Context: an optimization exercise on an open-source flow, tuned for small area and a short achievable clock period. The choices shown serve that exercise and are no tape-out recipe. Where RTL was checked, it was by simulation tests only, not by an equivalence proof against the original. The series may have gaps, and a smaller design here may also do less where the tests do not look. The RTL of run 5 was laid out without a check of its function.

[design/flow/config.mk]
export PLATFORM = sky130hd
export DESIGN_NAME = tawas
export DESIGN_NICKNAME = tawas
export VERILOG_FILES = /design/flow/design.v
export SDC_FILE = /design/flow/constraint.sdc
export NUM_CORES = 8
export LEC_CHECK = 0
export CAP_MARGIN = 30
export CORE_MARGIN = 2
export CORE_UTILIZATION = 40
export SETUP_SLACK_MARGIN = 1.5
export SLEW_MARGIN = 30
[design/flow/run.sh]
#!/bin/bash
# synth_recipe.tcl (not shown) runs the flow's synth.tcl, then flattens the netlist and writes it again
# the make line also repeats each setting of config.mk as NAME=value (left out here)
make -C /OpenROAD-flow-scripts/flow DESIGN_CONFIG=/design/flow/config.mk WORK_HOME=/design/flow/orfs CLKGATE_MAP_FILE= SYNTH_SCRIPT=/design/flow/synth_recipe.tcl finish
[design/flow/constraint.sdc]
create_clock -name core_clock -period 6.5 [get_ports {clk}]
set_input_delay 1.3000 -clock core_clock [delete_from_list [all_inputs] [get_ports {clk}]]
set_output_delay 1.3000 -clock core_clock [all_outputs]
set_load 0.01 [all_outputs]
[design/flow/design.v]
module tawas_fetch
(
    input clk,
    input rst,
    output ics,
    output [23:0] iaddr,
    input [31:0] idata,
    input [31:0] thread_mask,
    input [31:0] rcn_stall,
    input rcn_abort,
    input [2:0] au_flags,
    input [23:0] pc_rtn,
    output reg [4:0] s3_sel,
    output reg [4:0] s4_sel,
    output reg [4:0] s5_sel,
    output reg [4:0] s7_sel,
    output [2:0] rd_a,
    output [2:0] rd_b,
    output [2:0] rd_p,
    output [2:0] rd_d,
    output imm_sel,
    output rf_imm_en,
    output [2:0] rf_imm_reg,
    output [31:0] rf_imm,
    output ls_dir_en,
    output ls_dir_store,
    output [2:0] ls_dir_reg,
    output [31:0] ls_dir_addr,
    output au_op_en,
    output [14:0] au_op,
    output ls_op_en,
    output [14:0] ls_op
);
    integer i;
    reg [799:0] pc;
    reg [31:0] pc_vld;
    reg [31:0] thread_busy;
    reg s2_en;
    reg s3_en;
    reg s4_en;
    reg s5_en;
    reg s6_en;
    reg [4:0] s2_sel;
    reg [4:0] s6_sel;
    reg [24:0] s2_pc;
    reg [24:0] s3_pc;
    reg [24:0] s4_pc;
    reg [31:0] instr;
    wire [31:0] thread_ready = (~thread_busy) & thread_mask & (~rcn_stall);
    wire [31:0] p0 = {thread_ready[30:0], 1'b0};
    wire [31:0] p1 = p0 | {p0[30:0], 1'b0};
    wire [31:0] p2 = p1 | {p1[29:0], 2'b0};
    wire [31:0] p3 = p2 | {p2[27:0], 4'b0};
    wire [31:0] p4 = p3 | {p3[23:0], 8'b0};
    wire [31:0] below = p4 | {p4[15:0], 16'b0};
    wire [31:0] s1_oh = thread_ready & ~below;
    wire s1_en = |thread_ready;
    reg [4:0] s1_sel;
    reg [24:0] s1_pc;
    always @ *
    begin
        s1_sel = 5'd0;
        for (i = 0; i < 32; i = i + 1)
            s1_sel = s1_sel | ({5{s1_oh[i]}} & i[4:0]);
    end
    wire [31:0] s1_ohv = s1_oh & pc_vld;
    wire [31:0] s1_ohn = s1_oh & ~pc_vld;
    always @ *
    begin
        s1_pc = 25'd0;
        for (i = 0; i < 32; i = i + 1)
            s1_pc = s1_pc | ({25{s1_ohv[i]}} & pc[i * 25 +: 25]) | ({25{s1_ohn[i]}} & i[24:0]);
    end
    wire [31:0] retire_mask = {31'd0, s6_en} << s6_sel;
    wire [31:0] abort_mask = {31'd0, rcn_abort && s3_en} << s3_sel;
    always @ (posedge clk or posedge rst)
        if (rst)
            thread_busy <= 32'd0;
        else
            thread_busy <= (thread_busy | s1_oh) & ~(retire_mask | abort_mask);
    wire op_is_halt;
    assign ics = s2_en;
    assign iaddr = s2_pc[23:0];
    always @ (posedge clk)
    begin
        s2_pc <= s1_pc;
        s3_pc <= s2_pc;
        s4_pc <= s3_pc;
        s2_sel <= s1_sel;
        s3_sel <= s2_sel;
        s4_sel <= s3_sel;
        s5_sel <= s4_sel;
        s6_sel <= s5_sel;
        s7_sel <= s6_sel;
        instr <= idata;
    end
    always @ (posedge clk or posedge rst)
        if (rst)
        begin
            s2_en <= 1'b0;
            s3_en <= 1'b0;
            s4_en <= 1'b0;
            s5_en <= 1'b0;
            s6_en <= 1'b0;
        end
        else
        begin
            s2_en <= s1_en;
            s3_en <= s2_en;
            s4_en <= s3_en && !rcn_abort;
            s5_en <= s4_en && !op_is_halt;
            s6_en <= s5_en;
        end
    wire h3 = s3_pc[24];
    wire serial3 = !idata[31];
    wire hv3 = !idata[31] || !idata[30];
    wire hau3 = (idata[31:30] == 2'b00);
    wire lv3 = !idata[31] || !idata[30] || !idata[29];
    wire lau3 = !idata[30] || (idata[31:28] == 4'b1100);
    wire dh3 = (serial3) ? h3 : hv3;
    wire dl3 = (serial3) ? !h3 : lv3;
    wire [14:0] auop3 = (dh3 && hau3) ? idata[29:15] : idata[14:0];
    wire call3 = (idata[31:24] == 8'b11111111);
    wire [14:0] lsop3 = (call3) ? 15'h77F7 : (dh3 && !hau3) ? idata[29:15] : idata[14:0];
    wire dir3 = (idata[31:27] == 5'b11110);
    assign rd_a = auop3[2:0];
    assign rd_b = auop3[5:3];
    assign rd_p = lsop3[5:3];
    assign rd_d = (dir3) ? idata[25:23] : lsop3[2:0];
    wire [14:0] op_high = instr[29:15];
    wire [14:0] op_low = instr[14:0];
    wire [12:0] op_br = instr[27:15];
    wire op_high_vld = !instr[31] || !instr[30];
    wire op_high_au = (instr[31:30] == 2'b00);
    wire op_low_vld = !instr[31] || !instr[30] || !instr[29];
    wire op_low_au = !instr[30] || (instr[31:28] == 4'b1100);
    wire op_serial = !instr[31];
    wire op_br_vld = (instr[31:29] == 3'b110);
    wire op_is_br = op_br_vld && !op_br[12];
    wire [23:0] op_br_iaddr = s4_pc[23:0] + {{12{op_br[11]}}, op_br[11:0]};
    assign op_is_halt = op_br_vld && (op_br[12:0] == 13'd0);
    wire op_is_br_cond = op_br_vld && op_br[12];
    wire flag_sel = (op_br[10:8] == 3'd0) ? au_flags[0] :
                    (op_br[10:8] == 3'd1) ? au_flags[1] :
                    (op_br[10:8] == 3'd2) ? au_flags[2] : 1'b0;
    wire op_br_cond_true = (op_br[11]) ? !flag_sel : flag_sel;
    wire [23:0] op_br_cond_iaddr = s4_pc[23:0] + {{16{op_br[7]}}, op_br[7:0]};
    wire op_is_rtn = op_br_vld && op_br[12] && (op_br[7:0] == 8'd1);
    wire op_is_imm = (instr[31:28] == 4'b1110);
    wire [2:0] op_imm_reg = instr[27:25];
    wire [31:0] op_imm = {{8{instr[24]}}, instr[23:0]};
    wire op_is_dir_ld = (instr[31:26] == 6'b111100);
    wire op_is_dir_st = (instr[31:26] == 6'b111101);
    wire [31:0] op_daddr = {{8{instr[22]}}, instr[21:0], 2'b00};
    wire op_is_jmp = (instr[31:24] == 8'b11111110);
    wire op_is_call = (instr[31:24] == 8'b11111111);
    wire [23:0] op_iaddr = instr[23:0];
    wire [24:0] pc_inc = s4_pc + 25'd1;
    wire [24:0] pc_next = (op_serial && !s4_pc[24]) ? {1'b1, s4_pc[23:0]}
                                                    : {1'b0, pc_inc[23:0]};
    wire [24:0] pc_update_addr = (op_is_call || op_is_jmp) ? {1'b0, op_iaddr} :
                                 (op_is_rtn) ? {1'b0, pc_rtn} :
                                 (op_is_br) ? {1'b0, op_br_iaddr} :
                                 (op_is_br_cond && op_br_cond_true) ? {1'b0, op_br_cond_iaddr}
                                                                    : pc_next;
    wire [31:0] pc_we = {31'd0, s4_en} << s4_sel;
    always @ (posedge clk)
        for (i = 0; i < 32; i = i + 1)
            if (pc_we[i])
                pc[i * 25 +: 25] <= pc_update_addr;
    always @ (posedge clk or posedge rst)
        if (rst)
            pc_vld <= 32'd0;
        else
            pc_vld <= pc_vld | pc_we;
    assign imm_sel = op_is_imm || op_is_call;
    assign rf_imm_en = s4_en && imm_sel;
    assign rf_imm_reg = (op_is_imm) ? op_imm_reg : 3'd7;
    assign rf_imm = (op_is_imm) ? op_imm : {7'd0, pc_inc};
    assign ls_dir_en = s4_en && (op_is_dir_ld || op_is_dir_st);
    assign ls_dir_store = op_is_dir_st;
    assign ls_dir_reg = instr[25:23];
    assign ls_dir_addr = op_daddr;
    wire do_low = (op_serial) ? !s4_pc[24] : op_low_vld;
    wire do_high = (op_serial) ? s4_pc[24] : op_high_vld;
    assign au_op_en = s4_en && ((do_high && op_high_au) || (do_low && op_low_au));
    assign au_op = (do_high && op_high_au) ? op_high : op_low;
    assign ls_op_en = s4_en &&
                    ((do_high && !op_high_au) || (do_low && !op_low_au) || op_is_call);
    assign ls_op = (op_is_call) ? 15'h77F7 :
                   (do_high && !op_high_au) ? op_high : op_low;
endmodule
module tawas_regfile
(
    input clk,
    input [4:0] rd_thread,
    input [2:0] rd_a,
    input [2:0] rd_b,
    input [2:0] rd_p,
    input [2:0] rd_d,
    output reg [31:0] op_a,
    output reg [31:0] op_b,
    output reg [31:0] op_p,
    output reg [31:0] op_d,
    output reg [23:0] op_r7,
    output reg [2:0] flags,
    input [4:0] wb_thread,
    input wb_au_en,
    input [2:0] wb_au_reg,
    input [31:0] wb_au_data,
    input [2:0] wb_au_flags,
    input wb_ptr_en,
    input [2:0] wb_ptr_reg,
    input [31:0] wb_ptr_data,
    input wb_ld_en,
    input [2:0] wb_ld_reg,
    input [31:0] wb_ld_data,
    input rcn_load_en,
    input [4:0] rcn_load_thread,
    input [2:0] rcn_load_reg,
    input [31:0] rcn_load_data
);
    integer i;
    integer n;
    reg [8191:0] rf;
    reg [95:0] rf_fl;
    wire [31:0] rd_oh = 32'd1 << rd_thread;
    reg [255:0] row;
    reg [2:0] fl_rd;
    always @ *
    begin
        for (n = 0; n < 8; n = n + 1)
        begin
            row[n * 32 +: 32] = 32'd0;
            for (i = 0; i < 32; i = i + 1)
                row[n * 32 +: 32] = row[n * 32 +: 32] | ({32{rd_oh[i]}} & rf[(i * 8 + n) * 32 +: 32]);
        end
        fl_rd = 3'd0;
        for (i = 0; i < 32; i = i + 1)
            fl_rd = fl_rd | ({3{rd_oh[i]}} & rf_fl[i * 3 +: 3]);
    end
    always @ (posedge clk)
    begin
        op_a <= row[rd_a * 32 +: 32];
        op_b <= row[rd_b * 32 +: 32];
        op_p <= row[rd_p * 32 +: 32];
        op_d <= row[rd_d * 32 +: 32];
        op_r7 <= row[7 * 32 +: 24];
        flags <= fl_rd;
    end
    wire [7:0] au_hit = {7'd0, wb_au_en} << wb_au_reg;
    wire [7:0] ptr_hit = {7'd0, wb_ptr_en} << wb_ptr_reg;
    wire [7:0] ld_hit = {7'd0, wb_ld_en} << wb_ld_reg;
    wire [7:0] rcn_hit = {7'd0, rcn_load_en} << rcn_load_reg;
    wire [7:0] instr_hit = au_hit | ptr_hit | ld_hit;
    wire [7:0] rcn_we = rcn_hit & ~instr_hit;
    wire [31:0] wb_oh = 32'd1 << wb_thread;
    wire [31:0] rcn_oh = 32'd1 << rcn_load_thread;
    reg [255:0] col;
    always @ *
        for (n = 0; n < 8; n = n + 1)
            col[n * 32 +: 32] = (au_hit[n]) ? wb_au_data :
                     (ptr_hit[n]) ? wb_ptr_data :
                     (ld_hit[n]) ? wb_ld_data : rcn_load_data;
    always @ (posedge clk)
        for (i = 0; i < 32; i = i + 1)
            for (n = 0; n < 8; n = n + 1)
                if ((instr_hit[n] && wb_oh[i]) || (rcn_we[n] && rcn_oh[i]))
                    rf[(i * 8 + n) * 32 +: 32] <= col[n * 32 +: 32];
    always @ (posedge clk)
        for (i = 0; i < 32; i = i + 1)
            if (wb_au_en && wb_oh[i])
                rf_fl[i * 3 +: 3] <= wb_au_flags;
endmodule
module tawas_au
(
    input clk,
    input rst,
    input [31:0] op_a,
    input [31:0] op_b,
    input [4:0] thread_id,
    output [31:0] thread_mask,
    input imm_sel,
    input rf_imm_en,
    input [2:0] rf_imm_reg,
    input [31:0] rf_imm,
    input au_op_en,
    input [14:0] au_op,
    output wb_au_en,
    output [2:0] wb_au_reg,
    output [31:0] wb_au_data,
    output [2:0] wb_au_flags
);
    parameter RTL_VERSION = 32'hFFFFFFFF;
    wire [32:0] reg_a = {1'b0, op_a};
    wire [32:0] reg_b = {1'b0, op_b};
    wire [4:0] sh_bits = (au_op[11]) ? au_op[7:3] : op_b[4:0];
    wire [31:0] sh_lsl = (op_a << sh_bits);
    wire [31:0] sh_lsr = (op_a >> sh_bits);
    wire b_hi = |op_b[31:5];
    wire [32:0] bit_mask = 33'd1 << au_op[7:3];
    reg [32:0] result;
    always @ *
        if (imm_sel)
            result = {rf_imm[31], rf_imm};
        else if (au_op[14:13] == 2'b00)
            case (au_op[12:9])
            4'h0: result = reg_a | reg_b;
            4'h1: result = reg_a & reg_b;
            4'h2: result = reg_a ^ reg_b;
            4'h3: result = reg_a + reg_b;
            4'h4: result = reg_a - reg_b;
            default: result = 33'd0;
            endcase
        else if (au_op[14:11] == 4'b0100)
            case (au_op[10:6])
            5'h00: result = ~reg_b;
            5'h01: result = (~reg_b) + 33'd1;
            5'h02: result = {{25{op_b[7]}}, op_b[7:0]};
            5'h03: result = {{17{op_b[15]}}, op_b[15:0]};
            5'h04: result = (b_hi) ? 33'd0 : {sh_lsl[31], sh_lsl};
            5'h05: result = (b_hi) ? 33'd0 : {sh_lsr[31], sh_lsr};
            5'h06: result = (b_hi) ? {33{op_a[31]}} : {sh_lsr[31], sh_lsr};
            5'h1B:
                case (au_op[5:3])
                3'd0: result = {1'b0, RTL_VERSION};
                3'd1: result = {28'd0, thread_id};
                default: result = 33'd0;
                endcase
            5'h1F: result = reg_a;
            default: result = 33'd0;
            endcase
        else if (au_op[14:11] == 4'b0101)
            case (au_op[10:8])
            3'h1: result = reg_a & ~bit_mask;
            3'h2: result = reg_a | bit_mask;
            3'h3: result = reg_a ^ bit_mask;
            3'h4: result = {sh_lsl[31], sh_lsl};
            3'h5: result = {sh_lsr[31], sh_lsr};
            3'h6: result = {sh_lsr[31], sh_lsr};
            default: result = 33'd0;
            endcase
        else if (au_op[14:13] == 2'b10)
            result = reg_a + {{23{au_op[12]}}, au_op[12:3]};
        else
            result = {{23{au_op[12]}}, au_op[12:3]};
    wire no_store_op = (au_op[14:8] == 7'b0100111) ||
                       (au_op[14:12] == 3'b011) ||
                       (au_op[14:8] == 7'b0101000);
    wire csr_rd = !imm_sel && (au_op[14:6] == 9'b0100_11011);
    wire csr_wr = au_op_en && (au_op[14:6] == 9'b0100_11111);
    reg [32:0] result_d1;
    reg [2:0] wbreg_d1;
    reg rd_mask_d1;
    reg rd_ticks_d1;
    reg rd_scratch_d1;
    reg wr_mask_d1;
    reg wr_scratch_d1;
    reg wb_en_d1;
    always @ (posedge clk)
    begin
        result_d1 <= result;
        wbreg_d1 <= (imm_sel) ? rf_imm_reg :
                    (au_op[14:13] == 2'b00) ? au_op[8:6] : au_op[2:0];
        rd_mask_d1 <= csr_rd && (au_op[5:3] == 3'd2);
        rd_ticks_d1 <= csr_rd && (au_op[5:3] == 3'd3);
        rd_scratch_d1 <= csr_rd && (au_op[5:3] == 3'd7);
    end
    always @ (posedge clk or posedge rst)
        if (rst)
        begin
            wr_mask_d1 <= 1'b0;
            wr_scratch_d1 <= 1'b0;
            wb_en_d1 <= 1'b0;
        end
        else
        begin
            wr_mask_d1 <= csr_wr && (au_op[5:3] == 3'd2);
            wr_scratch_d1 <= csr_wr && (au_op[5:3] == 3'd7);
            wb_en_d1 <= rf_imm_en || (au_op_en && !no_store_op);
        end
    reg [31:0] csr_thread_mask;
    reg [31:0] csr_ticks;
    reg [31:0] csr_scratch;
    assign thread_mask = csr_thread_mask;
    always @ (posedge clk or posedge rst)
        if (rst) csr_ticks <= 32'd0;
        else csr_ticks <= csr_ticks + 32'd1;
    always @ (posedge clk or posedge rst)
        if (rst)
        begin
            csr_thread_mask <= 32'd1;
            csr_scratch <= 32'd0;
        end
        else
        begin
            if (wr_mask_d1)
                csr_thread_mask <= result_d1[31:0];
            if (wr_scratch_d1)
                csr_scratch <= result_d1[31:0];
        end
    reg [32:0] au_result_d2;
    reg [2:0] wbreg_d2;
    reg wb_en_d2;
    always @ (posedge clk)
    begin
        au_result_d2 <= (rd_mask_d1) ? {1'b0, csr_thread_mask} :
                        (rd_ticks_d1) ? {1'b0, csr_ticks} :
                        (rd_scratch_d1) ? {1'b0, csr_scratch} : result_d1;
        wbreg_d2 <= wbreg_d1;
    end
    reg [32:0] au_result_d3;
    reg au_zero_d3;
    reg [2:0] wbreg_d3;
    reg wb_en_d3;
    always @ (posedge clk)
    begin
        au_result_d3 <= au_result_d2;
        au_zero_d3 <= (au_result_d2 == 33'd0);
        wbreg_d3 <= wbreg_d2;
    end
    always @ (posedge clk or posedge rst)
        if (rst)
        begin
            wb_en_d2 <= 1'b0;
            wb_en_d3 <= 1'b0;
        end
        else
        begin
            wb_en_d2 <= wb_en_d1;
            wb_en_d3 <= wb_en_d2;
        end
    assign wb_au_en = wb_en_d3;
    assign wb_au_reg = wbreg_d3;
    assign wb_au_data = au_result_d3[31:0];
    assign wb_au_flags = {au_result_d3[32], au_result_d3[31], au_zero_d3};
endmodule
module tawas_ls
(
    input clk,
    input rst,
    input [31:0] op_p,
    input [31:0] op_d,
    input ls_dir_en,
    input ls_dir_store,
    input [2:0] ls_dir_reg,
    input [31:0] ls_dir_addr,
    input ls_op_en,
    input [14:0] ls_op,
    output reg dcs,
    output reg dwr,
    output reg [31:0] daddr,
    output reg [3:0] dmask,
    output reg [31:0] dout,
    input [31:0] din,
    output reg rcn_cs,
    output reg rcn_xch,
    output reg [2:0] rcn_wbreg,
    output wb_ptr_en,
    output [2:0] wb_ptr_reg,
    output [31:0] wb_ptr_data,
    output wb_ld_en,
    output [2:0] wb_ld_reg,
    output [31:0] wb_ld_data
);
    wire ls_op_st = ls_op[14];
    wire ls_op_post_inc = ls_op[13];
    wire [1:0] ls_op_type = ls_op[12:11];
    wire [4:0] ls_op_off = ls_op[10:6];
    wire [2:0] ls_op_ptr = ls_op[5:3];
    wire [2:0] ls_op_reg = ls_op[2:0];
    wire wren = (ls_dir_en) ? ls_dir_store : ls_op_st;
    wire xchange = (ls_dir_en || !wren) ? 1'b0 : (ls_op_type == 2'b11);
    wire [2:0] wbreg = (ls_dir_en) ? ls_dir_reg : ls_op_reg;
    wire [31:0] ptr = (ls_op_type == 2'd0) ? op_p :
                      (ls_op_type == 2'd1) ? {op_p[31:1], 1'b0} : {op_p[31:2], 2'b00};
    wire [31:0] off = (ls_op_type == 2'd0) ? {{27{ls_op_off[4]}}, ls_op_off} :
                      (ls_op_type == 2'd1) ? {{26{ls_op_off[4]}}, ls_op_off, 1'b0}
                                           : {{25{ls_op_off[4]}}, ls_op_off, 2'd0};
    wire [31:0] addr = (ls_dir_en) ? ls_dir_addr : ptr;
    wire [31:0] addr_inc = ptr + off;
    wire [31:0] bus_addr = (ls_dir_en || ls_op_post_inc) ? addr : addr_inc;
    wire data_bus_en = (ls_dir_en || ls_op_en) && (!bus_addr[31]);
    wire rcn_bus_en = (ls_dir_en || ls_op_en) && (bus_addr[31]);
    reg [31:0] wdata;
    reg [3:0] wmask;
    always @ *
        if (ls_dir_en)
        begin
            wdata = op_d;
            wmask = 4'hF;
        end
        else
            case (ls_op_type)
            2'd0:
            begin
                wdata = {4{op_d[7:0]}};
                case (bus_addr[1:0])
                2'd0: wmask = 4'b0001;
                2'd1: wmask = 4'b0010;
                2'd2: wmask = 4'b0100;
                default: wmask = 4'b1000;
                endcase
            end
            2'd1:
            begin
                wdata = {2{op_d[15:0]}};
                if (!bus_addr[1])
                    wmask = 4'b0011;
                else
                    wmask = 4'b1100;
            end
            default:
            begin
                wdata = op_d;
                wmask = 4'hF;
            end
            endcase
    always @ (posedge clk or posedge rst)
        if (rst)
        begin
            dcs <= 1'b0;
            rcn_cs <= 1'b0;
        end
        else
        begin
            dcs <= data_bus_en;
            rcn_cs <= rcn_bus_en;
        end
    always @ (posedge clk)
    begin
        dwr <= wren;
        daddr <= bus_addr;
        dmask <= wmask;
        dout <= wdata;
        rcn_xch <= xchange;
        rcn_wbreg <= wbreg;
    end
    reg ld_d1;
    reg ld_d2;
    reg ld_d3;
    reg wbptr_d1;
    reg wbptr_d2;
    reg wbptr_d3;
    always @ (posedge clk or posedge rst)
        if (rst)
        begin
            ld_d1 <= 1'b0;
            ld_d2 <= 1'b0;
            ld_d3 <= 1'b0;
            wbptr_d1 <= 1'b0;
            wbptr_d2 <= 1'b0;
            wbptr_d3 <= 1'b0;
        end
        else
        begin
            ld_d1 <= data_bus_en && (!wren || xchange);
            ld_d2 <= ld_d1;
            ld_d3 <= ld_d2;
            wbptr_d1 <= ls_op_en && ls_op_post_inc;
            wbptr_d2 <= wbptr_d1;
            wbptr_d3 <= wbptr_d2;
        end
    reg [2:0] wbreg_d2;
    reg [2:0] wbreg_d3;
    reg [3:0] wmask_d2;
    reg [3:0] wmask_d3;
    reg [31:0] data_in;
    reg [2:0] wbptr_reg_d1;
    reg [2:0] wbptr_reg_d2;
    reg [2:0] wbptr_reg_d3;
    reg [31:0] wbptr_addr_d1;
    reg [31:0] wbptr_addr_d2;
    reg [31:0] wbptr_addr_d3;
    always @ (posedge clk)
    begin
        wbreg_d2 <= rcn_wbreg;
        wbreg_d3 <= wbreg_d2;
        wmask_d2 <= dmask;
        wmask_d3 <= wmask_d2;
        data_in <= din;
        wbptr_reg_d1 <= ls_op_ptr;
        wbptr_reg_d2 <= wbptr_reg_d1;
        wbptr_reg_d3 <= wbptr_reg_d2;
        wbptr_addr_d1 <= addr_inc;
        wbptr_addr_d2 <= wbptr_addr_d1;
        wbptr_addr_d3 <= wbptr_addr_d2;
    end
    reg [31:0] data_in_final;
    always @ *
        if (wmask_d3 == 4'b1111)
            data_in_final = data_in;
        else if (wmask_d3[1:0] == 2'b11)
            data_in_final = {16'd0, data_in[15:0]};
        else if (wmask_d3[3:2] == 2'b11)
            data_in_final = {16'd0, data_in[31:16]};
        else if (wmask_d3[0])
            data_in_final = {24'd0, data_in[7:0]};
        else if (wmask_d3[1])
            data_in_final = {24'd0, data_in[15:8]};
        else if (wmask_d3[2])
            data_in_final = {24'd0, data_in[23:16]};
        else
            data_in_final = {24'd0, data_in[31:24]};
    assign wb_ptr_en = wbptr_d3;
    assign wb_ptr_reg = wbptr_reg_d3;
    assign wb_ptr_data = wbptr_addr_d3;
    assign wb_ld_en = ld_d3;
    assign wb_ld_reg = wbreg_d3;
    assign wb_ld_data = data_in_final;
endmodule
module tawas_rcn_master
(
    input rst,
    input clk,
    input [68:0] rcn_in,
    output [68:0] rcn_out,
    input cs,
    input [4:0] seq,
    output busy,
    input wr,
    input [3:0] mask,
    input [23:2] addr,
    input [31:0] wdata,
    output rsp,
    output [4:0] rsp_seq,
    output [3:0] rsp_mask,
    output [31:0] rsp_data
);
    reg [68:0] rin;
    reg [68:0] rout;
    assign rcn_out = rout;
    wire my_resp = rin[68] && !rin[67] && (rin[65:63] == 3'd0);
    wire [68:0] req = {1'b1, 1'b1, wr, 3'd0, seq[4:2], mask, addr[23:2], seq[1:0], wdata};
    always @ (posedge clk or posedge rst)
        if (rst)
        begin
            rin <= 69'd0;
            rout <= 69'd0;
        end
        else
        begin
            rin <= rcn_in;
            rout <= (cs) ? req : (my_resp) ? 69'd0 : rin;
        end
    assign busy = rin[68] && !my_resp;
    assign rsp = my_resp;
    assign rsp_seq = {rin[62:60], rin[33:32]};
    assign rsp_mask = rin[59:56];
    assign rsp_data = rin[31:0];
endmodule
module tawas_rcn_master_buf
(
    input rst,
    input clk,
    input [68:0] rcn_in,
    output [68:0] rcn_out,
    input cs,
    input [4:0] seq,
    input wr,
    input [3:0] mask,
    input [23:2] addr,
    input [31:0] wdata,
    output full,
    output rsp,
    output [4:0] rsp_seq,
    output [3:0] rsp_mask,
    output [31:0] rsp_data
);
    parameter DEPTH = 15;
    integer i;
    reg [64 * DEPTH - 1:0] req_buf;
    reg [3:0] write_ptr;
    reg [3:0] read_ptr;
    reg [3:0] req_cnt;
    assign full = (req_cnt >= 4'd11);
    wire req_push = cs;
    wire req_pop;
    always @ (posedge clk or posedge rst)
        if (rst)
            req_cnt <= 4'd0;
        else
            case ({req_push, req_pop})
            2'b10: req_cnt <= req_cnt + 4'd1;
            2'b01: req_cnt <= req_cnt - 4'd1;
            default: ;
            endcase
    always @ (posedge clk or posedge rst)
        if (rst)
            write_ptr <= 4'd0;
        else if (req_push)
            write_ptr <= (write_ptr == (DEPTH - 1)) ? 4'd0 : write_ptr + 4'd1;
    always @ (posedge clk or posedge rst)
        if (rst)
            read_ptr <= 4'd0;
        else if (req_pop)
            read_ptr <= (read_ptr == (DEPTH - 1)) ? 4'd0 : read_ptr + 4'd1;
    always @ (posedge clk)
        for (i = 0; i < DEPTH; i = i + 1)
            if (req_push && (write_ptr == i))
                req_buf[i * 64 +: 64] <= {seq, wr, mask[3:0], addr[23:2], wdata[31:0]};
    reg [63:0] req;
    always @ *
    begin
        req = 64'd0;
        for (i = 0; i < DEPTH; i = i + 1)
            req = req | ({64{read_ptr == i}} & req_buf[i * 64 +: 64]);
    end
    wire req_vld = (req_cnt != 4'd0);
    wire req_busy;
    assign req_pop = req_vld && !req_busy;
    tawas_rcn_master rcn_master
    (
        .rst(rst),
        .clk(clk),
        .rcn_in(rcn_in),
        .rcn_out(rcn_out),
        .cs(req_pop),
        .seq(req[63:59]),
        .busy(req_busy),
        .wr(req[58]),
        .mask(req[57:54]),
        .addr(req[53:32]),
        .wdata(req[31:0]),
        .rsp(rsp),
        .rsp_seq(rsp_seq),
        .rsp_mask(rsp_mask),
        .rsp_data(rsp_data)
    );
endmodule
module tawas_rcn
(
    input clk,
    input rst,
    input [4:0] seq,
    output [31:0] rcn_stall,
    input rcn_cs,
    input rcn_xch,
    input rcn_wr,
    input [31:0] rcn_addr,
    input [2:0] rcn_wbreg,
    input [3:0] rcn_mask,
    input [31:0] rcn_wdata,
    output reg rcn_load_en,
    output [4:0] rcn_load_thread,
    output reg [2:0] rcn_load_reg,
    output [31:0] rcn_load_data,
    input [68:0] rcn_in,
    output [68:0] rcn_out
);
    integer i;
    wire rsp;
    wire [4:0] rsp_seq;
    wire [3:0] rsp_mask;
    wire [31:0] rsp_data;
    wire master_full;
    tawas_rcn_master_buf rcn_master
    (
        .rst(rst),
        .clk(clk),
        .rcn_in(rcn_in),
        .rcn_out(rcn_out),
        .cs(rcn_cs),
        .seq(seq),
        .wr(rcn_wr),
        .mask(rcn_mask),
        .addr(rcn_addr[23:2]),
        .wdata(rcn_wdata),
        .full(master_full),
        .rsp(rsp),
        .rsp_seq(rsp_seq),
        .rsp_mask(rsp_mask),
        .rsp_data(rsp_data)
    );
    reg rsp_d1;
    reg rsp_d2;
    reg rsp_d3;
    reg [4:0] rsp_seq_d1;
    reg [4:0] rsp_seq_d2;
    reg [4:0] rsp_seq_d3;
    always @ (posedge clk)
    begin
        rsp_d1 <= rsp;
        rsp_d2 <= rsp_d1;
        rsp_d3 <= rsp_d2;
        rsp_seq_d1 <= rsp_seq;
        rsp_seq_d2 <= rsp_seq_d1;
        rsp_seq_d3 <= rsp_seq_d2;
    end
    reg [31:0] pending_stall;
    wire [31:0] set_pending_stall = {31'd0, rcn_cs} << seq;
    wire [31:0] clr_pending_stall = {31'd0, rsp_d3} << rsp_seq_d3;
    always @ (posedge clk or posedge rst)
        if (rst)
            pending_stall <= 32'd0;
        else
            pending_stall <= (pending_stall | set_pending_stall) & ~clr_pending_stall;
    assign rcn_stall = pending_stall | {32{master_full}};
    reg [95:0] wbreg;
    reg [31:0] xch;
    wire [31:0] seq_oh = {31'd0, rcn_cs} << seq;
    always @ (posedge clk)
        for (i = 0; i < 32; i = i + 1)
            if (seq_oh[i])
            begin
                wbreg[i * 3 +: 3] <= rcn_wbreg;
                xch[i] <= rcn_xch;
            end
    wire in_rsp = rcn_in[68] && !rcn_in[67] && (rcn_in[65:63] == 3'd0);
    wire [4:0] in_seq = {rcn_in[62:60], rcn_in[33:32]};
    wire [31:0] in_oh = 32'd1 << in_seq;
    wire in_byp = rcn_cs && (seq == in_seq);
    reg in_xch;
    reg [2:0] in_wbreg;
    always @ *
    begin
        in_xch = 1'b0;
        in_wbreg = 3'd0;
        for (i = 0; i < 32; i = i + 1)
        begin
            in_xch = in_xch | (in_oh[i] & xch[i]);
            in_wbreg = in_wbreg | ({3{in_oh[i]}} & wbreg[i * 3 +: 3]);
        end
        if (in_byp)
        begin
            in_xch = rcn_xch;
            in_wbreg = rcn_wbreg;
        end
    end
    always @ (posedge clk or posedge rst)
        if (rst)
            rcn_load_en <= 1'b0;
        else
            rcn_load_en <= in_rsp && (!rcn_in[66] || in_xch);
    always @ (posedge clk)
        rcn_load_reg <= in_wbreg;
    assign rcn_load_thread = rsp_seq;
    assign rcn_load_data = (rsp_mask[3:0] == 4'b1111) ? rsp_data[31:0] :
                           (rsp_mask[3:2] == 2'b11) ? {16'd0, rsp_data[31:16]} :
                           (rsp_mask[1:0] == 2'b11) ? {16'd0, rsp_data[15:0]} :
                           (rsp_mask[3]) ? {24'd0, rsp_data[31:24]} :
                           (rsp_mask[2]) ? {24'd0, rsp_data[23:16]} :
                           (rsp_mask[1]) ? {24'd0, rsp_data[15:8]} : {24'd0, rsp_data[7:0]};
endmodule
module tawas
(
    input clk,
    input rst,
    output ics,
    output [23:0] iaddr,
    input [31:0] idata,
    output dcs,
    output dwr,
    output [31:0] daddr,
    output [3:0] dmask,
    output [31:0] dout,
    input [31:0] din,
    input [68:0] rcn_in,
    output [68:0] rcn_out
);
    wire [31:0] thread_mask;
    wire [31:0] rcn_stall;
    wire rcn_load_en;
    wire [4:0] s3_sel;
    wire [4:0] s4_sel;
    wire [4:0] s5_sel;
    wire [4:0] s7_sel;
    wire [2:0] rd_a;
    wire [2:0] rd_b;
    wire [2:0] rd_p;
    wire [2:0] rd_d;
    wire [31:0] op_a;
    wire [31:0] op_b;
    wire [31:0] op_p;
    wire [31:0] op_d;
    wire [23:0] op_r7;
    wire [2:0] au_flags;
    wire imm_sel;
    wire rf_imm_en;
    wire [2:0] rf_imm_reg;
    wire [31:0] rf_imm;
    wire ls_dir_en;
    wire ls_dir_store;
    wire [2:0] ls_dir_reg;
    wire [31:0] ls_dir_addr;
    wire au_op_en;
    wire [14:0] au_op;
    wire ls_op_en;
    wire [14:0] ls_op;
    tawas_fetch tawas_fetch
    (
        .clk(clk),
        .rst(rst),
        .ics(ics),
        .iaddr(iaddr),
        .idata(idata),
        .thread_mask(thread_mask),
        .rcn_stall(rcn_stall),
        .rcn_abort(rcn_load_en),
        .au_flags(au_flags),
        .pc_rtn(op_r7),
        .s3_sel(s3_sel),
        .s4_sel(s4_sel),
        .s5_sel(s5_sel),
        .s7_sel(s7_sel),
        .rd_a(rd_a),
        .rd_b(rd_b),
        .rd_p(rd_p),
        .rd_d(rd_d),
        .imm_sel(imm_sel),
        .rf_imm_en(rf_imm_en),
        .rf_imm_reg(rf_imm_reg),
        .rf_imm(rf_imm),
        .ls_dir_en(ls_dir_en),
        .ls_dir_store(ls_dir_store),
        .ls_dir_reg(ls_dir_reg),
        .ls_dir_addr(ls_dir_addr),
        .au_op_en(au_op_en),
        .au_op(au_op),
        .ls_op_en(ls_op_en),
        .ls_op(ls_op)
    );
    wire wb_au_en;
    wire [2:0] wb_au_reg;
    wire [31:0] wb_au_data;
    wire [2:0] wb_au_flags;
    wire wb_ptr_en;
    wire [2:0] wb_ptr_reg;
    wire [31:0] wb_ptr_data;
    wire wb_ld_en;
    wire [2:0] wb_ld_reg;
    wire [31:0] wb_ld_data;
    wire [4:0] rcn_load_thread;
    wire [2:0] rcn_load_reg;
    wire [31:0] rcn_load_data;
    tawas_regfile tawas_regfile
    (
        .clk(clk),
        .rd_thread(s3_sel),
        .rd_a(rd_a),
        .rd_b(rd_b),
        .rd_p(rd_p),
        .rd_d(rd_d),
        .op_a(op_a),
        .op_b(op_b),
        .op_p(op_p),
        .op_d(op_d),
        .op_r7(op_r7),
        .flags(au_flags),
        .wb_thread(s7_sel),
        .wb_au_en(wb_au_en),
        .wb_au_reg(wb_au_reg),
        .wb_au_data(wb_au_data),
        .wb_au_flags(wb_au_flags),
        .wb_ptr_en(wb_ptr_en),
        .wb_ptr_reg(wb_ptr_reg),
        .wb_ptr_data(wb_ptr_data),
        .wb_ld_en(wb_ld_en),
        .wb_ld_reg(wb_ld_reg),
        .wb_ld_data(wb_ld_data),
        .rcn_load_en(rcn_load_en),
        .rcn_load_thread(rcn_load_thread),
        .rcn_load_reg(rcn_load_reg),
        .rcn_load_data(rcn_load_data)
    );
    tawas_au tawas_au
    (
        .clk(clk),
        .rst(rst),
        .op_a(op_a),
        .op_b(op_b),
        .thread_id(s4_sel),
        .thread_mask(thread_mask),
        .imm_sel(imm_sel),
        .rf_imm_en(rf_imm_en),
        .rf_imm_reg(rf_imm_reg),
        .rf_imm(rf_imm),
        .au_op_en(au_op_en),
        .au_op(au_op),
        .wb_au_en(wb_au_en),
        .wb_au_reg(wb_au_reg),
        .wb_au_data(wb_au_data),
        .wb_au_flags(wb_au_flags)
    );
    wire rcn_cs;
    wire rcn_xch;
    wire [2:0] rcn_wbreg;
    tawas_ls tawas_ls
    (
        .clk(clk),
        .rst(rst),
        .op_p(op_p),
        .op_d(op_d),
        .ls_dir_en(ls_dir_en),
        .ls_dir_store(ls_dir_store),
        .ls_dir_reg(ls_dir_reg),
        .ls_dir_addr(ls_dir_addr),
        .ls_op_en(ls_op_en),
        .ls_op(ls_op),
        .dcs(dcs),
        .dwr(dwr),
        .daddr(daddr),
        .dmask(dmask),
        .dout(dout),
        .din(din),
        .rcn_cs(rcn_cs),
        .rcn_xch(rcn_xch),
        .rcn_wbreg(rcn_wbreg),
        .wb_ptr_en(wb_ptr_en),
        .wb_ptr_reg(wb_ptr_reg),
        .wb_ptr_data(wb_ptr_data),
        .wb_ld_en(wb_ld_en),
        .wb_ld_reg(wb_ld_reg),
        .wb_ld_data(wb_ld_data)
    );
    tawas_rcn tawas_rcn
    (
        .clk(clk),
        .rst(rst),
        .seq(s5_sel),
        .rcn_stall(rcn_stall),
        .rcn_cs(rcn_cs),
        .rcn_xch(rcn_xch),
        .rcn_wr(dwr),
        .rcn_addr(daddr),
        .rcn_wbreg(rcn_wbreg),
        .rcn_mask(dmask),
        .rcn_wdata(dout),
        .rcn_load_en(rcn_load_en),
        .rcn_load_thread(rcn_load_thread),
        .rcn_load_reg(rcn_load_reg),
        .rcn_load_data(rcn_load_data),
        .rcn_in(rcn_in),
        .rcn_out(rcn_out)
    );
endmodule
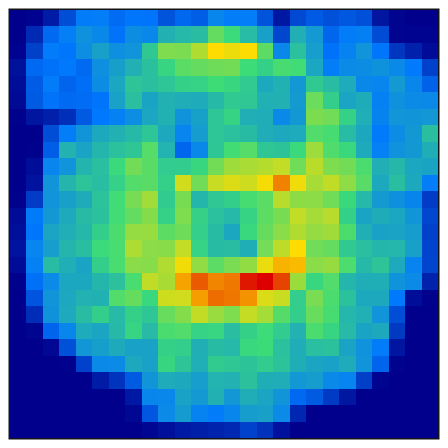
**Above:** run 1 (signal metal coverage by tile).
26 x 26 tiles, from dark blue (low) to red (high), scaled to the fullest tile. Values are wire area over tile area, all layers added.
14% of the tiles are nearly empty. The fullest tile reaches 1.0. The densest ninth of the die: middle. 21% of the tiles are over half the peak. The mean over all tiles is 0.35.
GRT Resource Usage Total: 0.368
final WL: 2080000 um
DR WL/cell: 45.9 um
vias: 308k

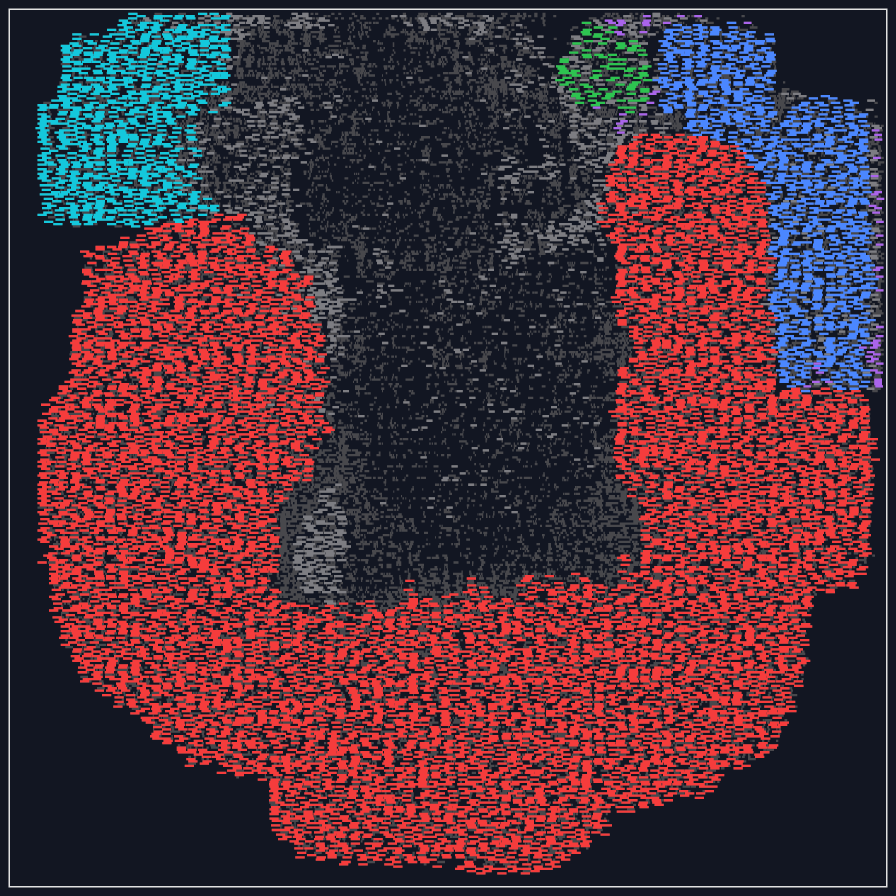
**Above:** run 1 (where the registers sit).
Other sequential cells in the stronger grey, the rest of the logic in the fainter grey.
`tawas_rcn.rcn_master.req_buf`: in blue, sequential cells 960, where top right. `tawas_regfile.rf`: in red, sequential cells 8192. `tawas_rcn.rcn_master.rcn_master.rin`: in purple, sequential cells 69. `tawas_fetch.pc`: in cyan, sequential cells 800, where top left. `tawas_rcn.wbreg`: in green, sequential cells 96.

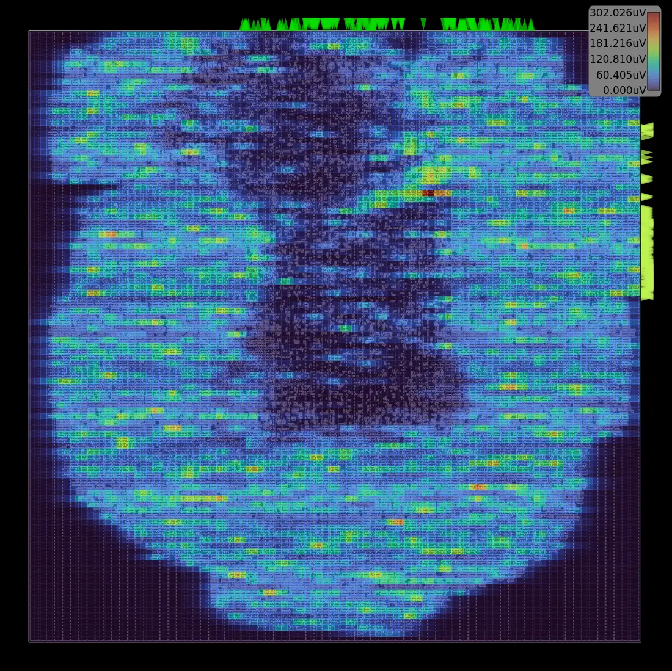
**Above:** run 1 (IR drop map).

==> run 1: what timing repair did <==
| item | in CTS | in global routing |
|---|---|---|
| setup endpoints to repair | 136 | 52 |
| setup buffers | 27 | 9 |
| gates cloned | 0 | 1 |
| pin swaps | 12 | 11 |
| gates resized for setup | 39 | 43 |
==> run 1: through the flow <==
stage / worst slack [ns] / cell area, sq um / hold slack (ns)
2_1_floorplan: -1.06 / 431000 / 0.310
3_3_place_gp: -0.163 / 467000 / 0.310
3_5_place_dp: 0.520 / 469000 / 0.312
4_1_cts: 1.43 / 507000 / 0.270
5_1_grt: 1.38 / 508000 / 0.281
6_report: 1.22 / 509000 / 0.259
==> run 1: final timing paths <==
kind,endpoint,cells after the start
max reg2reg,tawas_regfile.op_b[7]$_DFF_P_,12
min in group asynchronous,tawas_rcn.rcn_master.rcn_master.rin[37]$_DFF_PP0_,3
max,tawas_regfile.op_b[7]$_DFF_P_,12
min reg2reg,tawas_ls.wbptr_addr_d2[14]$_DFF_P_,0
min,tawas_ls.wbptr_addr_d2[14]$_DFF_P_,0
max in group asynchronous,tawas_rcn.rcn_master.rcn_master.rin[58]$_DFF_PP0_,4
==> run 1: kinds of logic after synthesis <==
group	after synthesis	share of synthesized area
fa+ha+maj	272	0.00798
buf+inv	2062	0.0201
simple gates	6121	0.0675
mux	364	0.00919
flops	11200	0.760
xor+xnor	237	0.00481
compound gates	7659	0.131
==> run 1: cells in the final DEF (no fill, tap or decap), types with 578 or more instances in the layout <==
| cell | Yosys | final |
|---|---|---|
| edfxtp_1 | 10200 | 10200 |
| a22oi_1 | 3165 | 3160 |
| nor2_1 | 2116 | 2017 |
| buf_4 | 51 | 1698 |
| clkbuf_16 | 0 | 1256 |
| nand2_1 | 1140 | 1115 |
| a221oi_1 | 858 | 856 |
| a21oi_1 | 863 | 790 |
| nor3_1 | 798 | 741 |
| a22o_1 | 739 | 735 |
| nand3_1 | 610 | 603 |
| nand4_1 | 578 | 578 |
==> run 1: worst max-delay path, delay by kind of cell (launching register included) <==
| family | cells | cell delay [ns] |
|---|---|---|
| buffers and inverters | 2 | 0.65 |
| AOI/OAI and AO/OA | 2 | 0.98 |
| DFF | 1 | 0.69 |
| and+or+nand+nor | 8 | 2.73 |
==> summary.md, run 1 <==
| Metric | Value |
|---|---|
| Status | failed layout checks |
| Violated checks | antenna rules |
| Initial DRC Count | 56.6k |
| Clock-cell share | 0.0741 |
| Initial antenna violation count | 283 |
| Detailed Place HPWL | 1300000 um |
| FF+latch area | 0.328 sq mm |
| Most used flip-flop cell after synthesis | edfxtp_1 |
| Post-synth EDFFs | 10.2k |
| Final hold vios | 0 |
| CTS clk-pin slew, worst paths | 0.06 ns |
| Largest stage delay, worst path | 0.80 ns |
| Flop2flop setup slack | 1.22 ns |
| Post-layout min period | 5.28 ns |
| Worst-Margin Slew | 1.29 ns |
| Die height | 1040 um |
| Synth area leader | edfxtp_1 |
| Clk_skew | 0.148 ns |
| Antenna-violating nets left | 2 |
| Critical Path RT | 7.53 ns |
| Buffer depth of the longest clock path | 6 |
| Non-clk buf share | 0.0425 |
| Vias in the first global route | 278k |
| Sequential element share of the synthesized area | 0.760 |
| H-tree depth | 7 |
| Die area | 1.09 sq mm |
| Met2 Resource Use GR | 0.525 |
| CP Class | register to register |
| Initial core utilization | 0.401 |
==> run 2: changes to the inputs <==
--- a/design/flow/design.v
+++ b/design/flow/design.v
@@ -13,2 +13,3 @@
     output reg [4:0] s3_sel,
+    output reg [31:0] s3_oh,
     output reg [4:0] s4_sel,
@@ -29,3 +30,3 @@
     output au_op_en,
-    output [14:0] au_op,
+    output [14:0] au_op_s3,
     output ls_op_en,
@@ -74,3 +75,3 @@
     wire [31:0] retire_mask = {31'd0, s6_en} << s6_sel;
-    wire [31:0] abort_mask = {31'd0, rcn_abort && s3_en} << s3_sel;
+    wire [31:0] abort_mask = s3_oh & {32{rcn_abort && s3_en}};
     always @ (posedge clk or posedge rst)
@@ -90,2 +91,3 @@
         s3_sel <= s2_sel;
+        s3_oh <= 32'd1 << s2_sel;
         s4_sel <= s3_sel;
@@ -125,2 +127,3 @@
     wire dir3 = (idata[31:27] == 5'b11110);
+    assign au_op_s3 = auop3;
     assign rd_a = auop3[2:0];
@@ -129,9 +132,14 @@
     assign rd_d = (dir3) ? idata[25:23] : lsop3[2:0];
-    wire [14:0] op_high = instr[29:15];
-    wire [14:0] op_low = instr[14:0];
+    wire au_v3 = (dh3 && hau3) || (dl3 && lau3);
+    wire ls_v3 = (dh3 && !hau3) || (dl3 && !lau3) || call3;
+    reg [14:0] ls_op_s4;
+    reg au_v4;
+    reg ls_v4;
+    always @ (posedge clk)
+    begin
+        ls_op_s4 <= lsop3;
+        au_v4 <= au_v3;
+        ls_v4 <= ls_v3;
+    end
     wire [12:0] op_br = instr[27:15];
-    wire op_high_vld = !instr[31] || !instr[30];
-    wire op_high_au = (instr[31:30] == 2'b00);
-    wire op_low_vld = !instr[31] || !instr[30] || !instr[29];
-    wire op_low_au = !instr[30] || (instr[31:28] == 4'b1100);
     wire op_serial = !instr[31];
@@ -183,10 +191,5 @@
     assign ls_dir_addr = op_daddr;
-    wire do_low = (op_serial) ? !s4_pc[24] : op_low_vld;
-    wire do_high = (op_serial) ? s4_pc[24] : op_high_vld;
-    assign au_op_en = s4_en && ((do_high && op_high_au) || (do_low && op_low_au));
-    assign au_op = (do_high && op_high_au) ? op_high : op_low;
-    assign ls_op_en = s4_en &&
-                    ((do_high && !op_high_au) || (do_low && !op_low_au) || op_is_call);
-    assign ls_op = (op_is_call) ? 15'h77F7 :
-                   (do_high && !op_high_au) ? op_high : op_low;
+    assign au_op_en = s4_en && au_v4;
+    assign ls_op_en = s4_en && ls_v4;
+    assign ls_op = ls_op_s4;
 endmodule
@@ -195,3 +198,3 @@
     input clk,
-    input [4:0] rd_thread,
+    input [31:0] rd_oh,
     input [2:0] rd_a,
@@ -226,3 +229,2 @@
     reg [95:0] rf_fl;
-    wire [31:0] rd_oh = 32'd1 << rd_thread;
     reg [255:0] row;
@@ -287,3 +289,3 @@
     input au_op_en,
-    input [14:0] au_op,
+    input [14:0] au_op_s3,
     output wb_au_en,
@@ -294,4 +296,25 @@
     parameter RTL_VERSION = 32'hFFFFFFFF;
+    reg [14:0] au_op;
+    reg sum_op;
+    reg sum_inv;
+    reg sum_zero_a;
+    reg sum_imm;
+    always @ (posedge clk)
+    begin
+        au_op <= au_op_s3;
+        sum_op <= (au_op_s3[14:9] == 6'b00_0011) ||
+                  (au_op_s3[14:9] == 6'b00_0100) ||
+                  (au_op_s3[14:6] == 9'b0100_00001) ||
+                  (au_op_s3[14:13] == 2'b10);
+        sum_inv <= (au_op_s3[14:9] == 6'b00_0100) || (au_op_s3[14:6] == 9'b0100_00001);
+        sum_zero_a <= (au_op_s3[14:6] == 9'b0100_00001);
+        sum_imm <= (au_op_s3[14:13] == 2'b10);
+    end
     wire [32:0] reg_a = {1'b0, op_a};
     wire [32:0] reg_b = {1'b0, op_b};
+    wire [32:0] imm10 = {{23{au_op[12]}}, au_op[12:3]};
+    wire [32:0] sum_x = (sum_zero_a) ? 33'd0 : reg_a;
+    wire [32:0] sum_y = (sum_inv) ? ~reg_b : (sum_imm) ? imm10 : reg_b;
+    wire [33:0] sum_c = {sum_x, 1'b1} + {sum_y, sum_inv};
+    wire [32:0] sum = sum_c[33:1];
     wire [4:0] sh_bits = (au_op[11]) ? au_op[7:3] : op_b[4:0];
@@ -310,4 +333,2 @@
             4'h2: result = reg_a ^ reg_b;
-            4'h3: result = reg_a + reg_b;
-            4'h4: result = reg_a - reg_b;
             default: result = 33'd0;
@@ -317,3 +338,2 @@
             5'h00: result = ~reg_b;
-            5'h01: result = (~reg_b) + 33'd1;
             5'h02: result = {{25{op_b[7]}}, op_b[7:0]};
@@ -342,6 +362,4 @@
             endcase
-        else if (au_op[14:13] == 2'b10)
-            result = reg_a + {{23{au_op[12]}}, au_op[12:3]};
         else
-            result = {{23{au_op[12]}}, au_op[12:3]};
+            result = imm10;
     wire no_store_op = (au_op[14:8] == 7'b0100111) ||
@@ -352,2 +370,4 @@
     reg [32:0] result_d1;
+    reg [32:0] sum_d1;
+    reg sel_sum_d1;
     reg [2:0] wbreg_d1;
@@ -362,2 +382,4 @@
         result_d1 <= result;
+        sum_d1 <= sum;
+        sel_sum_d1 <= sum_op && !imm_sel;
         wbreg_d1 <= (imm_sel) ? rf_imm_reg :
@@ -408,3 +430,4 @@
                         (rd_ticks_d1) ? {1'b0, csr_ticks} :
-                        (rd_scratch_d1) ? {1'b0, csr_scratch} : result_d1;
+                        (rd_scratch_d1) ? {1'b0, csr_scratch} :
+                        (sel_sum_d1) ? sum_d1 : result_d1;
         wbreg_d2 <= wbreg_d1;
@@ -864,2 +887,3 @@
     wire [4:0] s3_sel;
+    wire [31:0] s3_oh;
     wire [4:0] s4_sel;
@@ -886,3 +910,3 @@
     wire au_op_en;
-    wire [14:0] au_op;
+    wire [14:0] au_op_s3;
     wire ls_op_en;
@@ -902,2 +926,3 @@
         .s3_sel(s3_sel),
+        .s3_oh(s3_oh),
         .s4_sel(s4_sel),
@@ -918,3 +943,3 @@
         .au_op_en(au_op_en),
-        .au_op(au_op),
+        .au_op_s3(au_op_s3),
         .ls_op_en(ls_op_en),
@@ -938,3 +963,3 @@
         .clk(clk),
-        .rd_thread(s3_sel),
+        .rd_oh(s3_oh),
         .rd_a(rd_a),
@@ -978,3 +1003,3 @@
         .au_op_en(au_op_en),
-        .au_op(au_op),
+        .au_op_s3(au_op_s3),
         .wb_au_en(wb_au_en),
--- a/design/flow/config.mk
+++ b/design/flow/config.mk
@@ -9,4 +9,4 @@
 export CORE_MARGIN = 2
-export CORE_UTILIZATION = 40
-export SETUP_SLACK_MARGIN = 1.5
+export CORE_UTILIZATION = 55
+export SETUP_SLACK_MARGIN = 3.2
 export SLEW_MARGIN = 30
==> summary.md, run 2 <==
| Metric | Value |
|---|---|
| Most used flip-flop cell after synthesis | edfxtp_1 (unchanged) |
| CTS clk-pin slew, worst paths | 0.06 ns (about the same) |
| Status | complete, no violations (was failed layout checks) |
| Buffer depth of the longest clock path | 5 (was 6) |
| Worst-Margin Slew | 1.31 ns (was 1.29 ns) |
| Initial DRC Count | 61.3k (was 56.6k) |
| Initial antenna violation count | 199 (was 283) |
| Antenna-violating nets left | 0 (was 2) |
| Initial core utilization | 0.551 (was 0.401) |
| Setup WS pre-CTS | 1.35 ns (was 0.520 ns) |
| Detailed Place HPWL | 1130000 um (was 1300000 um) |
| CP Class | register to register (unchanged) |
| Commonest non-fill, non-tap cell in the layout | edfxtp_1 (unchanged) |
| Synth Area in Simple Gates | 0.0655 (was 0.0675) |
| GRT Resource Usage Total | 0.479 (was 0.368) |
| Synth area leader | edfxtp_1 (unchanged) |
| Final hold vios | 0 (unchanged) |
| Most frequent cells in the layout | edfxtp_1, a22oi_1, nor2_1 (unchanged) |
| Mux cell area share after synthesis | 0.00994 (was 0.00919) |
| Post-layout min period | 3.76 ns (was 5.28 ns) |
| Vias in the first global route | 275k (was 278k) |
| Vias | 306k (was 308k) |
| Compound-Gate Fraction of Synth Area | 0.126 (was 0.131) |
| Clk_skew | 0.137 ns (was 0.148 ns) |
[run 2: worst paths after layout]
path	depth (start not counted)	end	slack [ns]	start
min	0	tawas_ls.wbptr_addr_d3[29]$_DFF_P_	0.31	tawas_ls.wbptr_addr_d2[29]$_DFF_P_
max reg2reg	12	tawas_fetch.s2_pc[22]$_DFF_P_	2.74	tawas_au.csr_thread_mask[13]$_DFFE_PP0P_
min in group asynchronous	2	tawas_au.csr_ticks[19]$_DFF_PP0_	0.52	rst
max	12	tawas_fetch.s2_pc[22]$_DFF_P_	2.74	tawas_au.csr_thread_mask[13]$_DFFE_PP0P_
max in group asynchronous	4	tawas_rcn.rcn_master.rcn_master.rin[56]$_DFF_PP0_	4.35	rst
min reg2reg	0	tawas_ls.wbptr_addr_d3[29]$_DFF_P_	0.31	tawas_ls.wbptr_addr_d2[29]$_DFF_P_
[run 2: metal layers]
layer  up-vias  track usage  part of all wire
li1     115000            -                 -
met5         -      0.00643            0.0010
met1    156000        0.629              0.34
met4       100        0.307             0.081
met3      5905        0.194              0.17
met2     29400        0.664              0.41
[run 2: layout make-up]
| class | count | area, sq um | area share |
|---|---|---|---|
| diodes | 204 | 510 | 0.00101 |
| clock buffers | 1586 | 32500 | 0.0641 |
| clock inverters | 463 | 3650 | 0.00720 |
| inverters | 183 | 741 | 0.00146 |
| multi-input cells | 14200 | 102000 | 0.201 |
| flip-flops and latches | 11300 | 330000 | 0.651 |
| well taps | 10300 | 12800 | 0.0253 |
| repair buffers | 2305 | 24400 | 0.0481 |
[run 2: critical path, delay by kind of cell (launching register included)]
family,cells,cell delay [ns]
simple gates,8,2.86
flops,1,0.39
buf+inv,2,0.25
compound gates,2,0.23
[run 2: what timing repair did]
action,in CTS,in global routing
buffers inserted,417,127
pin swaps,203,202
gates resized for setup,1648,503
cloned,45,43
endpoints found under the hold margin,0,0
setup endpoints to repair,16200,7640
hold buffers,0,0
[run 2: through the flow]
stage	cells	hold slack [ns]	area [sq um]	utilization
3_3_place_gp	37600	0.310	456000	0.586
6_report	40500	0.313	507000	0.652
3_5_place_dp	37600	0.312	457000	0.588
4_1_cts	40100	0.322	502000	0.646
2_1_floorplan	27500	0.310	429000	-
5_1_grt	40300	0.324	506000	0.651
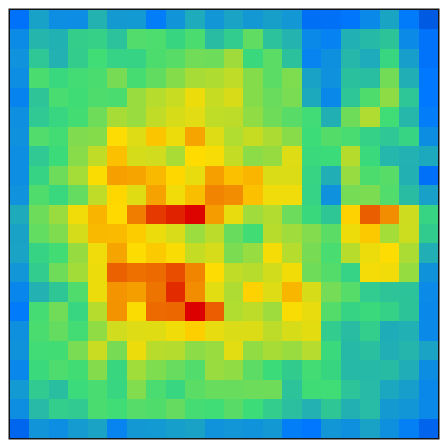
**Above:** run 2 (signal metal coverage by tile).
22 x 22 tiles, from dark blue (low) to red (high), scaled to the fullest tile. Values are wire area over tile area, all layers added.
The fullest tile reaches 0.85. The densest ninth of the die: middle. 58% of the tiles are over half the peak. The mean over all tiles is 0.46.

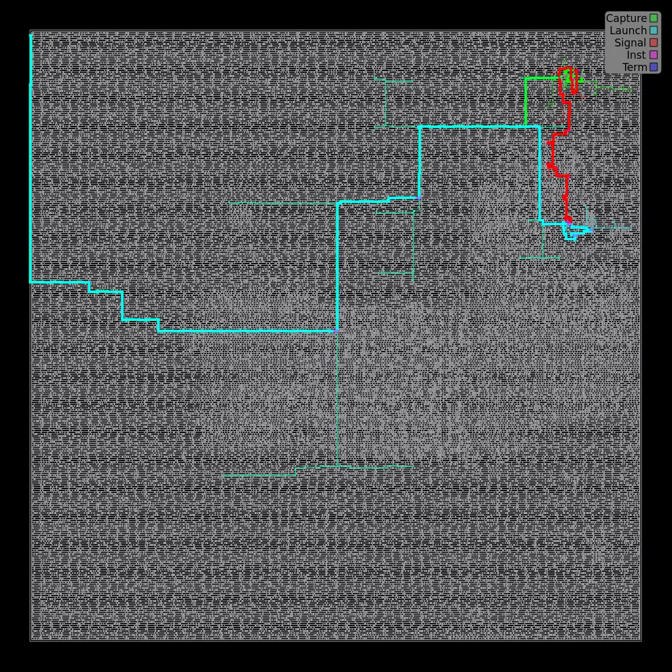
**Above:** run 2 (the worst timing path).
Post-Layout Cell Count: 40.5k
final core occ: 0.652
setup_tns: 0 ns
final worst slack: 2.74 ns

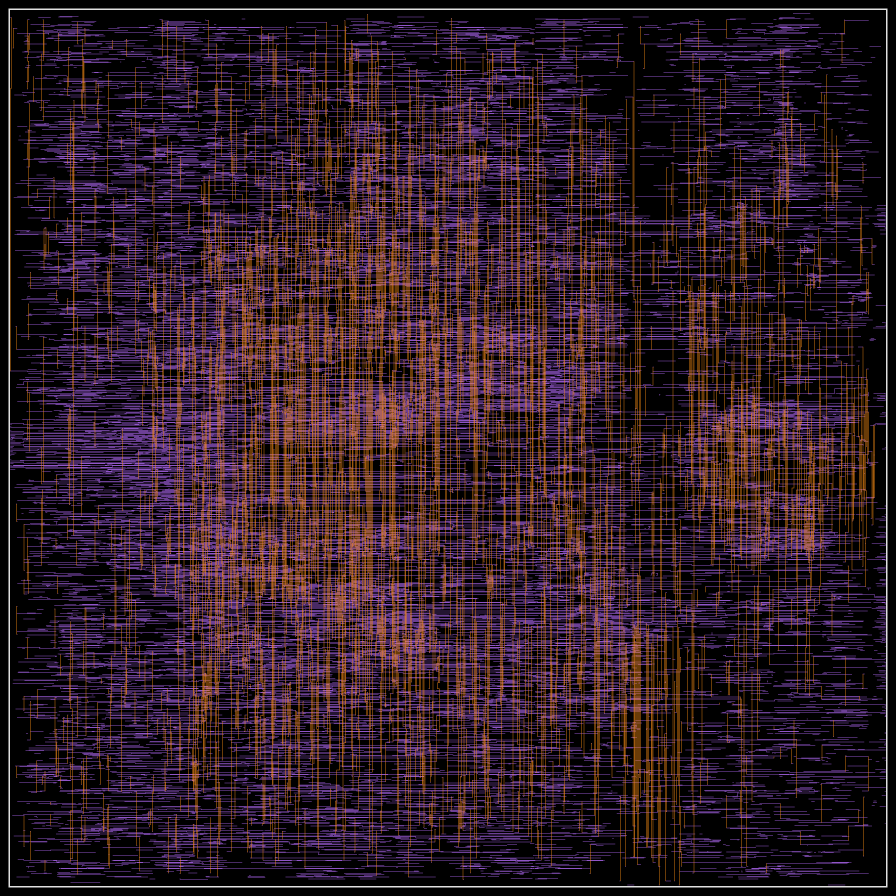
**Above:** run 2 (routed metal, one colour a layer).
Only two layers are drawn.
M4: in orange, wire length 158 mm. M3: in purple, wire length 322 mm.
DR WL/cell: 48.1 um
final WL: 1950000 um

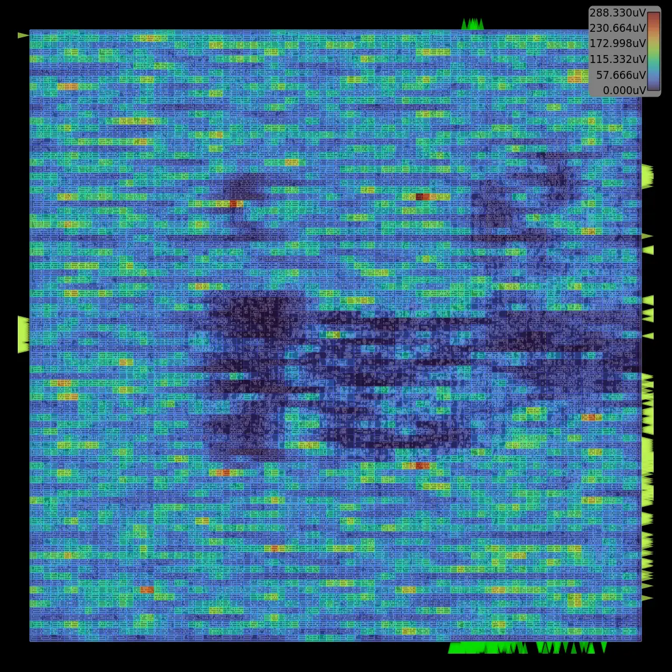
**Above:** run 2 (IR drop map).

==> run 3: changes to the inputs <==
--- a/design/flow/config.mk
+++ b/design/flow/config.mk
@@ -10,3 +10,5 @@
 export CORE_UTILIZATION = 55
-export SETUP_SLACK_MARGIN = 3.2
+export CTS_CLUSTER_DIAMETER = 100
+export CTS_CLUSTER_SIZE = 24
+export SETUP_SLACK_MARGIN = 3.3
 export SLEW_MARGIN = 30
==> summary.md, run 3 <==
| Metric | Value |
|---|---|
| Most frequent cells in the layout | edfxtp_1, a22oi_1, nor2_1 (unchanged) |
| Critical Path RT | 7.68 ns (was 7.72 ns) |
| Ant diodes | 226 (was 204) |
| Most used flip-flop cell after synthesis | edfxtp_1 (unchanged) |
| Initial DRC Count | 64.1k (was 61.3k) |
| Layout clock buffer count | 755 (was 1586) |
| Clock-cell share | 0.0330 (was 0.0713) |
| Antenna-violating nets left | 0 (unchanged) |
| Buffer depth of the longest clock path | 4 (was 5) |
| Adder-cell share of the synthesized area | 0.00702 (unchanged) |
| WHS | 0.261 ns (was 0.313 ns) |
| Die height | 887 um (unchanged) |
| Post-layout min period | 3.80 ns (was 3.76 ns) |
| Post-synthesis xor/xnor area fraction | 0.00368 (unchanged) |
| Vias in the first global route | 270k (was 275k) |
| Commonest non-fill, non-tap cell in the layout | edfxtp_1 (unchanged) |
| Footprint of the multi-input gates | 0.104 sq mm (was 0.102 sq mm) |
| Flop2flop setup slack | 2.70 ns (was 2.74 ns) |
| Met1 usage | 0.633 (was 0.629) |
| CP Class | register to register (unchanged) |
| Inverter count | 184 (was 183) |
| Status | complete, no violations (unchanged) |
| Synth Area in Simple Gates | 0.0655 (unchanged) |
| Most Used Layer, Global Route | met2 (unchanged) |
| Area-dominant class | flip-flops and latches (unchanged) |
| Sequential element share of the synthesized area | 0.769 (unchanged) |
| Worst-Margin Slew | 1.29 ns (was 1.31 ns) |
| Setup_tns | 0 ns (unchanged) |
| Final hold vios | 0 (unchanged) |
| FF+latch area | 0.330 sq mm (about the same) |
| Clk_skew | 0.118 ns (was 0.137 ns) |
| Number of sequential cells | 11.3k (unchanged) |
| Detailed Place HPWL | 1190000 um (was 1130000 um) |
| CTS clk-pin slew, worst paths | 0.11 ns (was 0.06 ns) |
| Post-synth EDFFs | 10.2k (unchanged) |
| Non-clk buf share | 0.0620 (was 0.0481) |
| Multi-input gate count | 14.2k (unchanged) |
[run 3: metrics by stage]
| stage | cells | cell area [sq um] | util | worst slack [ns] |
|---|---|---|---|---|
| final | 39800 | 495000 | 0.637 | 2.70 |
| after CTS | 39300 | 487000 | 0.627 | 2.72 |
| after global routing | 39600 | 495000 | 0.636 | 2.64 |
| after global placement | 37700 | 456000 | 0.587 | 0.247 |
| after floorplan | 27500 | 429000 | - | 0.361 |
| after detailed placement | 37800 | 458000 | 0.589 | 1.11 |
[run 3: kinds of logic (layout without fill, tap and decap cells)]
group           Yosys count  count (layout)
xor+xnor                180             180
simple gates           5930            5937
mux                     392             393
fa+ha+maj               238             238
compound gates         7402            7459
flops                 11300           11300
buf+inv                2090            3804
other cells               0             226
[run 3: layer usage]
| layer | wire, um | part of all wire |
|---|---|---|
| met5 | 2800 | 0.0014 |
| met4 | 175000 | 0.087 |
| met3 | 342000 | 0.17 |
| met2 | 822000 | 0.41 |
| met1 | 667000 | 0.33 |
[run 3: final timing paths]
check / start / to / cells past startpoint
worst max register to register: tawas_au.csr_thread_mask[11]$_DFFE_PP0P_ / tawas_fetch.s2_pc[16]$_DFF_P_ / 12
worst min register to register: tawas_ls.wbptr_addr_d2[12]$_DFF_P_ / tawas_ls.wbptr_addr_d3[12]$_DFF_P_ / 0
worst min-delay path: tawas_ls.wbptr_addr_d2[12]$_DFF_P_ / tawas_ls.wbptr_addr_d3[12]$_DFF_P_ / 0
worst max-delay path: tawas_au.csr_thread_mask[11]$_DFFE_PP0P_ / tawas_fetch.s2_pc[16]$_DFF_P_ / 12
min in group asynchronous: rst / tawas_rcn.rcn_master.rcn_master.rin[19]$_DFF_PP0_ / 2
max in group asynchronous: rst / tawas_ls.dcs$_DFF_PP0_ / 3
[run 3: critical path, stage by stage (launching register included)]
cell and delay [ns]:
dfrtp_1 0.41, nor3b_4 0.16, or4_4 0.56, or4_4 0.50, or4_4 0.55, or3_4 0.44
buf_4 0.18, nor3_4 0.21, buf_12 0.15, bufbuf_16 0.26, a222oi_1 0.09, and3_1 0.21
nand2_1 0.06
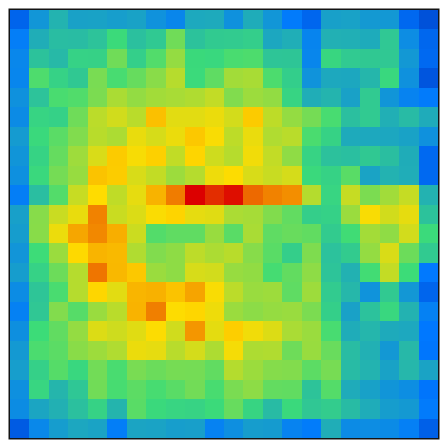
**Above:** run 3 (signal metal coverage by tile).
22 x 22 tiles, from dark blue (low) to red (high), scaled to the fullest tile. Values are wire area over tile area, all layers added.
The mean over all tiles is 0.48. The densest ninth of the die: middle. 54% of the tiles are over half the peak. The fullest tile reaches 0.92.
vias: 305k
DR WL/cell: 50.5 um
final WL: 2010000 um
GRT Resource Usage Total: 0.487

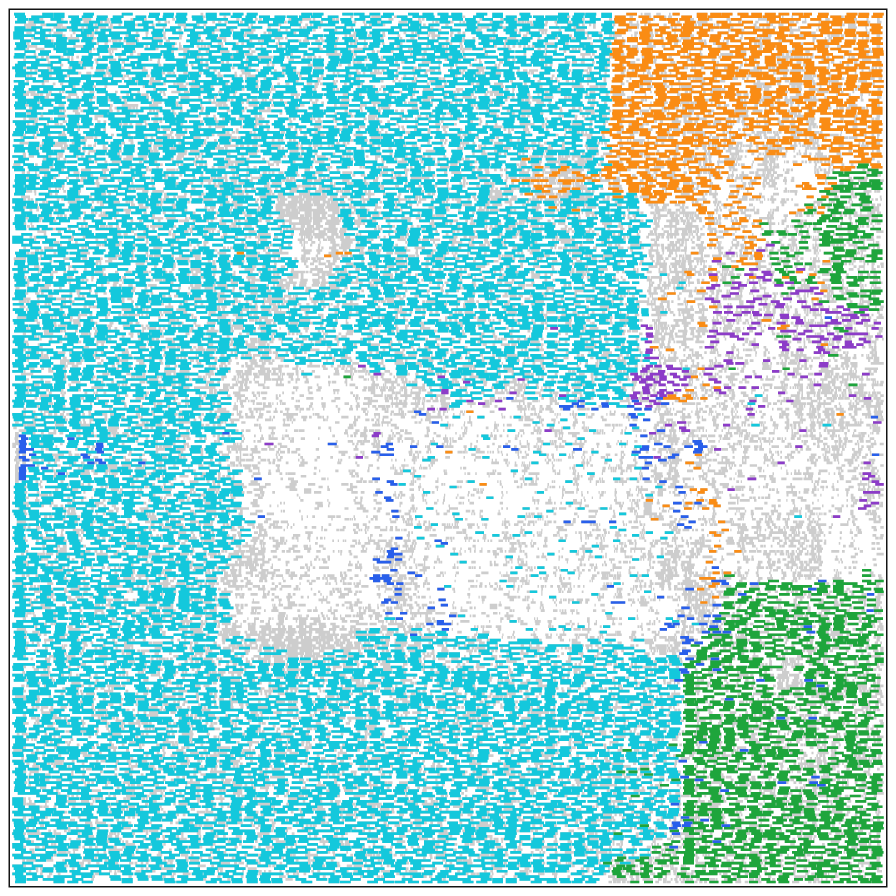
**Above:** run 3 (hierarchy map of the flops).
Other cells in grey.
`tawas_regfile`: in cyan, sequential cells 8443. `tawas_rcn`: in green, sequential cells 1292, where a column on the right. `tawas_fetch`: in orange, sequential cells 1055, where top right. `tawas_ls`: in blue, sequential cells 232. `tawas_au`: in purple, sequential cells 266, where right middle.
final core occ: 0.637
Post-Layout Cell Count: 39.8k
die area: 0.786 sq mm

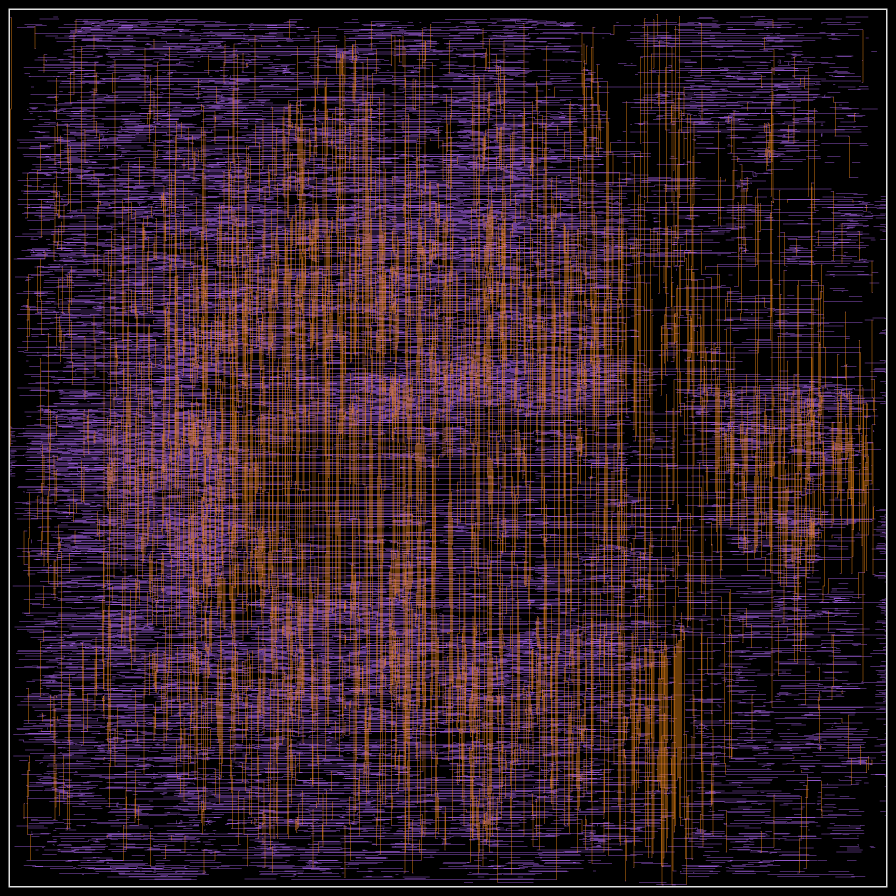
**Above:** run 3 (routed metal, one colour a layer).
Only two layers are drawn.
M3: in purple, wire length 342 mm. M4: in orange, wire length 175 mm.

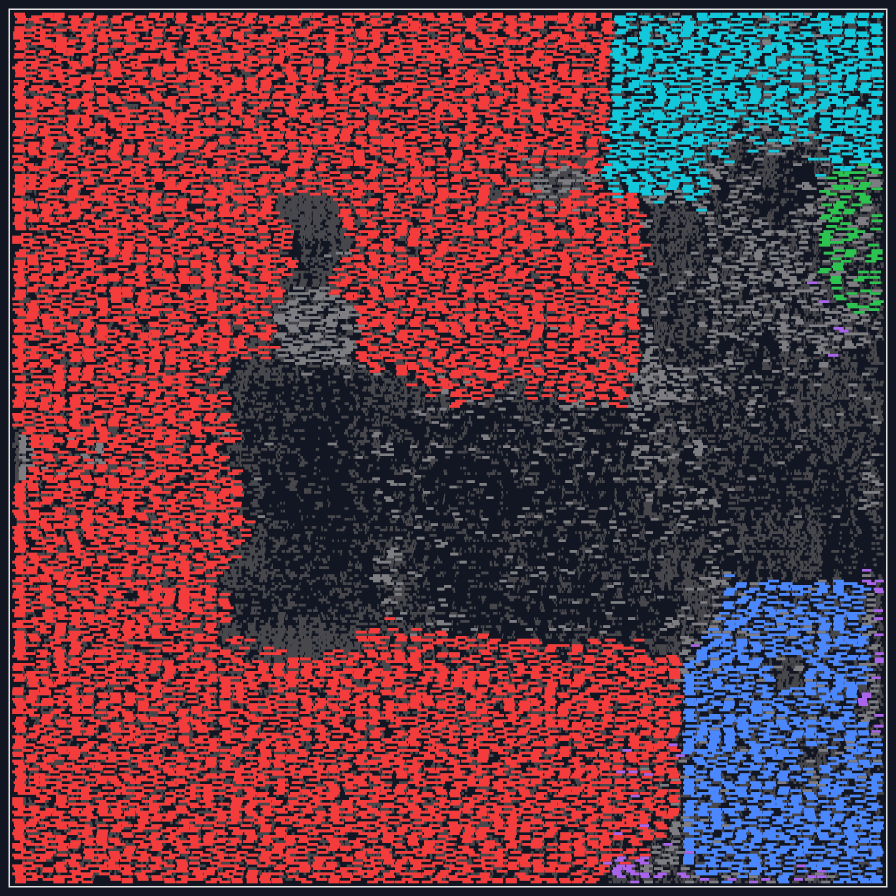
**Above:** run 3 (where the registers sit).
Other sequential cells in the stronger grey, the rest of the logic in the fainter grey.
`tawas_fetch.pc`: in cyan, sequential cells 800, where top right. `tawas_rcn.rcn_master.req_buf`: in blue, sequential cells 960, where bottom right. `tawas_rcn.wbreg`: in green, sequential cells 96, where top right. `tawas_regfile.rf`: in red, sequential cells 8192. `tawas_rcn.rcn_master.rcn_master.rin`: in purple, sequential cells 69.
Another 1171 sequential cells are not coloured.

==> run 4: too many edits to list; what changed since run 3 <==
design/flow/design.v: 1061 -> 1167 lines; modules unchanged: 1
  tawas_fetch: edited, 195 -> 226 lines
  tawas_regfile: edited, 81 -> 137 lines
  tawas_au: edited, 184 -> 198 lines
  tawas_ls: edited, 174 -> 165 lines
  tawas_rcn_master_buf: edited, 79 -> 79 lines
  tawas_rcn: edited, 114 -> 120 lines
  tawas: edited, 194 -> 202 lines
==> module tawas as of run 4 <==
module tawas
(
    input clk,
    input rst,
    output ics,
    output [23:0] iaddr,
    input [31:0] idata,
    output dcs,
    output dwr,
    output [31:0] daddr,
    output [3:0] dmask,
    output [31:0] dout,
    input [31:0] din,
    input [68:0] rcn_in,
    output [68:0] rcn_out
);
    wire [31:0] thread_mask_next;
    wire [31:0] rcn_stall_next;
    wire rcn_load_en;
    wire [4:0] s3_sel;
    wire [31:0] s2_oh;
    wire [4:0] s4_sel;
    wire [4:0] s5_sel;
    wire [4:0] s6_sel;
    wire [2:0] rd_a;
    wire [2:0] rd_b;
    wire [2:0] rd_p;
    wire [2:0] rd_d;
    wire [31:0] rv_a;
    wire [31:0] rv_b;
    wire [31:0] rv_p;
    wire [31:0] rv_d;
    wire [23:0] r7_s3;
    wire [2:0] flags_s3;
    wire imm_sel_s3;
    wire [31:0] imm_s3;
    wire rf_imm_en;
    wire [2:0] rf_imm_reg;
    wire ls_dir_en;
    wire ls_dir_s3;
    wire ls_dir_store_s3;
    wire [2:0] ls_dir_reg_s3;
    wire [31:0] ls_dir_addr_s3;
    wire au_op_en;
    wire [14:0] au_op_s3;
    wire ls_op_en;
    wire [14:0] ls_op_s3;
    tawas_fetch tawas_fetch
    (
        .clk(clk),
        .rst(rst),
        .ics(ics),
        .iaddr(iaddr),
        .idata(idata),
        .thread_mask_next(thread_mask_next),
        .rcn_stall_next(rcn_stall_next),
        .rcn_abort(rcn_load_en),
        .au_flags_s3(flags_s3),
        .pc_rtn_s3(r7_s3),
        .s3_sel(s3_sel),
        .s2_oh(s2_oh),
        .s4_sel(s4_sel),
        .s5_sel(s5_sel),
        .s6_sel(s6_sel),
        .rd_a(rd_a),
        .rd_b(rd_b),
        .rd_p(rd_p),
        .rd_d(rd_d),
        .imm_sel_s3(imm_sel_s3),
        .imm_s3(imm_s3),
        .rf_imm_en(rf_imm_en),
        .rf_imm_reg(rf_imm_reg),
        .ls_dir_en(ls_dir_en),
        .ls_dir_s3(ls_dir_s3),
        .ls_dir_store_s3(ls_dir_store_s3),
        .ls_dir_reg_s3(ls_dir_reg_s3),
        .ls_dir_addr_s3(ls_dir_addr_s3),
        .au_op_en(au_op_en),
        .au_op_s3(au_op_s3),
        .ls_op_en(ls_op_en),
        .ls_op_s3(ls_op_s3)
    );
    wire wb_au_en;
    wire [2:0] wb_au_reg;
    wire [31:0] wb_au_data;
    wire [2:0] wb_au_flags;
    wire wb_ptr_en;
    wire [2:0] wb_ptr_reg;
    wire [31:0] wb_ptr_data;
    wire wb_ld_en;
    wire [2:0] wb_ld_reg;
    wire [31:0] wb_ld_data;
    wire rcn_load_en_next;
    wire [4:0] rcn_load_thread;
    wire [2:0] rcn_load_reg;
    wire [31:0] rcn_load_data;
    tawas_regfile tawas_regfile
    (
        .clk(clk),
        .rd_oh(s2_oh),
        .rd_a(rd_a),
        .rd_b(rd_b),
        .rd_p(rd_p),
        .rd_d(rd_d),
        .rv_a(rv_a),
        .rv_b(rv_b),
        .rv_p(rv_p),
        .rv_d(rv_d),
        .r7_s3(r7_s3),
        .flags_s3(flags_s3),
        .rst(rst),
        .wb_thread(s6_sel),
        .wb_au_en(wb_au_en),
        .wb_au_reg(wb_au_reg),
        .wb_au_data(wb_au_data),
        .wb_au_flags(wb_au_flags),
        .wb_ptr_en(wb_ptr_en),
        .wb_ptr_reg(wb_ptr_reg),
        .wb_ptr_data(wb_ptr_data),
        .wb_ld_en(wb_ld_en),
        .wb_ld_reg(wb_ld_reg),
        .wb_ld_data(wb_ld_data),
        .rcn_load_en(rcn_load_en_next),
        .rcn_load_thread(rcn_load_thread),
        .rcn_load_reg(rcn_load_reg),
        .rcn_load_data(rcn_load_data)
    );
    tawas_au tawas_au
    (
        .clk(clk),
        .rst(rst),
        .rv_a(rv_a),
        .rv_b(rv_b),
        .thread_id(s4_sel),
        .thread_mask(),
        .thread_mask_next(thread_mask_next),
        .imm_sel_s3(imm_sel_s3),
        .imm_s3(imm_s3),
        .rf_imm_en(rf_imm_en),
        .rf_imm_reg(rf_imm_reg),
        .au_op_en(au_op_en),
        .au_op_s3(au_op_s3),
        .wb_au_en(wb_au_en),
        .wb_au_reg(wb_au_reg),
        .wb_au_data(wb_au_data),
        .wb_au_flags(wb_au_flags)
    );
    wire rcn_cs;
    wire rcn_xch;
    wire [2:0] rcn_wbreg;
    tawas_ls tawas_ls
    (
        .clk(clk),
        .rst(rst),
        .ls_op_s3(ls_op_s3),
        .ls_dir_s3(ls_dir_s3),
        .ls_dir_store_s3(ls_dir_store_s3),
        .ls_dir_reg_s3(ls_dir_reg_s3),
        .ls_dir_addr_s3(ls_dir_addr_s3),
        .rv_p(rv_p),
        .rv_d(rv_d),
        .ls_dir_en(ls_dir_en),
        .ls_op_en(ls_op_en),
        .dcs(dcs),
        .dwr(dwr),
        .daddr(daddr),
        .dmask(dmask),
        .dout(dout),
        .din(din),
        .rcn_cs(rcn_cs),
        .rcn_xch(rcn_xch),
        .rcn_wbreg(rcn_wbreg),
        .wb_ptr_en(wb_ptr_en),
        .wb_ptr_reg(wb_ptr_reg),
        .wb_ptr_data(wb_ptr_data),
        .wb_ld_en(wb_ld_en),
        .wb_ld_reg(wb_ld_reg),
        .wb_ld_data(wb_ld_data)
    );
    tawas_rcn tawas_rcn
    (
        .clk(clk),
        .rst(rst),
        .seq(s5_sel),
        .rcn_stall(),
        .rcn_stall_next(rcn_stall_next),
        .rcn_cs(rcn_cs),
        .rcn_xch(rcn_xch),
        .rcn_wr(dwr),
        .rcn_addr(daddr),
        .rcn_wbreg(rcn_wbreg),
        .rcn_mask(dmask),
        .rcn_wdata(dout),
        .rcn_load_en(rcn_load_en),
        .rcn_load_en_next(rcn_load_en_next),
        .rcn_load_thread_next(rcn_load_thread),
        .rcn_load_reg_next(rcn_load_reg),
        .rcn_load_data(rcn_load_data),
        .rcn_in(rcn_in),
        .rcn_out(rcn_out)
    );
endmodule
==> module tawas_rcn as of run 4 <==
module tawas_rcn
(
    input clk,
    input rst,
    input [4:0] seq,
    output [31:0] rcn_stall,
    output [31:0] rcn_stall_next,
    input rcn_cs,
    input rcn_xch,
    input rcn_wr,
    input [31:0] rcn_addr,
    input [2:0] rcn_wbreg,
    input [3:0] rcn_mask,
    input [31:0] rcn_wdata,
    output reg rcn_load_en,
    output rcn_load_en_next,
    output [4:0] rcn_load_thread_next,
    output [2:0] rcn_load_reg_next,
    output [31:0] rcn_load_data,
    input [68:0] rcn_in,
    output [68:0] rcn_out
);
    integer i;
    wire rsp;
    wire [4:0] rsp_seq;
    wire [3:0] rsp_mask;
    wire [31:0] rsp_data;
    wire master_full;
    wire master_full_next;
    tawas_rcn_master_buf rcn_master
    (
        .rst(rst),
        .clk(clk),
        .rcn_in(rcn_in),
        .rcn_out(rcn_out),
        .cs(rcn_cs),
        .seq(seq),
        .wr(rcn_wr),
        .mask(rcn_mask),
        .addr(rcn_addr[23:2]),
        .wdata(rcn_wdata),
        .full(master_full),
        .full_next(master_full_next),
        .rsp(rsp),
        .rsp_seq(rsp_seq),
        .rsp_mask(rsp_mask),
        .rsp_data(rsp_data)
    );
    reg rsp_d1;
    reg rsp_d2;
    reg rsp_d3;
    reg [4:0] rsp_seq_d1;
    reg [4:0] rsp_seq_d2;
    reg [4:0] rsp_seq_d3;
    always @ (posedge clk)
    begin
        rsp_d1 <= rsp;
        rsp_d2 <= rsp_d1;
        rsp_d3 <= rsp_d2;
        rsp_seq_d1 <= rsp_seq;
        rsp_seq_d2 <= rsp_seq_d1;
        rsp_seq_d3 <= rsp_seq_d2;
    end
    reg [31:0] pending_stall;
    wire [31:0] set_pending_stall = {31'd0, rcn_cs} << seq;
    wire [31:0] clr_pending_stall = {31'd0, rsp_d3} << rsp_seq_d3;
    wire [31:0] pending_stall_next = (pending_stall | set_pending_stall) & ~clr_pending_stall;
    always @ (posedge clk or posedge rst)
        if (rst)
            pending_stall <= 32'd0;
        else
            pending_stall <= pending_stall_next;
    assign rcn_stall = pending_stall | {32{master_full}};
    assign rcn_stall_next = pending_stall_next | {32{master_full_next}};
    reg [95:0] wbreg;
    reg [31:0] xch;
    wire [31:0] seq_oh = {31'd0, rcn_cs} << seq;
    always @ (posedge clk)
        for (i = 0; i < 32; i = i + 1)
            if (seq_oh[i])
            begin
                wbreg[i * 3 +: 3] <= rcn_wbreg;
                xch[i] <= rcn_xch;
            end
    wire in_rsp = rcn_in[68] && !rcn_in[67] && (rcn_in[65:63] == 3'd0);
    wire [4:0] in_seq = {rcn_in[62:60], rcn_in[33:32]};
    wire [31:0] in_oh = 32'd1 << in_seq;
    wire in_byp = rcn_cs && (seq == in_seq);
    reg in_xch;
    reg [2:0] in_wbreg;
    always @ *
    begin
        in_xch = 1'b0;
        in_wbreg = 3'd0;
        for (i = 0; i < 32; i = i + 1)
        begin
            in_xch = in_xch | (in_oh[i] & xch[i]);
            in_wbreg = in_wbreg | ({3{in_oh[i]}} & wbreg[i * 3 +: 3]);
        end
        if (in_byp)
        begin
            in_xch = rcn_xch;
            in_wbreg = rcn_wbreg;
        end
    end
    assign rcn_load_en_next = in_rsp && (!rcn_in[66] || in_xch);
    assign rcn_load_thread_next = in_seq;
    assign rcn_load_reg_next = in_wbreg;
    always @ (posedge clk or posedge rst)
        if (rst)
            rcn_load_en <= 1'b0;
        else
            rcn_load_en <= rcn_load_en_next;
    assign rcn_load_data = (rsp_mask[3:0] == 4'b1111) ? rsp_data[31:0] :
                           (rsp_mask[3:2] == 2'b11) ? {16'd0, rsp_data[31:16]} :
                           (rsp_mask[1:0] == 2'b11) ? {16'd0, rsp_data[15:0]} :
                           (rsp_mask[3]) ? {24'd0, rsp_data[31:24]} :
                           (rsp_mask[2]) ? {24'd0, rsp_data[23:16]} :
                           (rsp_mask[1]) ? {24'd0, rsp_data[15:8]} : {24'd0, rsp_data[7:0]};
endmodule
==> module tawas_rcn_master_buf as of run 4 <==
module tawas_rcn_master_buf
(
    input rst,
    input clk,
    input [68:0] rcn_in,
    output [68:0] rcn_out,
    input cs,
    input [4:0] seq,
    input wr,
    input [3:0] mask,
    input [23:2] addr,
    input [31:0] wdata,
    output full,
    output full_next,
    output rsp,
    output [4:0] rsp_seq,
    output [3:0] rsp_mask,
    output [31:0] rsp_data
);
    parameter DEPTH = 15;
    integer i;
    reg [64 * DEPTH - 1:0] req_buf;
    reg [DEPTH - 1:0] write_ptr;
    reg [DEPTH - 1:0] read_ptr;
    reg [3:0] req_cnt;
    assign full = (req_cnt >= 4'd11);
    wire req_push = cs;
    wire req_pop;
    wire [3:0] req_cnt_next = (req_push && !req_pop) ? req_cnt + 4'd1 :
                              (!req_push && req_pop) ? req_cnt - 4'd1 : req_cnt;
    assign full_next = (req_cnt_next >= 4'd11);
    always @ (posedge clk or posedge rst)
        if (rst)
            req_cnt <= 4'd0;
        else
            req_cnt <= req_cnt_next;
    always @ (posedge clk or posedge rst)
        if (rst)
            write_ptr <= {{(DEPTH - 1){1'b0}}, 1'b1};
        else if (req_push)
            write_ptr <= {write_ptr[DEPTH - 2:0], write_ptr[DEPTH - 1]};
    always @ (posedge clk or posedge rst)
        if (rst)
            read_ptr <= {{(DEPTH - 1){1'b0}}, 1'b1};
        else if (req_pop)
            read_ptr <= {read_ptr[DEPTH - 2:0], read_ptr[DEPTH - 1]};
    always @ (posedge clk)
        for (i = 0; i < DEPTH; i = i + 1)
            if (req_push && write_ptr[i])
                req_buf[i * 64 +: 64] <= {seq, wr, mask[3:0], addr[23:2], wdata[31:0]};
    reg [63:0] req;
    always @ *
    begin
        req = 64'd0;
        for (i = 0; i < DEPTH; i = i + 1)
            req = req | ({64{read_ptr[i]}} & req_buf[i * 64 +: 64]);
    end
    wire req_vld = (req_cnt != 4'd0);
    wire req_busy;
    assign req_pop = req_vld && !req_busy;
    tawas_rcn_master rcn_master
    (
        .rst(rst),
        .clk(clk),
        .rcn_in(rcn_in),
        .rcn_out(rcn_out),
        .cs(req_pop),
        .seq(req[63:59]),
        .busy(req_busy),
        .wr(req[58]),
        .mask(req[57:54]),
        .addr(req[53:32]),
        .wdata(req[31:0]),
        .rsp(rsp),
        .rsp_seq(rsp_seq),
        .rsp_mask(rsp_mask),
        .rsp_data(rsp_data)
    );
endmodule
--- a/design/flow/config.mk
+++ b/design/flow/config.mk
@@ -8,7 +8,8 @@
 export CAP_MARGIN = 30
 export CORE_MARGIN = 2
-export CORE_UTILIZATION = 55
+export CORE_UTILIZATION = 38
 export CTS_CLUSTER_DIAMETER = 100
 export CTS_CLUSTER_SIZE = 24
-export SETUP_SLACK_MARGIN = 3.3
+export PLACE_DENSITY = 0.42
+export SETUP_SLACK_MARGIN = 3.5
 export SLEW_MARGIN = 30
==> summary.md, run 4 <==
| Metric | Value |
|---|---|
| Status | complete, no violations (unchanged) |
| CTS clk-pin slew, worst paths | 0.10 ns (was 0.11 ns) |
| WL met1 | 921000 um (was 667000 um) |
| Initial DRC Count | 54.2k (was 64.1k) |
| CP Class | register to register (unchanged) |
| Critical Path RT | 7.35 ns (was 7.68 ns) |
| DR top layer | met5 (unchanged) |
| Die height | 1070 um (was 887 um) |
| Detailed Place HPWL | 1380000 um (was 1190000 um) |
| Antenna-violating nets left | 0 (unchanged) |
| WHS | 0.313 ns (was 0.261 ns) |
| Initial antenna violation count | 480 (was 196) |
| Met2 Resource Use GR | 0.567 (was 0.672) |
| Top delay family on crit path | flip-flops (was simple AND/OR/NAND/NOR gates) |
| Post-CTS Hold Buffers | 0 (unchanged) |
| GR Layer Usage met3 | 0.105 (was 0.200) |
| Synth area leader | edfxtp_1 (unchanged) |
| H-tree depth | 6 (unchanged) |
| Hold Path Depth | 0 (unchanged) |
| Final hold vios | 0 (unchanged) |
| Post-synth EDFFs | 10.2k (unchanged) |
| Buffer depth of the longest clock path | 5 (was 4) |
| Initial core utilization | 0.381 (was 0.551) |
| Post-layout min period | 3.28 ns (was 3.80 ns) |
| Flop2flop setup slack | 3.22 ns (was 2.70 ns) |
| Most used flip-flop cell after synthesis | edfxtp_1 (unchanged) |
| Largest stage delay, worst path | 1.17 ns (was 0.56 ns) |
| Worst-Margin Slew | 1.42 ns (was 1.29 ns) |
| Buf/Inv on CP | 1 (was 3) |
| Design Area, Final | 0.497 sq mm (was 0.495 sq mm) |
| Cell chain of the critical path | a22o_2 > buf_4 (was nor3b_4 > or4_4 > or4_4 > or4_4 > or3_4 > buf_4 > nor3_4 > buf_12 > bufbuf_16 > a222oi_1 > and3_1 > nand2_1) |
| R2R depth | 2 (was 12) |
| Most Used Layer, Global Route | met2 (unchanged) |
## run 4: changes by cell type after synthesis, moves of 207 or more
cell and delta:
nor3_1 -562, nand2_1 +503, o22ai_1 -328, dfxtp_1 +288, a21oi_1 -218, nor2_1 -1508
a22o_1 +276, a22oi_1 +207, a222oi_1 +221, o21ai_0 -211
## run 4: cells by family (layout without fill, tap and decap cells)
kind of cell,Yosys count,after routing,share of synthesized area
other,0,1453,0
AO/OA/AOI/OAI,7409,7412,0.131
XOR/XNOR,158,158,0.00319
AND/OR/NAND/NOR,4512,4541,0.0516
flip-flops,11700,11700,0.780
multiplexers,368,368,0.0106
buffers and inverters,2084,3434,0.0185
adder cells (fa/ha/maj),190,190,0.00554
## run 4: worst min-delay path by stage
stage / to / slack [ns] / startpoint
floorplan: tawas_au.wbreg_d2[0]$_DFF_P_ / 0.31 / tawas_au.wbreg_d1[0]$_DFF_P_
global placement: tawas_ls.wbptr_addr_d3[17]$_DFF_P_ / 0.31 / tawas_ls.wbptr_addr_d2[17]$_DFF_P_
detailed placement: tawas_ls.wbptr_addr_d2[17]$_DFF_P_ / 0.31 / tawas_ls.wbptr_addr_d1[17]$_DFF_P_
CTS: tawas_ls.wbptr_addr_d3[17]$_DFF_P_ / 0.31 / tawas_ls.wbptr_addr_d2[17]$_DFF_P_
global route: tawas_ls.wbptr_addr_d3[17]$_DFF_P_ / 0.32 / tawas_ls.wbptr_addr_d2[17]$_DFF_P_
finish: tawas_ls.wbptr_addr_d3[17]$_DFF_P_ / 0.31 / tawas_ls.wbptr_addr_d2[17]$_DFF_P_
## run 4: layout make-up
class | instances | area [sq um]
fill | 102000 | 640000
sequential | 11700 | 339000
multi-input combinational | 12700 | 95400
timing repair buffer | 2235 | 22000
tap | 15200 | 19000
clock buffer | 914 | 16800
antenna | 1453 | 3640
clock inverter | 88 | 1140
inverter | 191 | 825
timing repair inverter | 6 | 86.3
## run 4: what timing repair did
item,4_1_cts,5_1_grt
buffers inserted,372,134
endpoints found under the setup margin,9429,3890
gates resized for setup,2096,454
pin swaps,195,161
cloned,37,19
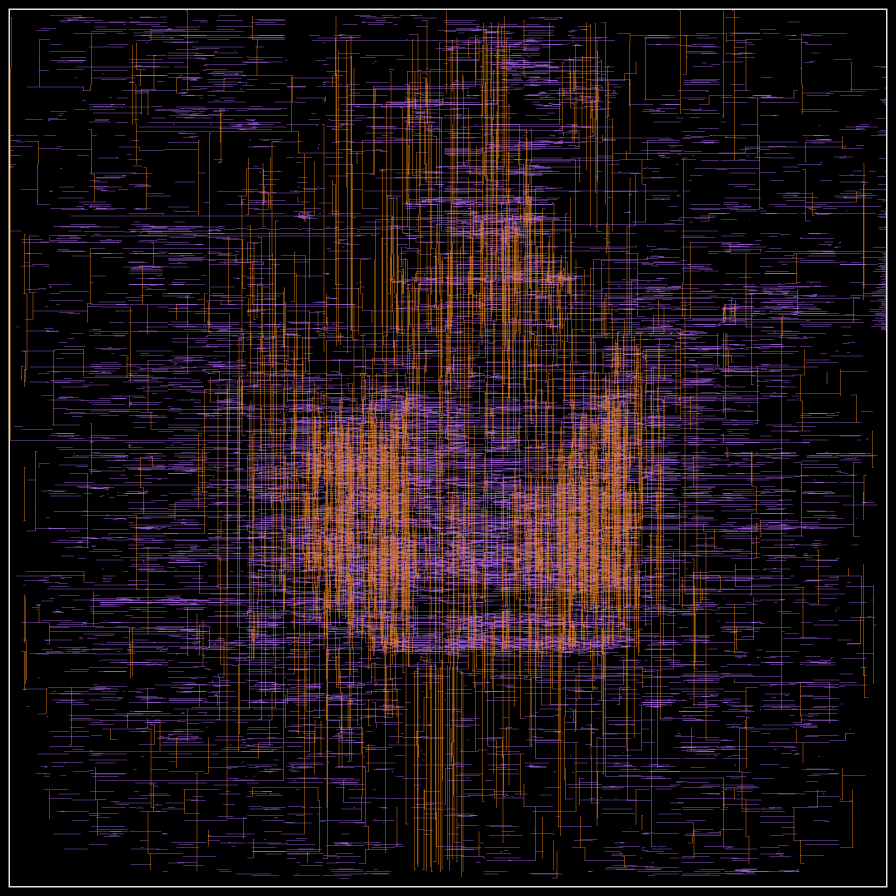
**Above:** run 4 (routed metal, one colour a layer).
Only two layers are drawn.
M4: in orange, wire length 137 mm. M3: in purple, wire length 239 mm.

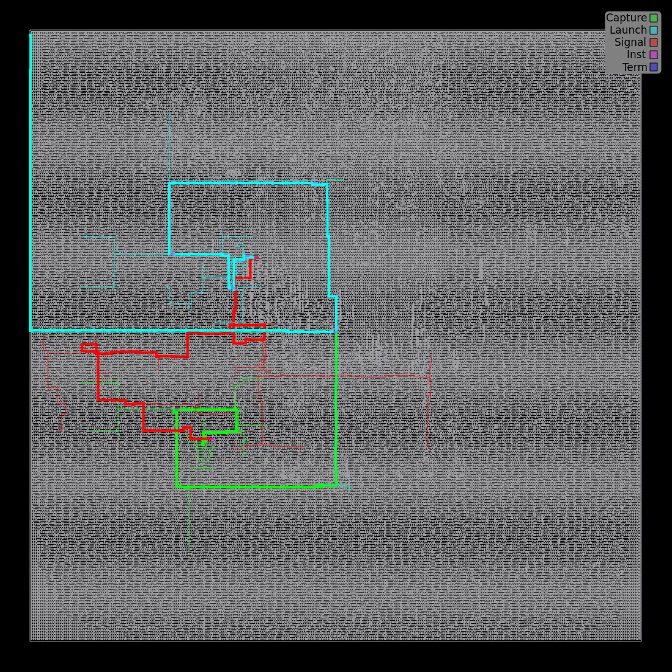
**Above:** run 4 (the worst timing path).
final worst slack: 3.22 ns
final core occ: 0.437

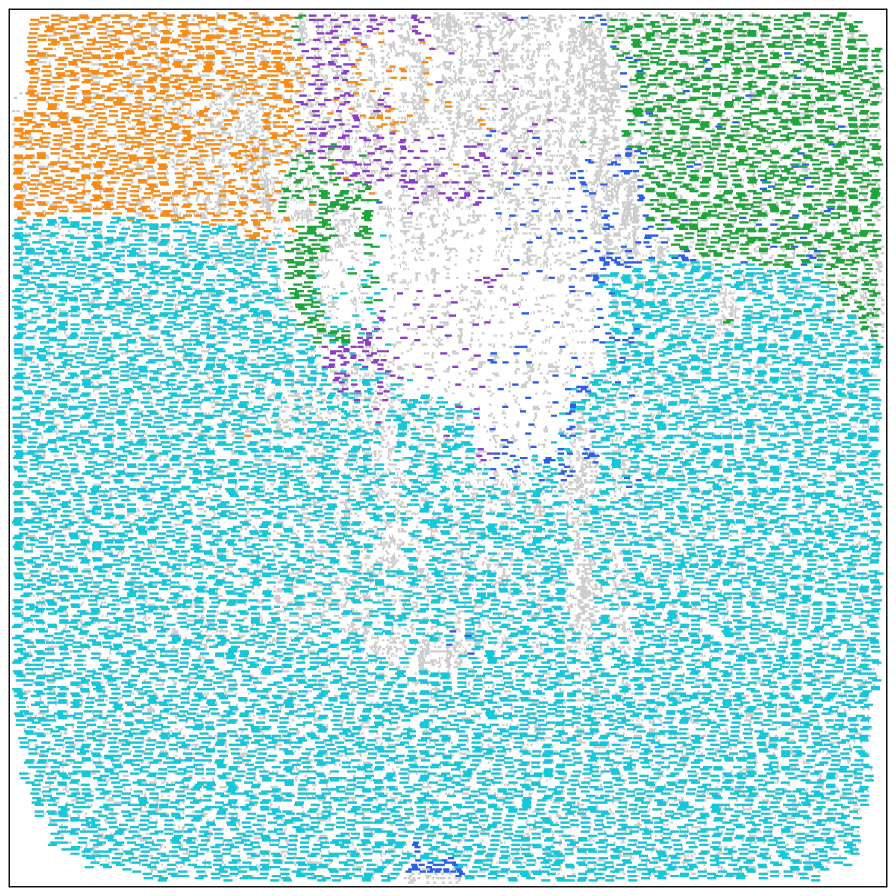
**Above:** run 4 (hierarchy map of the flops).
Other cells in grey.
`tawas_fetch`: in orange, sequential cells 1065, where top left. `tawas_ls`: in blue, sequential cells 307. `tawas_au`: in purple, sequential cells 333, where top middle. `tawas_rcn`: in green, sequential cells 1311. `tawas_regfile`: in cyan, sequential cells 8652.
Post-Layout Cell Count: 44.4k
die area: 1.15 sq mm

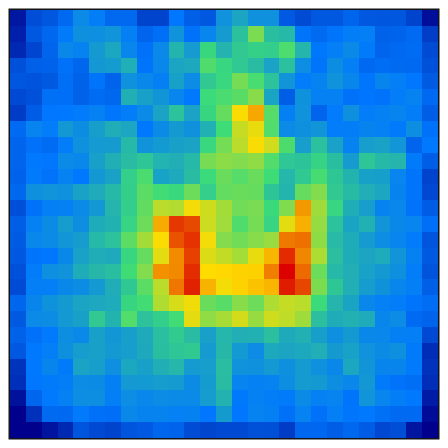
**Above:** run 4 (signal metal coverage by tile).
27 x 27 tiles, from dark blue (low) to red (high), scaled to the fullest tile. Values are wire area over tile area, all layers added.
The mean over all tiles is 0.34. 0.50% of the tiles are nearly empty. 18% of the tiles are over half the peak. The fullest tile reaches 0.95. The densest ninth of the die: middle.
DR WL/cell: 51.9 um
final WL: 2310000 um

## Run 5: large edit since run 4, in outline
design/flow/design.v: 1167 -> 1264 lines; modules unchanged: 0
  tawas_fetch: edited, 226 -> 184 lines
  tawas_regfile: edited, 137 -> 194 lines
  tawas_au: edited, 198 -> 210 lines
  tawas_ls: edited, 165 -> 238 lines
  tawas_rcn_master: edited, 40 -> 49 lines
  tawas_rcn_master_buf: edited, 79 -> 76 lines
  tawas_rcn: edited, 120 -> 102 lines
  tawas: edited, 202 -> 211 lines
==> module tawas_rcn as of run 5 <==
module tawas_rcn
(
    input clk,
    input rst,
    input [4:0] thread_decode,
    output [31:0] rcn_stall,
    input rcn_cs,
    input rcn_xch,
    input rcn_wr,
    input [31:0] rcn_addr,
    input [2:0] rcn_wbreg,
    input [3:0] rcn_mask,
    input [31:0] rcn_wdata,
    output reg rcn_load_en,
    output reg [4:0] rcn_load_thread,
    output reg [2:0] rcn_load_reg,
    output reg [31:0] rcn_load_data,
    input [68:0] rcn_in,
    output [68:0] rcn_out
);
    parameter MASTER_GROUP_8 = 0;
    reg [4:0] seq;
    wire rdone;
    wire wdone;
    wire [4:0] rsp_seq;
    wire [3:0] rsp_mask;
    wire [31:0] rsp_data;
    wire master_full;
    always @ (posedge clk)
        seq <= thread_decode;
    tawas_rcn_master_buf #(.MASTER_GROUP_8(MASTER_GROUP_8)) rcn_master
    (
        .rst(rst),
        .clk(clk),
        .rcn_in(rcn_in),
        .rcn_out(rcn_out),
        .cs(rcn_cs),
        .seq(seq),
        .wr(rcn_wr),
        .mask(rcn_mask),
        .addr(rcn_addr[23:0]),
        .wdata(rcn_wdata),
        .full(master_full),
        .rdone(rdone),
        .wdone(wdone),
        .rsp_seq(rsp_seq),
        .rsp_mask(rsp_mask),
        .rsp_addr(),
        .rsp_data(rsp_data)
    );
    reg rdone_d1;
    reg rdone_d2;
    reg rdone_d3;
    reg wdone_d1;
    reg wdone_d2;
    reg wdone_d3;
    reg [4:0] rsp_seq_d1;
    reg [4:0] rsp_seq_d2;
    reg [4:0] rsp_seq_d3;
    always @ (posedge clk)
    begin
        rdone_d1 <= rdone;
        rdone_d2 <= rdone_d1;
        rdone_d3 <= rdone_d2;
        wdone_d1 <= wdone;
        wdone_d2 <= wdone_d1;
        wdone_d3 <= wdone_d2;
        rsp_seq_d1 <= rsp_seq;
        rsp_seq_d2 <= rsp_seq_d1;
        rsp_seq_d3 <= rsp_seq_d2;
    end
    reg [31:0] pending_stall;
    wire [31:0] set_pending_stall = (rcn_cs) ? (32'd1 << seq) : 32'd0;
    wire [31:0] clr_pending_stall = (rdone_d3 || wdone_d3) ? (32'd1 << rsp_seq_d3) : 32'd0;
    always @ (posedge clk or posedge rst)
        if (rst)
            pending_stall <= 32'd0;
        else
            pending_stall <= (pending_stall | set_pending_stall) & ~clr_pending_stall;
    assign rcn_stall = pending_stall | {32{master_full}};
    reg [2:0] wbreg[31:0];
    reg xch[31:0];
    always @ (posedge clk)
        if (rcn_cs)
        begin
            wbreg[seq] <= rcn_wbreg;
            xch[seq] <= rcn_wr && rcn_xch;
        end
    wire [31:0] rsp_data_adj = (rsp_mask[3:0] == 4'b1111) ? rsp_data[31:0] :
                               (rsp_mask[3:2] == 2'b11) ? {16'd0, rsp_data[31:16]} :
                               (rsp_mask[1:0] == 2'b11) ? {16'd0, rsp_data[15:0]} :
                               (rsp_mask[3]) ? {24'd0, rsp_data[31:24]} :
                               (rsp_mask[2]) ? {24'd0, rsp_data[23:16]} :
                               (rsp_mask[1]) ? {24'd0, rsp_data[15:8]} : {24'd0, rsp_data[7:0]};
    always @ *
    begin
        rcn_load_en = rdone || (wdone && xch[rsp_seq]);
        rcn_load_thread = rsp_seq;
        rcn_load_reg = wbreg[rsp_seq];
        rcn_load_data = rsp_data_adj;
    end
endmodule
==> module tawas_rcn_master_buf as of run 5 <==
module tawas_rcn_master_buf
(
    input rst,
    input clk,
    input [68:0] rcn_in,
    output [68:0] rcn_out,
    input cs,
    input [4:0] seq,
    input wr,
    input [3:0] mask,
    input [23:0] addr,
    input [31:0] wdata,
    output full,
    output rdone,
    output wdone,
    output [4:0] rsp_seq,
    output [3:0] rsp_mask,
    output [23:0] rsp_addr,
    output [31:0] rsp_data
);
    parameter MASTER_GROUP_8 = 0;
    parameter DEPTH = 16;  
    reg [63:0] req_buf[(DEPTH - 1):0];
    reg [5:0] write_ptr;
    reg [5:0] read_ptr;
    reg [6:0] req_cnt;
    assign full = (req_cnt >= (DEPTH - 5));
    wire req_push = cs && (req_cnt != DEPTH);
    wire req_pop;
    always @ (posedge clk or posedge rst)
        if (rst)
            req_cnt <= 7'd0;
        else
            case ({req_push, req_pop})
            2'b10: req_cnt <= req_cnt + 7'd1;
            2'd01: req_cnt <= req_cnt - 7'd1;
            default: ;
            endcase
    always @ (posedge clk or posedge rst)
        if (rst)
            write_ptr <= 6'd0;
        else if (req_push)
            write_ptr <= (write_ptr == (DEPTH - 1)) ? 6'd0 : write_ptr + 6'd1;
    always @ (posedge clk or posedge rst)
        if (rst)
            read_ptr <= 6'd0;
        else if (req_pop)
            read_ptr <= (read_ptr == (DEPTH - 1)) ? 6'd0 : read_ptr + 6'd1;
    always @ (posedge clk)
        if (req_push)
            req_buf[write_ptr] <= {seq, wr, mask[3:0], addr[23:2], wdata[31:0]};
  wire req_vld = (req_cnt != 0);
  wire [63:0] req = req_buf[read_ptr][63:0];
  wire req_busy;
  assign req_pop = req_vld && !req_busy;
  tawas_rcn_master #(.MASTER_GROUP_8(MASTER_GROUP_8)) rcn_master
  (
      .rst(rst),
      .clk(clk),
      .rcn_in(rcn_in),
      .rcn_out(rcn_out),
      .cs(req_vld),
      .seq(req[63:59]),
      .busy(req_busy),
      .wr(req[58]),
      .mask(req[57:54]),
      .addr({req[53:32], 2'd0}),
      .wdata(req[31:0]),
      .rdone(rdone),
      .wdone(wdone),
      .rsp_seq(rsp_seq),
      .rsp_mask(rsp_mask),
      .rsp_addr(rsp_addr),
      .rsp_data(rsp_data)
  );
endmodule
==> module tawas_rcn_master as of run 5 <==
module tawas_rcn_master
(
    input rst,
    input clk,
    input [68:0] rcn_in,
    output [68:0] rcn_out,
    input cs,
    input [4:0] seq,
    output busy,
    input wr,
    input [3:0] mask,
    input [23:0] addr,
    input [31:0] wdata,
    output rdone,
    output wdone,
    output [4:0] rsp_seq,
    output [3:0] rsp_mask,
    output [23:0] rsp_addr,
    output [31:0] rsp_data
);
    parameter MASTER_GROUP_8 = 0;
    reg [68:0] rin;
    reg [68:0] rout;
    assign rcn_out = rout;
    wire [2:0] my_id = MASTER_GROUP_8;
    wire my_resp = rin[68] && !rin[67] && (rin[65:63] == MASTER_GROUP_8);
    wire req_valid;
    wire [68:0] req;
    always @ (posedge clk or posedge rst)
        if (rst)
        begin
            rin <= 69'd0;
            rout <= 69'd0;
        end
        else
        begin
            rin <= rcn_in;
            rout <= (req_valid) ? req : (my_resp) ? 69'd0 : rin;
        end
    assign busy = rin[68] && !my_resp;
    assign req_valid = cs && !(rin[68] && !my_resp);
    assign req = {1'b1, 1'b1, wr, my_id, seq[4:2], mask, addr[23:2], seq[1:0], wdata};
    assign rdone = my_resp && !rin[66];
    assign wdone = my_resp && rin[66];
    assign rsp_seq = {rin[62:60], rin[33:32]};
    assign rsp_mask = rin[59:56];
    assign rsp_addr = {rin[55:34], 2'd0};
    assign rsp_data = rin[31:0];
endmodule
==> design/flow/config.mk (replaced) <==
export PLATFORM = sky130hd
export DESIGN_NAME = tawas
export DESIGN_NICKNAME = tawas
export VERILOG_FILES = /design/flow/design.v
export SDC_FILE = /design/flow/constraint.sdc
export NUM_CORES = 8
export LEC_CHECK = 0
export CAP_MARGIN = 30
export CORE_MARGIN = 2
export CORE_UTILIZATION = 40
export SETUP_SLACK_MARGIN = 1.5
export SLEW_MARGIN = 30
==> summary.md, run 5 <==
| Metric | Value |
|---|---|
| Most used flip-flop cell after synthesis | edfxtp_1 (unchanged) |
| Sequential share of cell area | 0.611 (was 0.681) |
| Commonest non-fill, non-tap cell in the layout | edfxtp_1 (unchanged) |
| Top delay family on crit path | compound AO/OA/AOI/OAI gates (was flip-flops) |
| Initial DRC Count | 45.2k (was 54.2k) |
| Post-Place Cell Area | 0.515 sq mm (was 0.464 sq mm) |
| Initial antenna violation count | 309 (was 480) |
| Largest stage delay, worst path | 0.47 ns (was 1.17 ns) |
| Buffer depth of the longest clock path | 6 (was 5) |
| Status | complete, no violations (unchanged) |
| CTS clk-pin slew, worst paths | 0.06 ns (was 0.10 ns) |
| Crit path max-delay cell type | a2111o_1 (was dfxtp_2) |
| Clock-cell share | 0.0725 (was 0.0360) |
| Die height | 1100 um (was 1070 um) |
| Area-dominant class | flip-flops and latches (unchanged) |
| Detailed Place HPWL | 1170000 um (was 1380000 um) |
| Synth area leader | edfxtp_1 (unchanged) |
| Layout filler cell count | 101k (was 102k) |
| Fraction of area in multi-input gates | 0.242 (was 0.192) |
| Post-synth EDFFs | 10.2k (about the same) |
| Cts repair resizes | 150 (was 2096) |
| Ant diodes | 676 (was 1453) |
| Final hold vios | 0 (unchanged) |
| Post-layout min period | 5.81 ns (was 3.28 ns) |
| # Post-CTS Setup Buffers | 35 (was 372) |
[run 5: cell types whose count changed after synthesis, moves of 256 or more]
| cell | change |
|---|---|
| dfxtp_1 | -660 |
| nand3_1 | -554 |
| a22o_1 | -858 |
| a22oi_1 | -3485 |
| a222oi_1 | -256 |
| a221oi_1 | -619 |
| nand4_1 | -489 |
| o21ai_0 | +1179 |
| nand2_1 | +878 |
| nor2_1 | +901 |
| mux4_2 | +2950 |
| a21oi_1 | +412 |
| dfrtp_1 | +640 |
[run 5: worst paths after layout]
check                           depth (start not counted)                              start  slack [ns]                                            endpoint
worst max-delay path                                   29    tawas_fetch.instr[31]$_DFFE_PP_        0.69                     tawas_ls.rcn_addr[20]$_DFFE_PP_
worst min-delay path                                    0  tawas_ls.wbptr_addr_d2[3]$_DFF_P_        0.28                   tawas_ls.wbptr_addr_d3[3]$_DFF_P_
worst max register to register                         29    tawas_fetch.instr[31]$_DFFE_PP_        0.69                     tawas_ls.rcn_addr[20]$_DFFE_PP_
worst min register to register                          0  tawas_ls.wbptr_addr_d2[3]$_DFF_P_        0.28                   tawas_ls.wbptr_addr_d3[3]$_DFF_P_
max in group asynchronous                               4                                rst        4.30                   tawas_fetch.pc[15][5]$_DFFE_PP0P_
min in group asynchronous                               2                                rst        0.42  tawas_rcn.rcn_master.rcn_master.rout[44]$_DFF_PP0_
[run 5: routing by layer]
metal | global-route usage | share of wire | routed length (um) | up-vias
li1 | - | - | - | 115000
met2 | 0.427 | 0.44 | 796000 | 18200
met4 | 0.159 | 0.064 | 116000 | 154
met5 | 0.000820 | 0.00069 | 1250 | -
met3 | 0.0874 | 0.11 | 198000 | 4146
met1 | 0.388 | 0.39 | 696000 | 155000
[run 5: cells by family (layout without fill, tap and decap cells)]
kind of cell | count (synthesis) | after routing | share of synthesized area
other | 0 | 676 | 0
AO/OA/AOI/OAI | 4511 | 4511 | 0.0588
XOR/XNOR | 264 | 264 | 0.00480
flip-flops | 11700 | 11700 | 0.712
buffers and inverters | 2034 | 4550 | 0.0163
adder cells (fa/ha/maj) | 324 | 324 | 0.00856
AND/OR/NAND/NOR | 4978 | 4978 | 0.0447
multiplexers | 3638 | 3638 | 0.155
[run 5: stage by stage]
step,setup TNS (ns),std cells
after floorplan,-,27500
after global placement,-0.424,43400
after detailed placement,-0.138,43500
after CTS,0,45800
after global routing,0,46300
final,0,46700
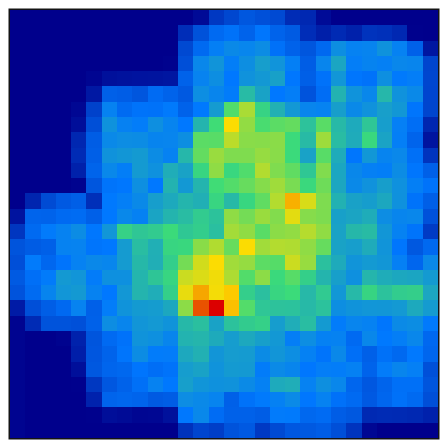
**Above:** run 5 (signal metal coverage by tile).
28 x 28 tiles, from dark blue (low) to red (high), scaled to the fullest tile. Values are wire area over tile area, all layers added.
11% of the tiles are over half the peak. The mean over all tiles is 0.26. The densest ninth of the die: middle.
vias: 292k
GRT Resource Usage Total: 0.290
DR WL/cell: 38.7 um
final WL: 1810000 um

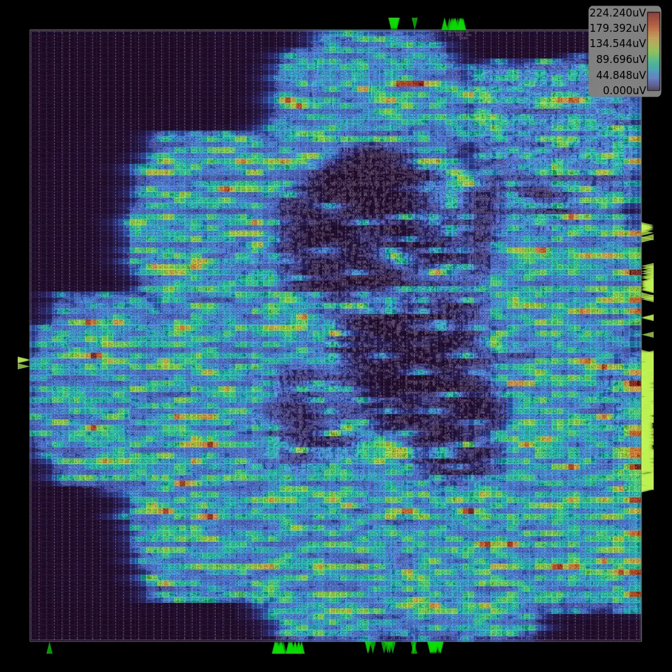
**Above:** run 5 (IR drop map).

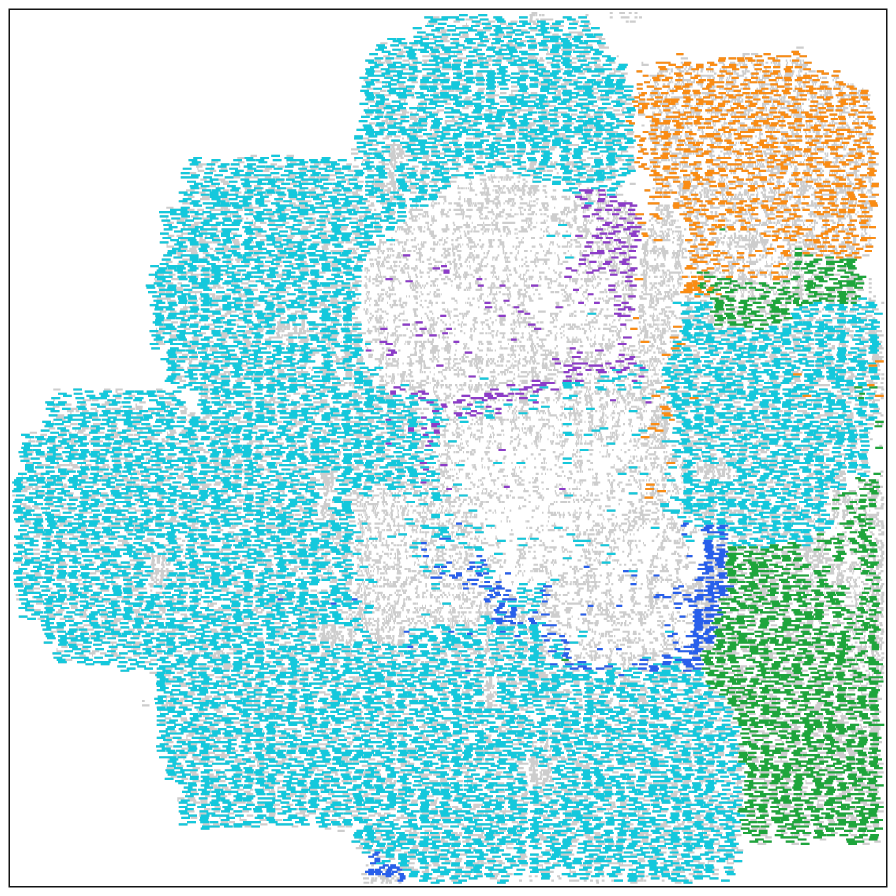
**Above:** run 5 (hierarchy map of the flops).
Other cells in grey.
`tawas_au`: in purple, sequential cells 256. `tawas_rcn`: in green, sequential cells 1367. `tawas_fetch`: in orange, sequential cells 969, where top right. `tawas_ls`: in blue, sequential cells 298. `tawas_regfile`: in cyan, sequential cells 8851, where widely spread.
die area: 1.21 sq mm
Post-Layout Cell Count: 46.7k
final core occ: 0.467

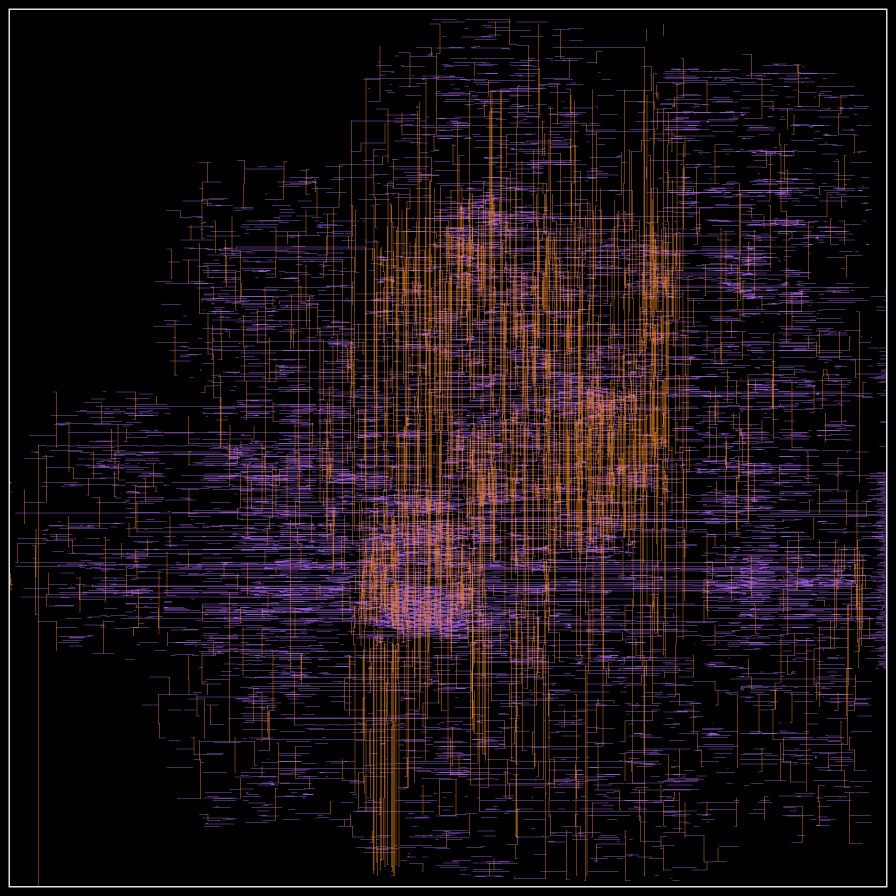
**Above:** run 5 (routed metal, one colour a layer).
Only two layers are drawn.
M3: in purple, wire length 198 mm. M4: in orange, wire length 116 mm.

==> separate check: timing with driven ports <==
The results above use ideal ports. As a check the final layouts listed here were re-extracted and re-timed, cells and wires unchanged. Step 1, drivers: a clkbuf_16 drives clk and a buf_2 each remaining input, both assumed. Step 2, shift: input delay + t, output delay - t, t = (earliest + latest rising clock arrival at the registers) / 2. This alone moves slack from input paths to output paths. Slacks: ideal / step 1 / step 2; pairs: ideal / step 1.
run	t, ns	setup slack, ns	worst data-port slew with drivers (ns)
run 1	1.405	1.216 / 1.216 / 0.975	0.13
run 2	1.408	2.736 / 2.736 / 1.999	0.28
run 3	1.387	2.701 / 2.701 / 2.066	0.24
run 4	1.370	3.218 / 3.213 / 2.132	0.20
run 5	1.445	0.695 / 0.695 / 0.695	0.11
For run 4, which loses most, drivers alone change the setup slack by -0.005 ns; drivers and shift together by -1.086 ns.
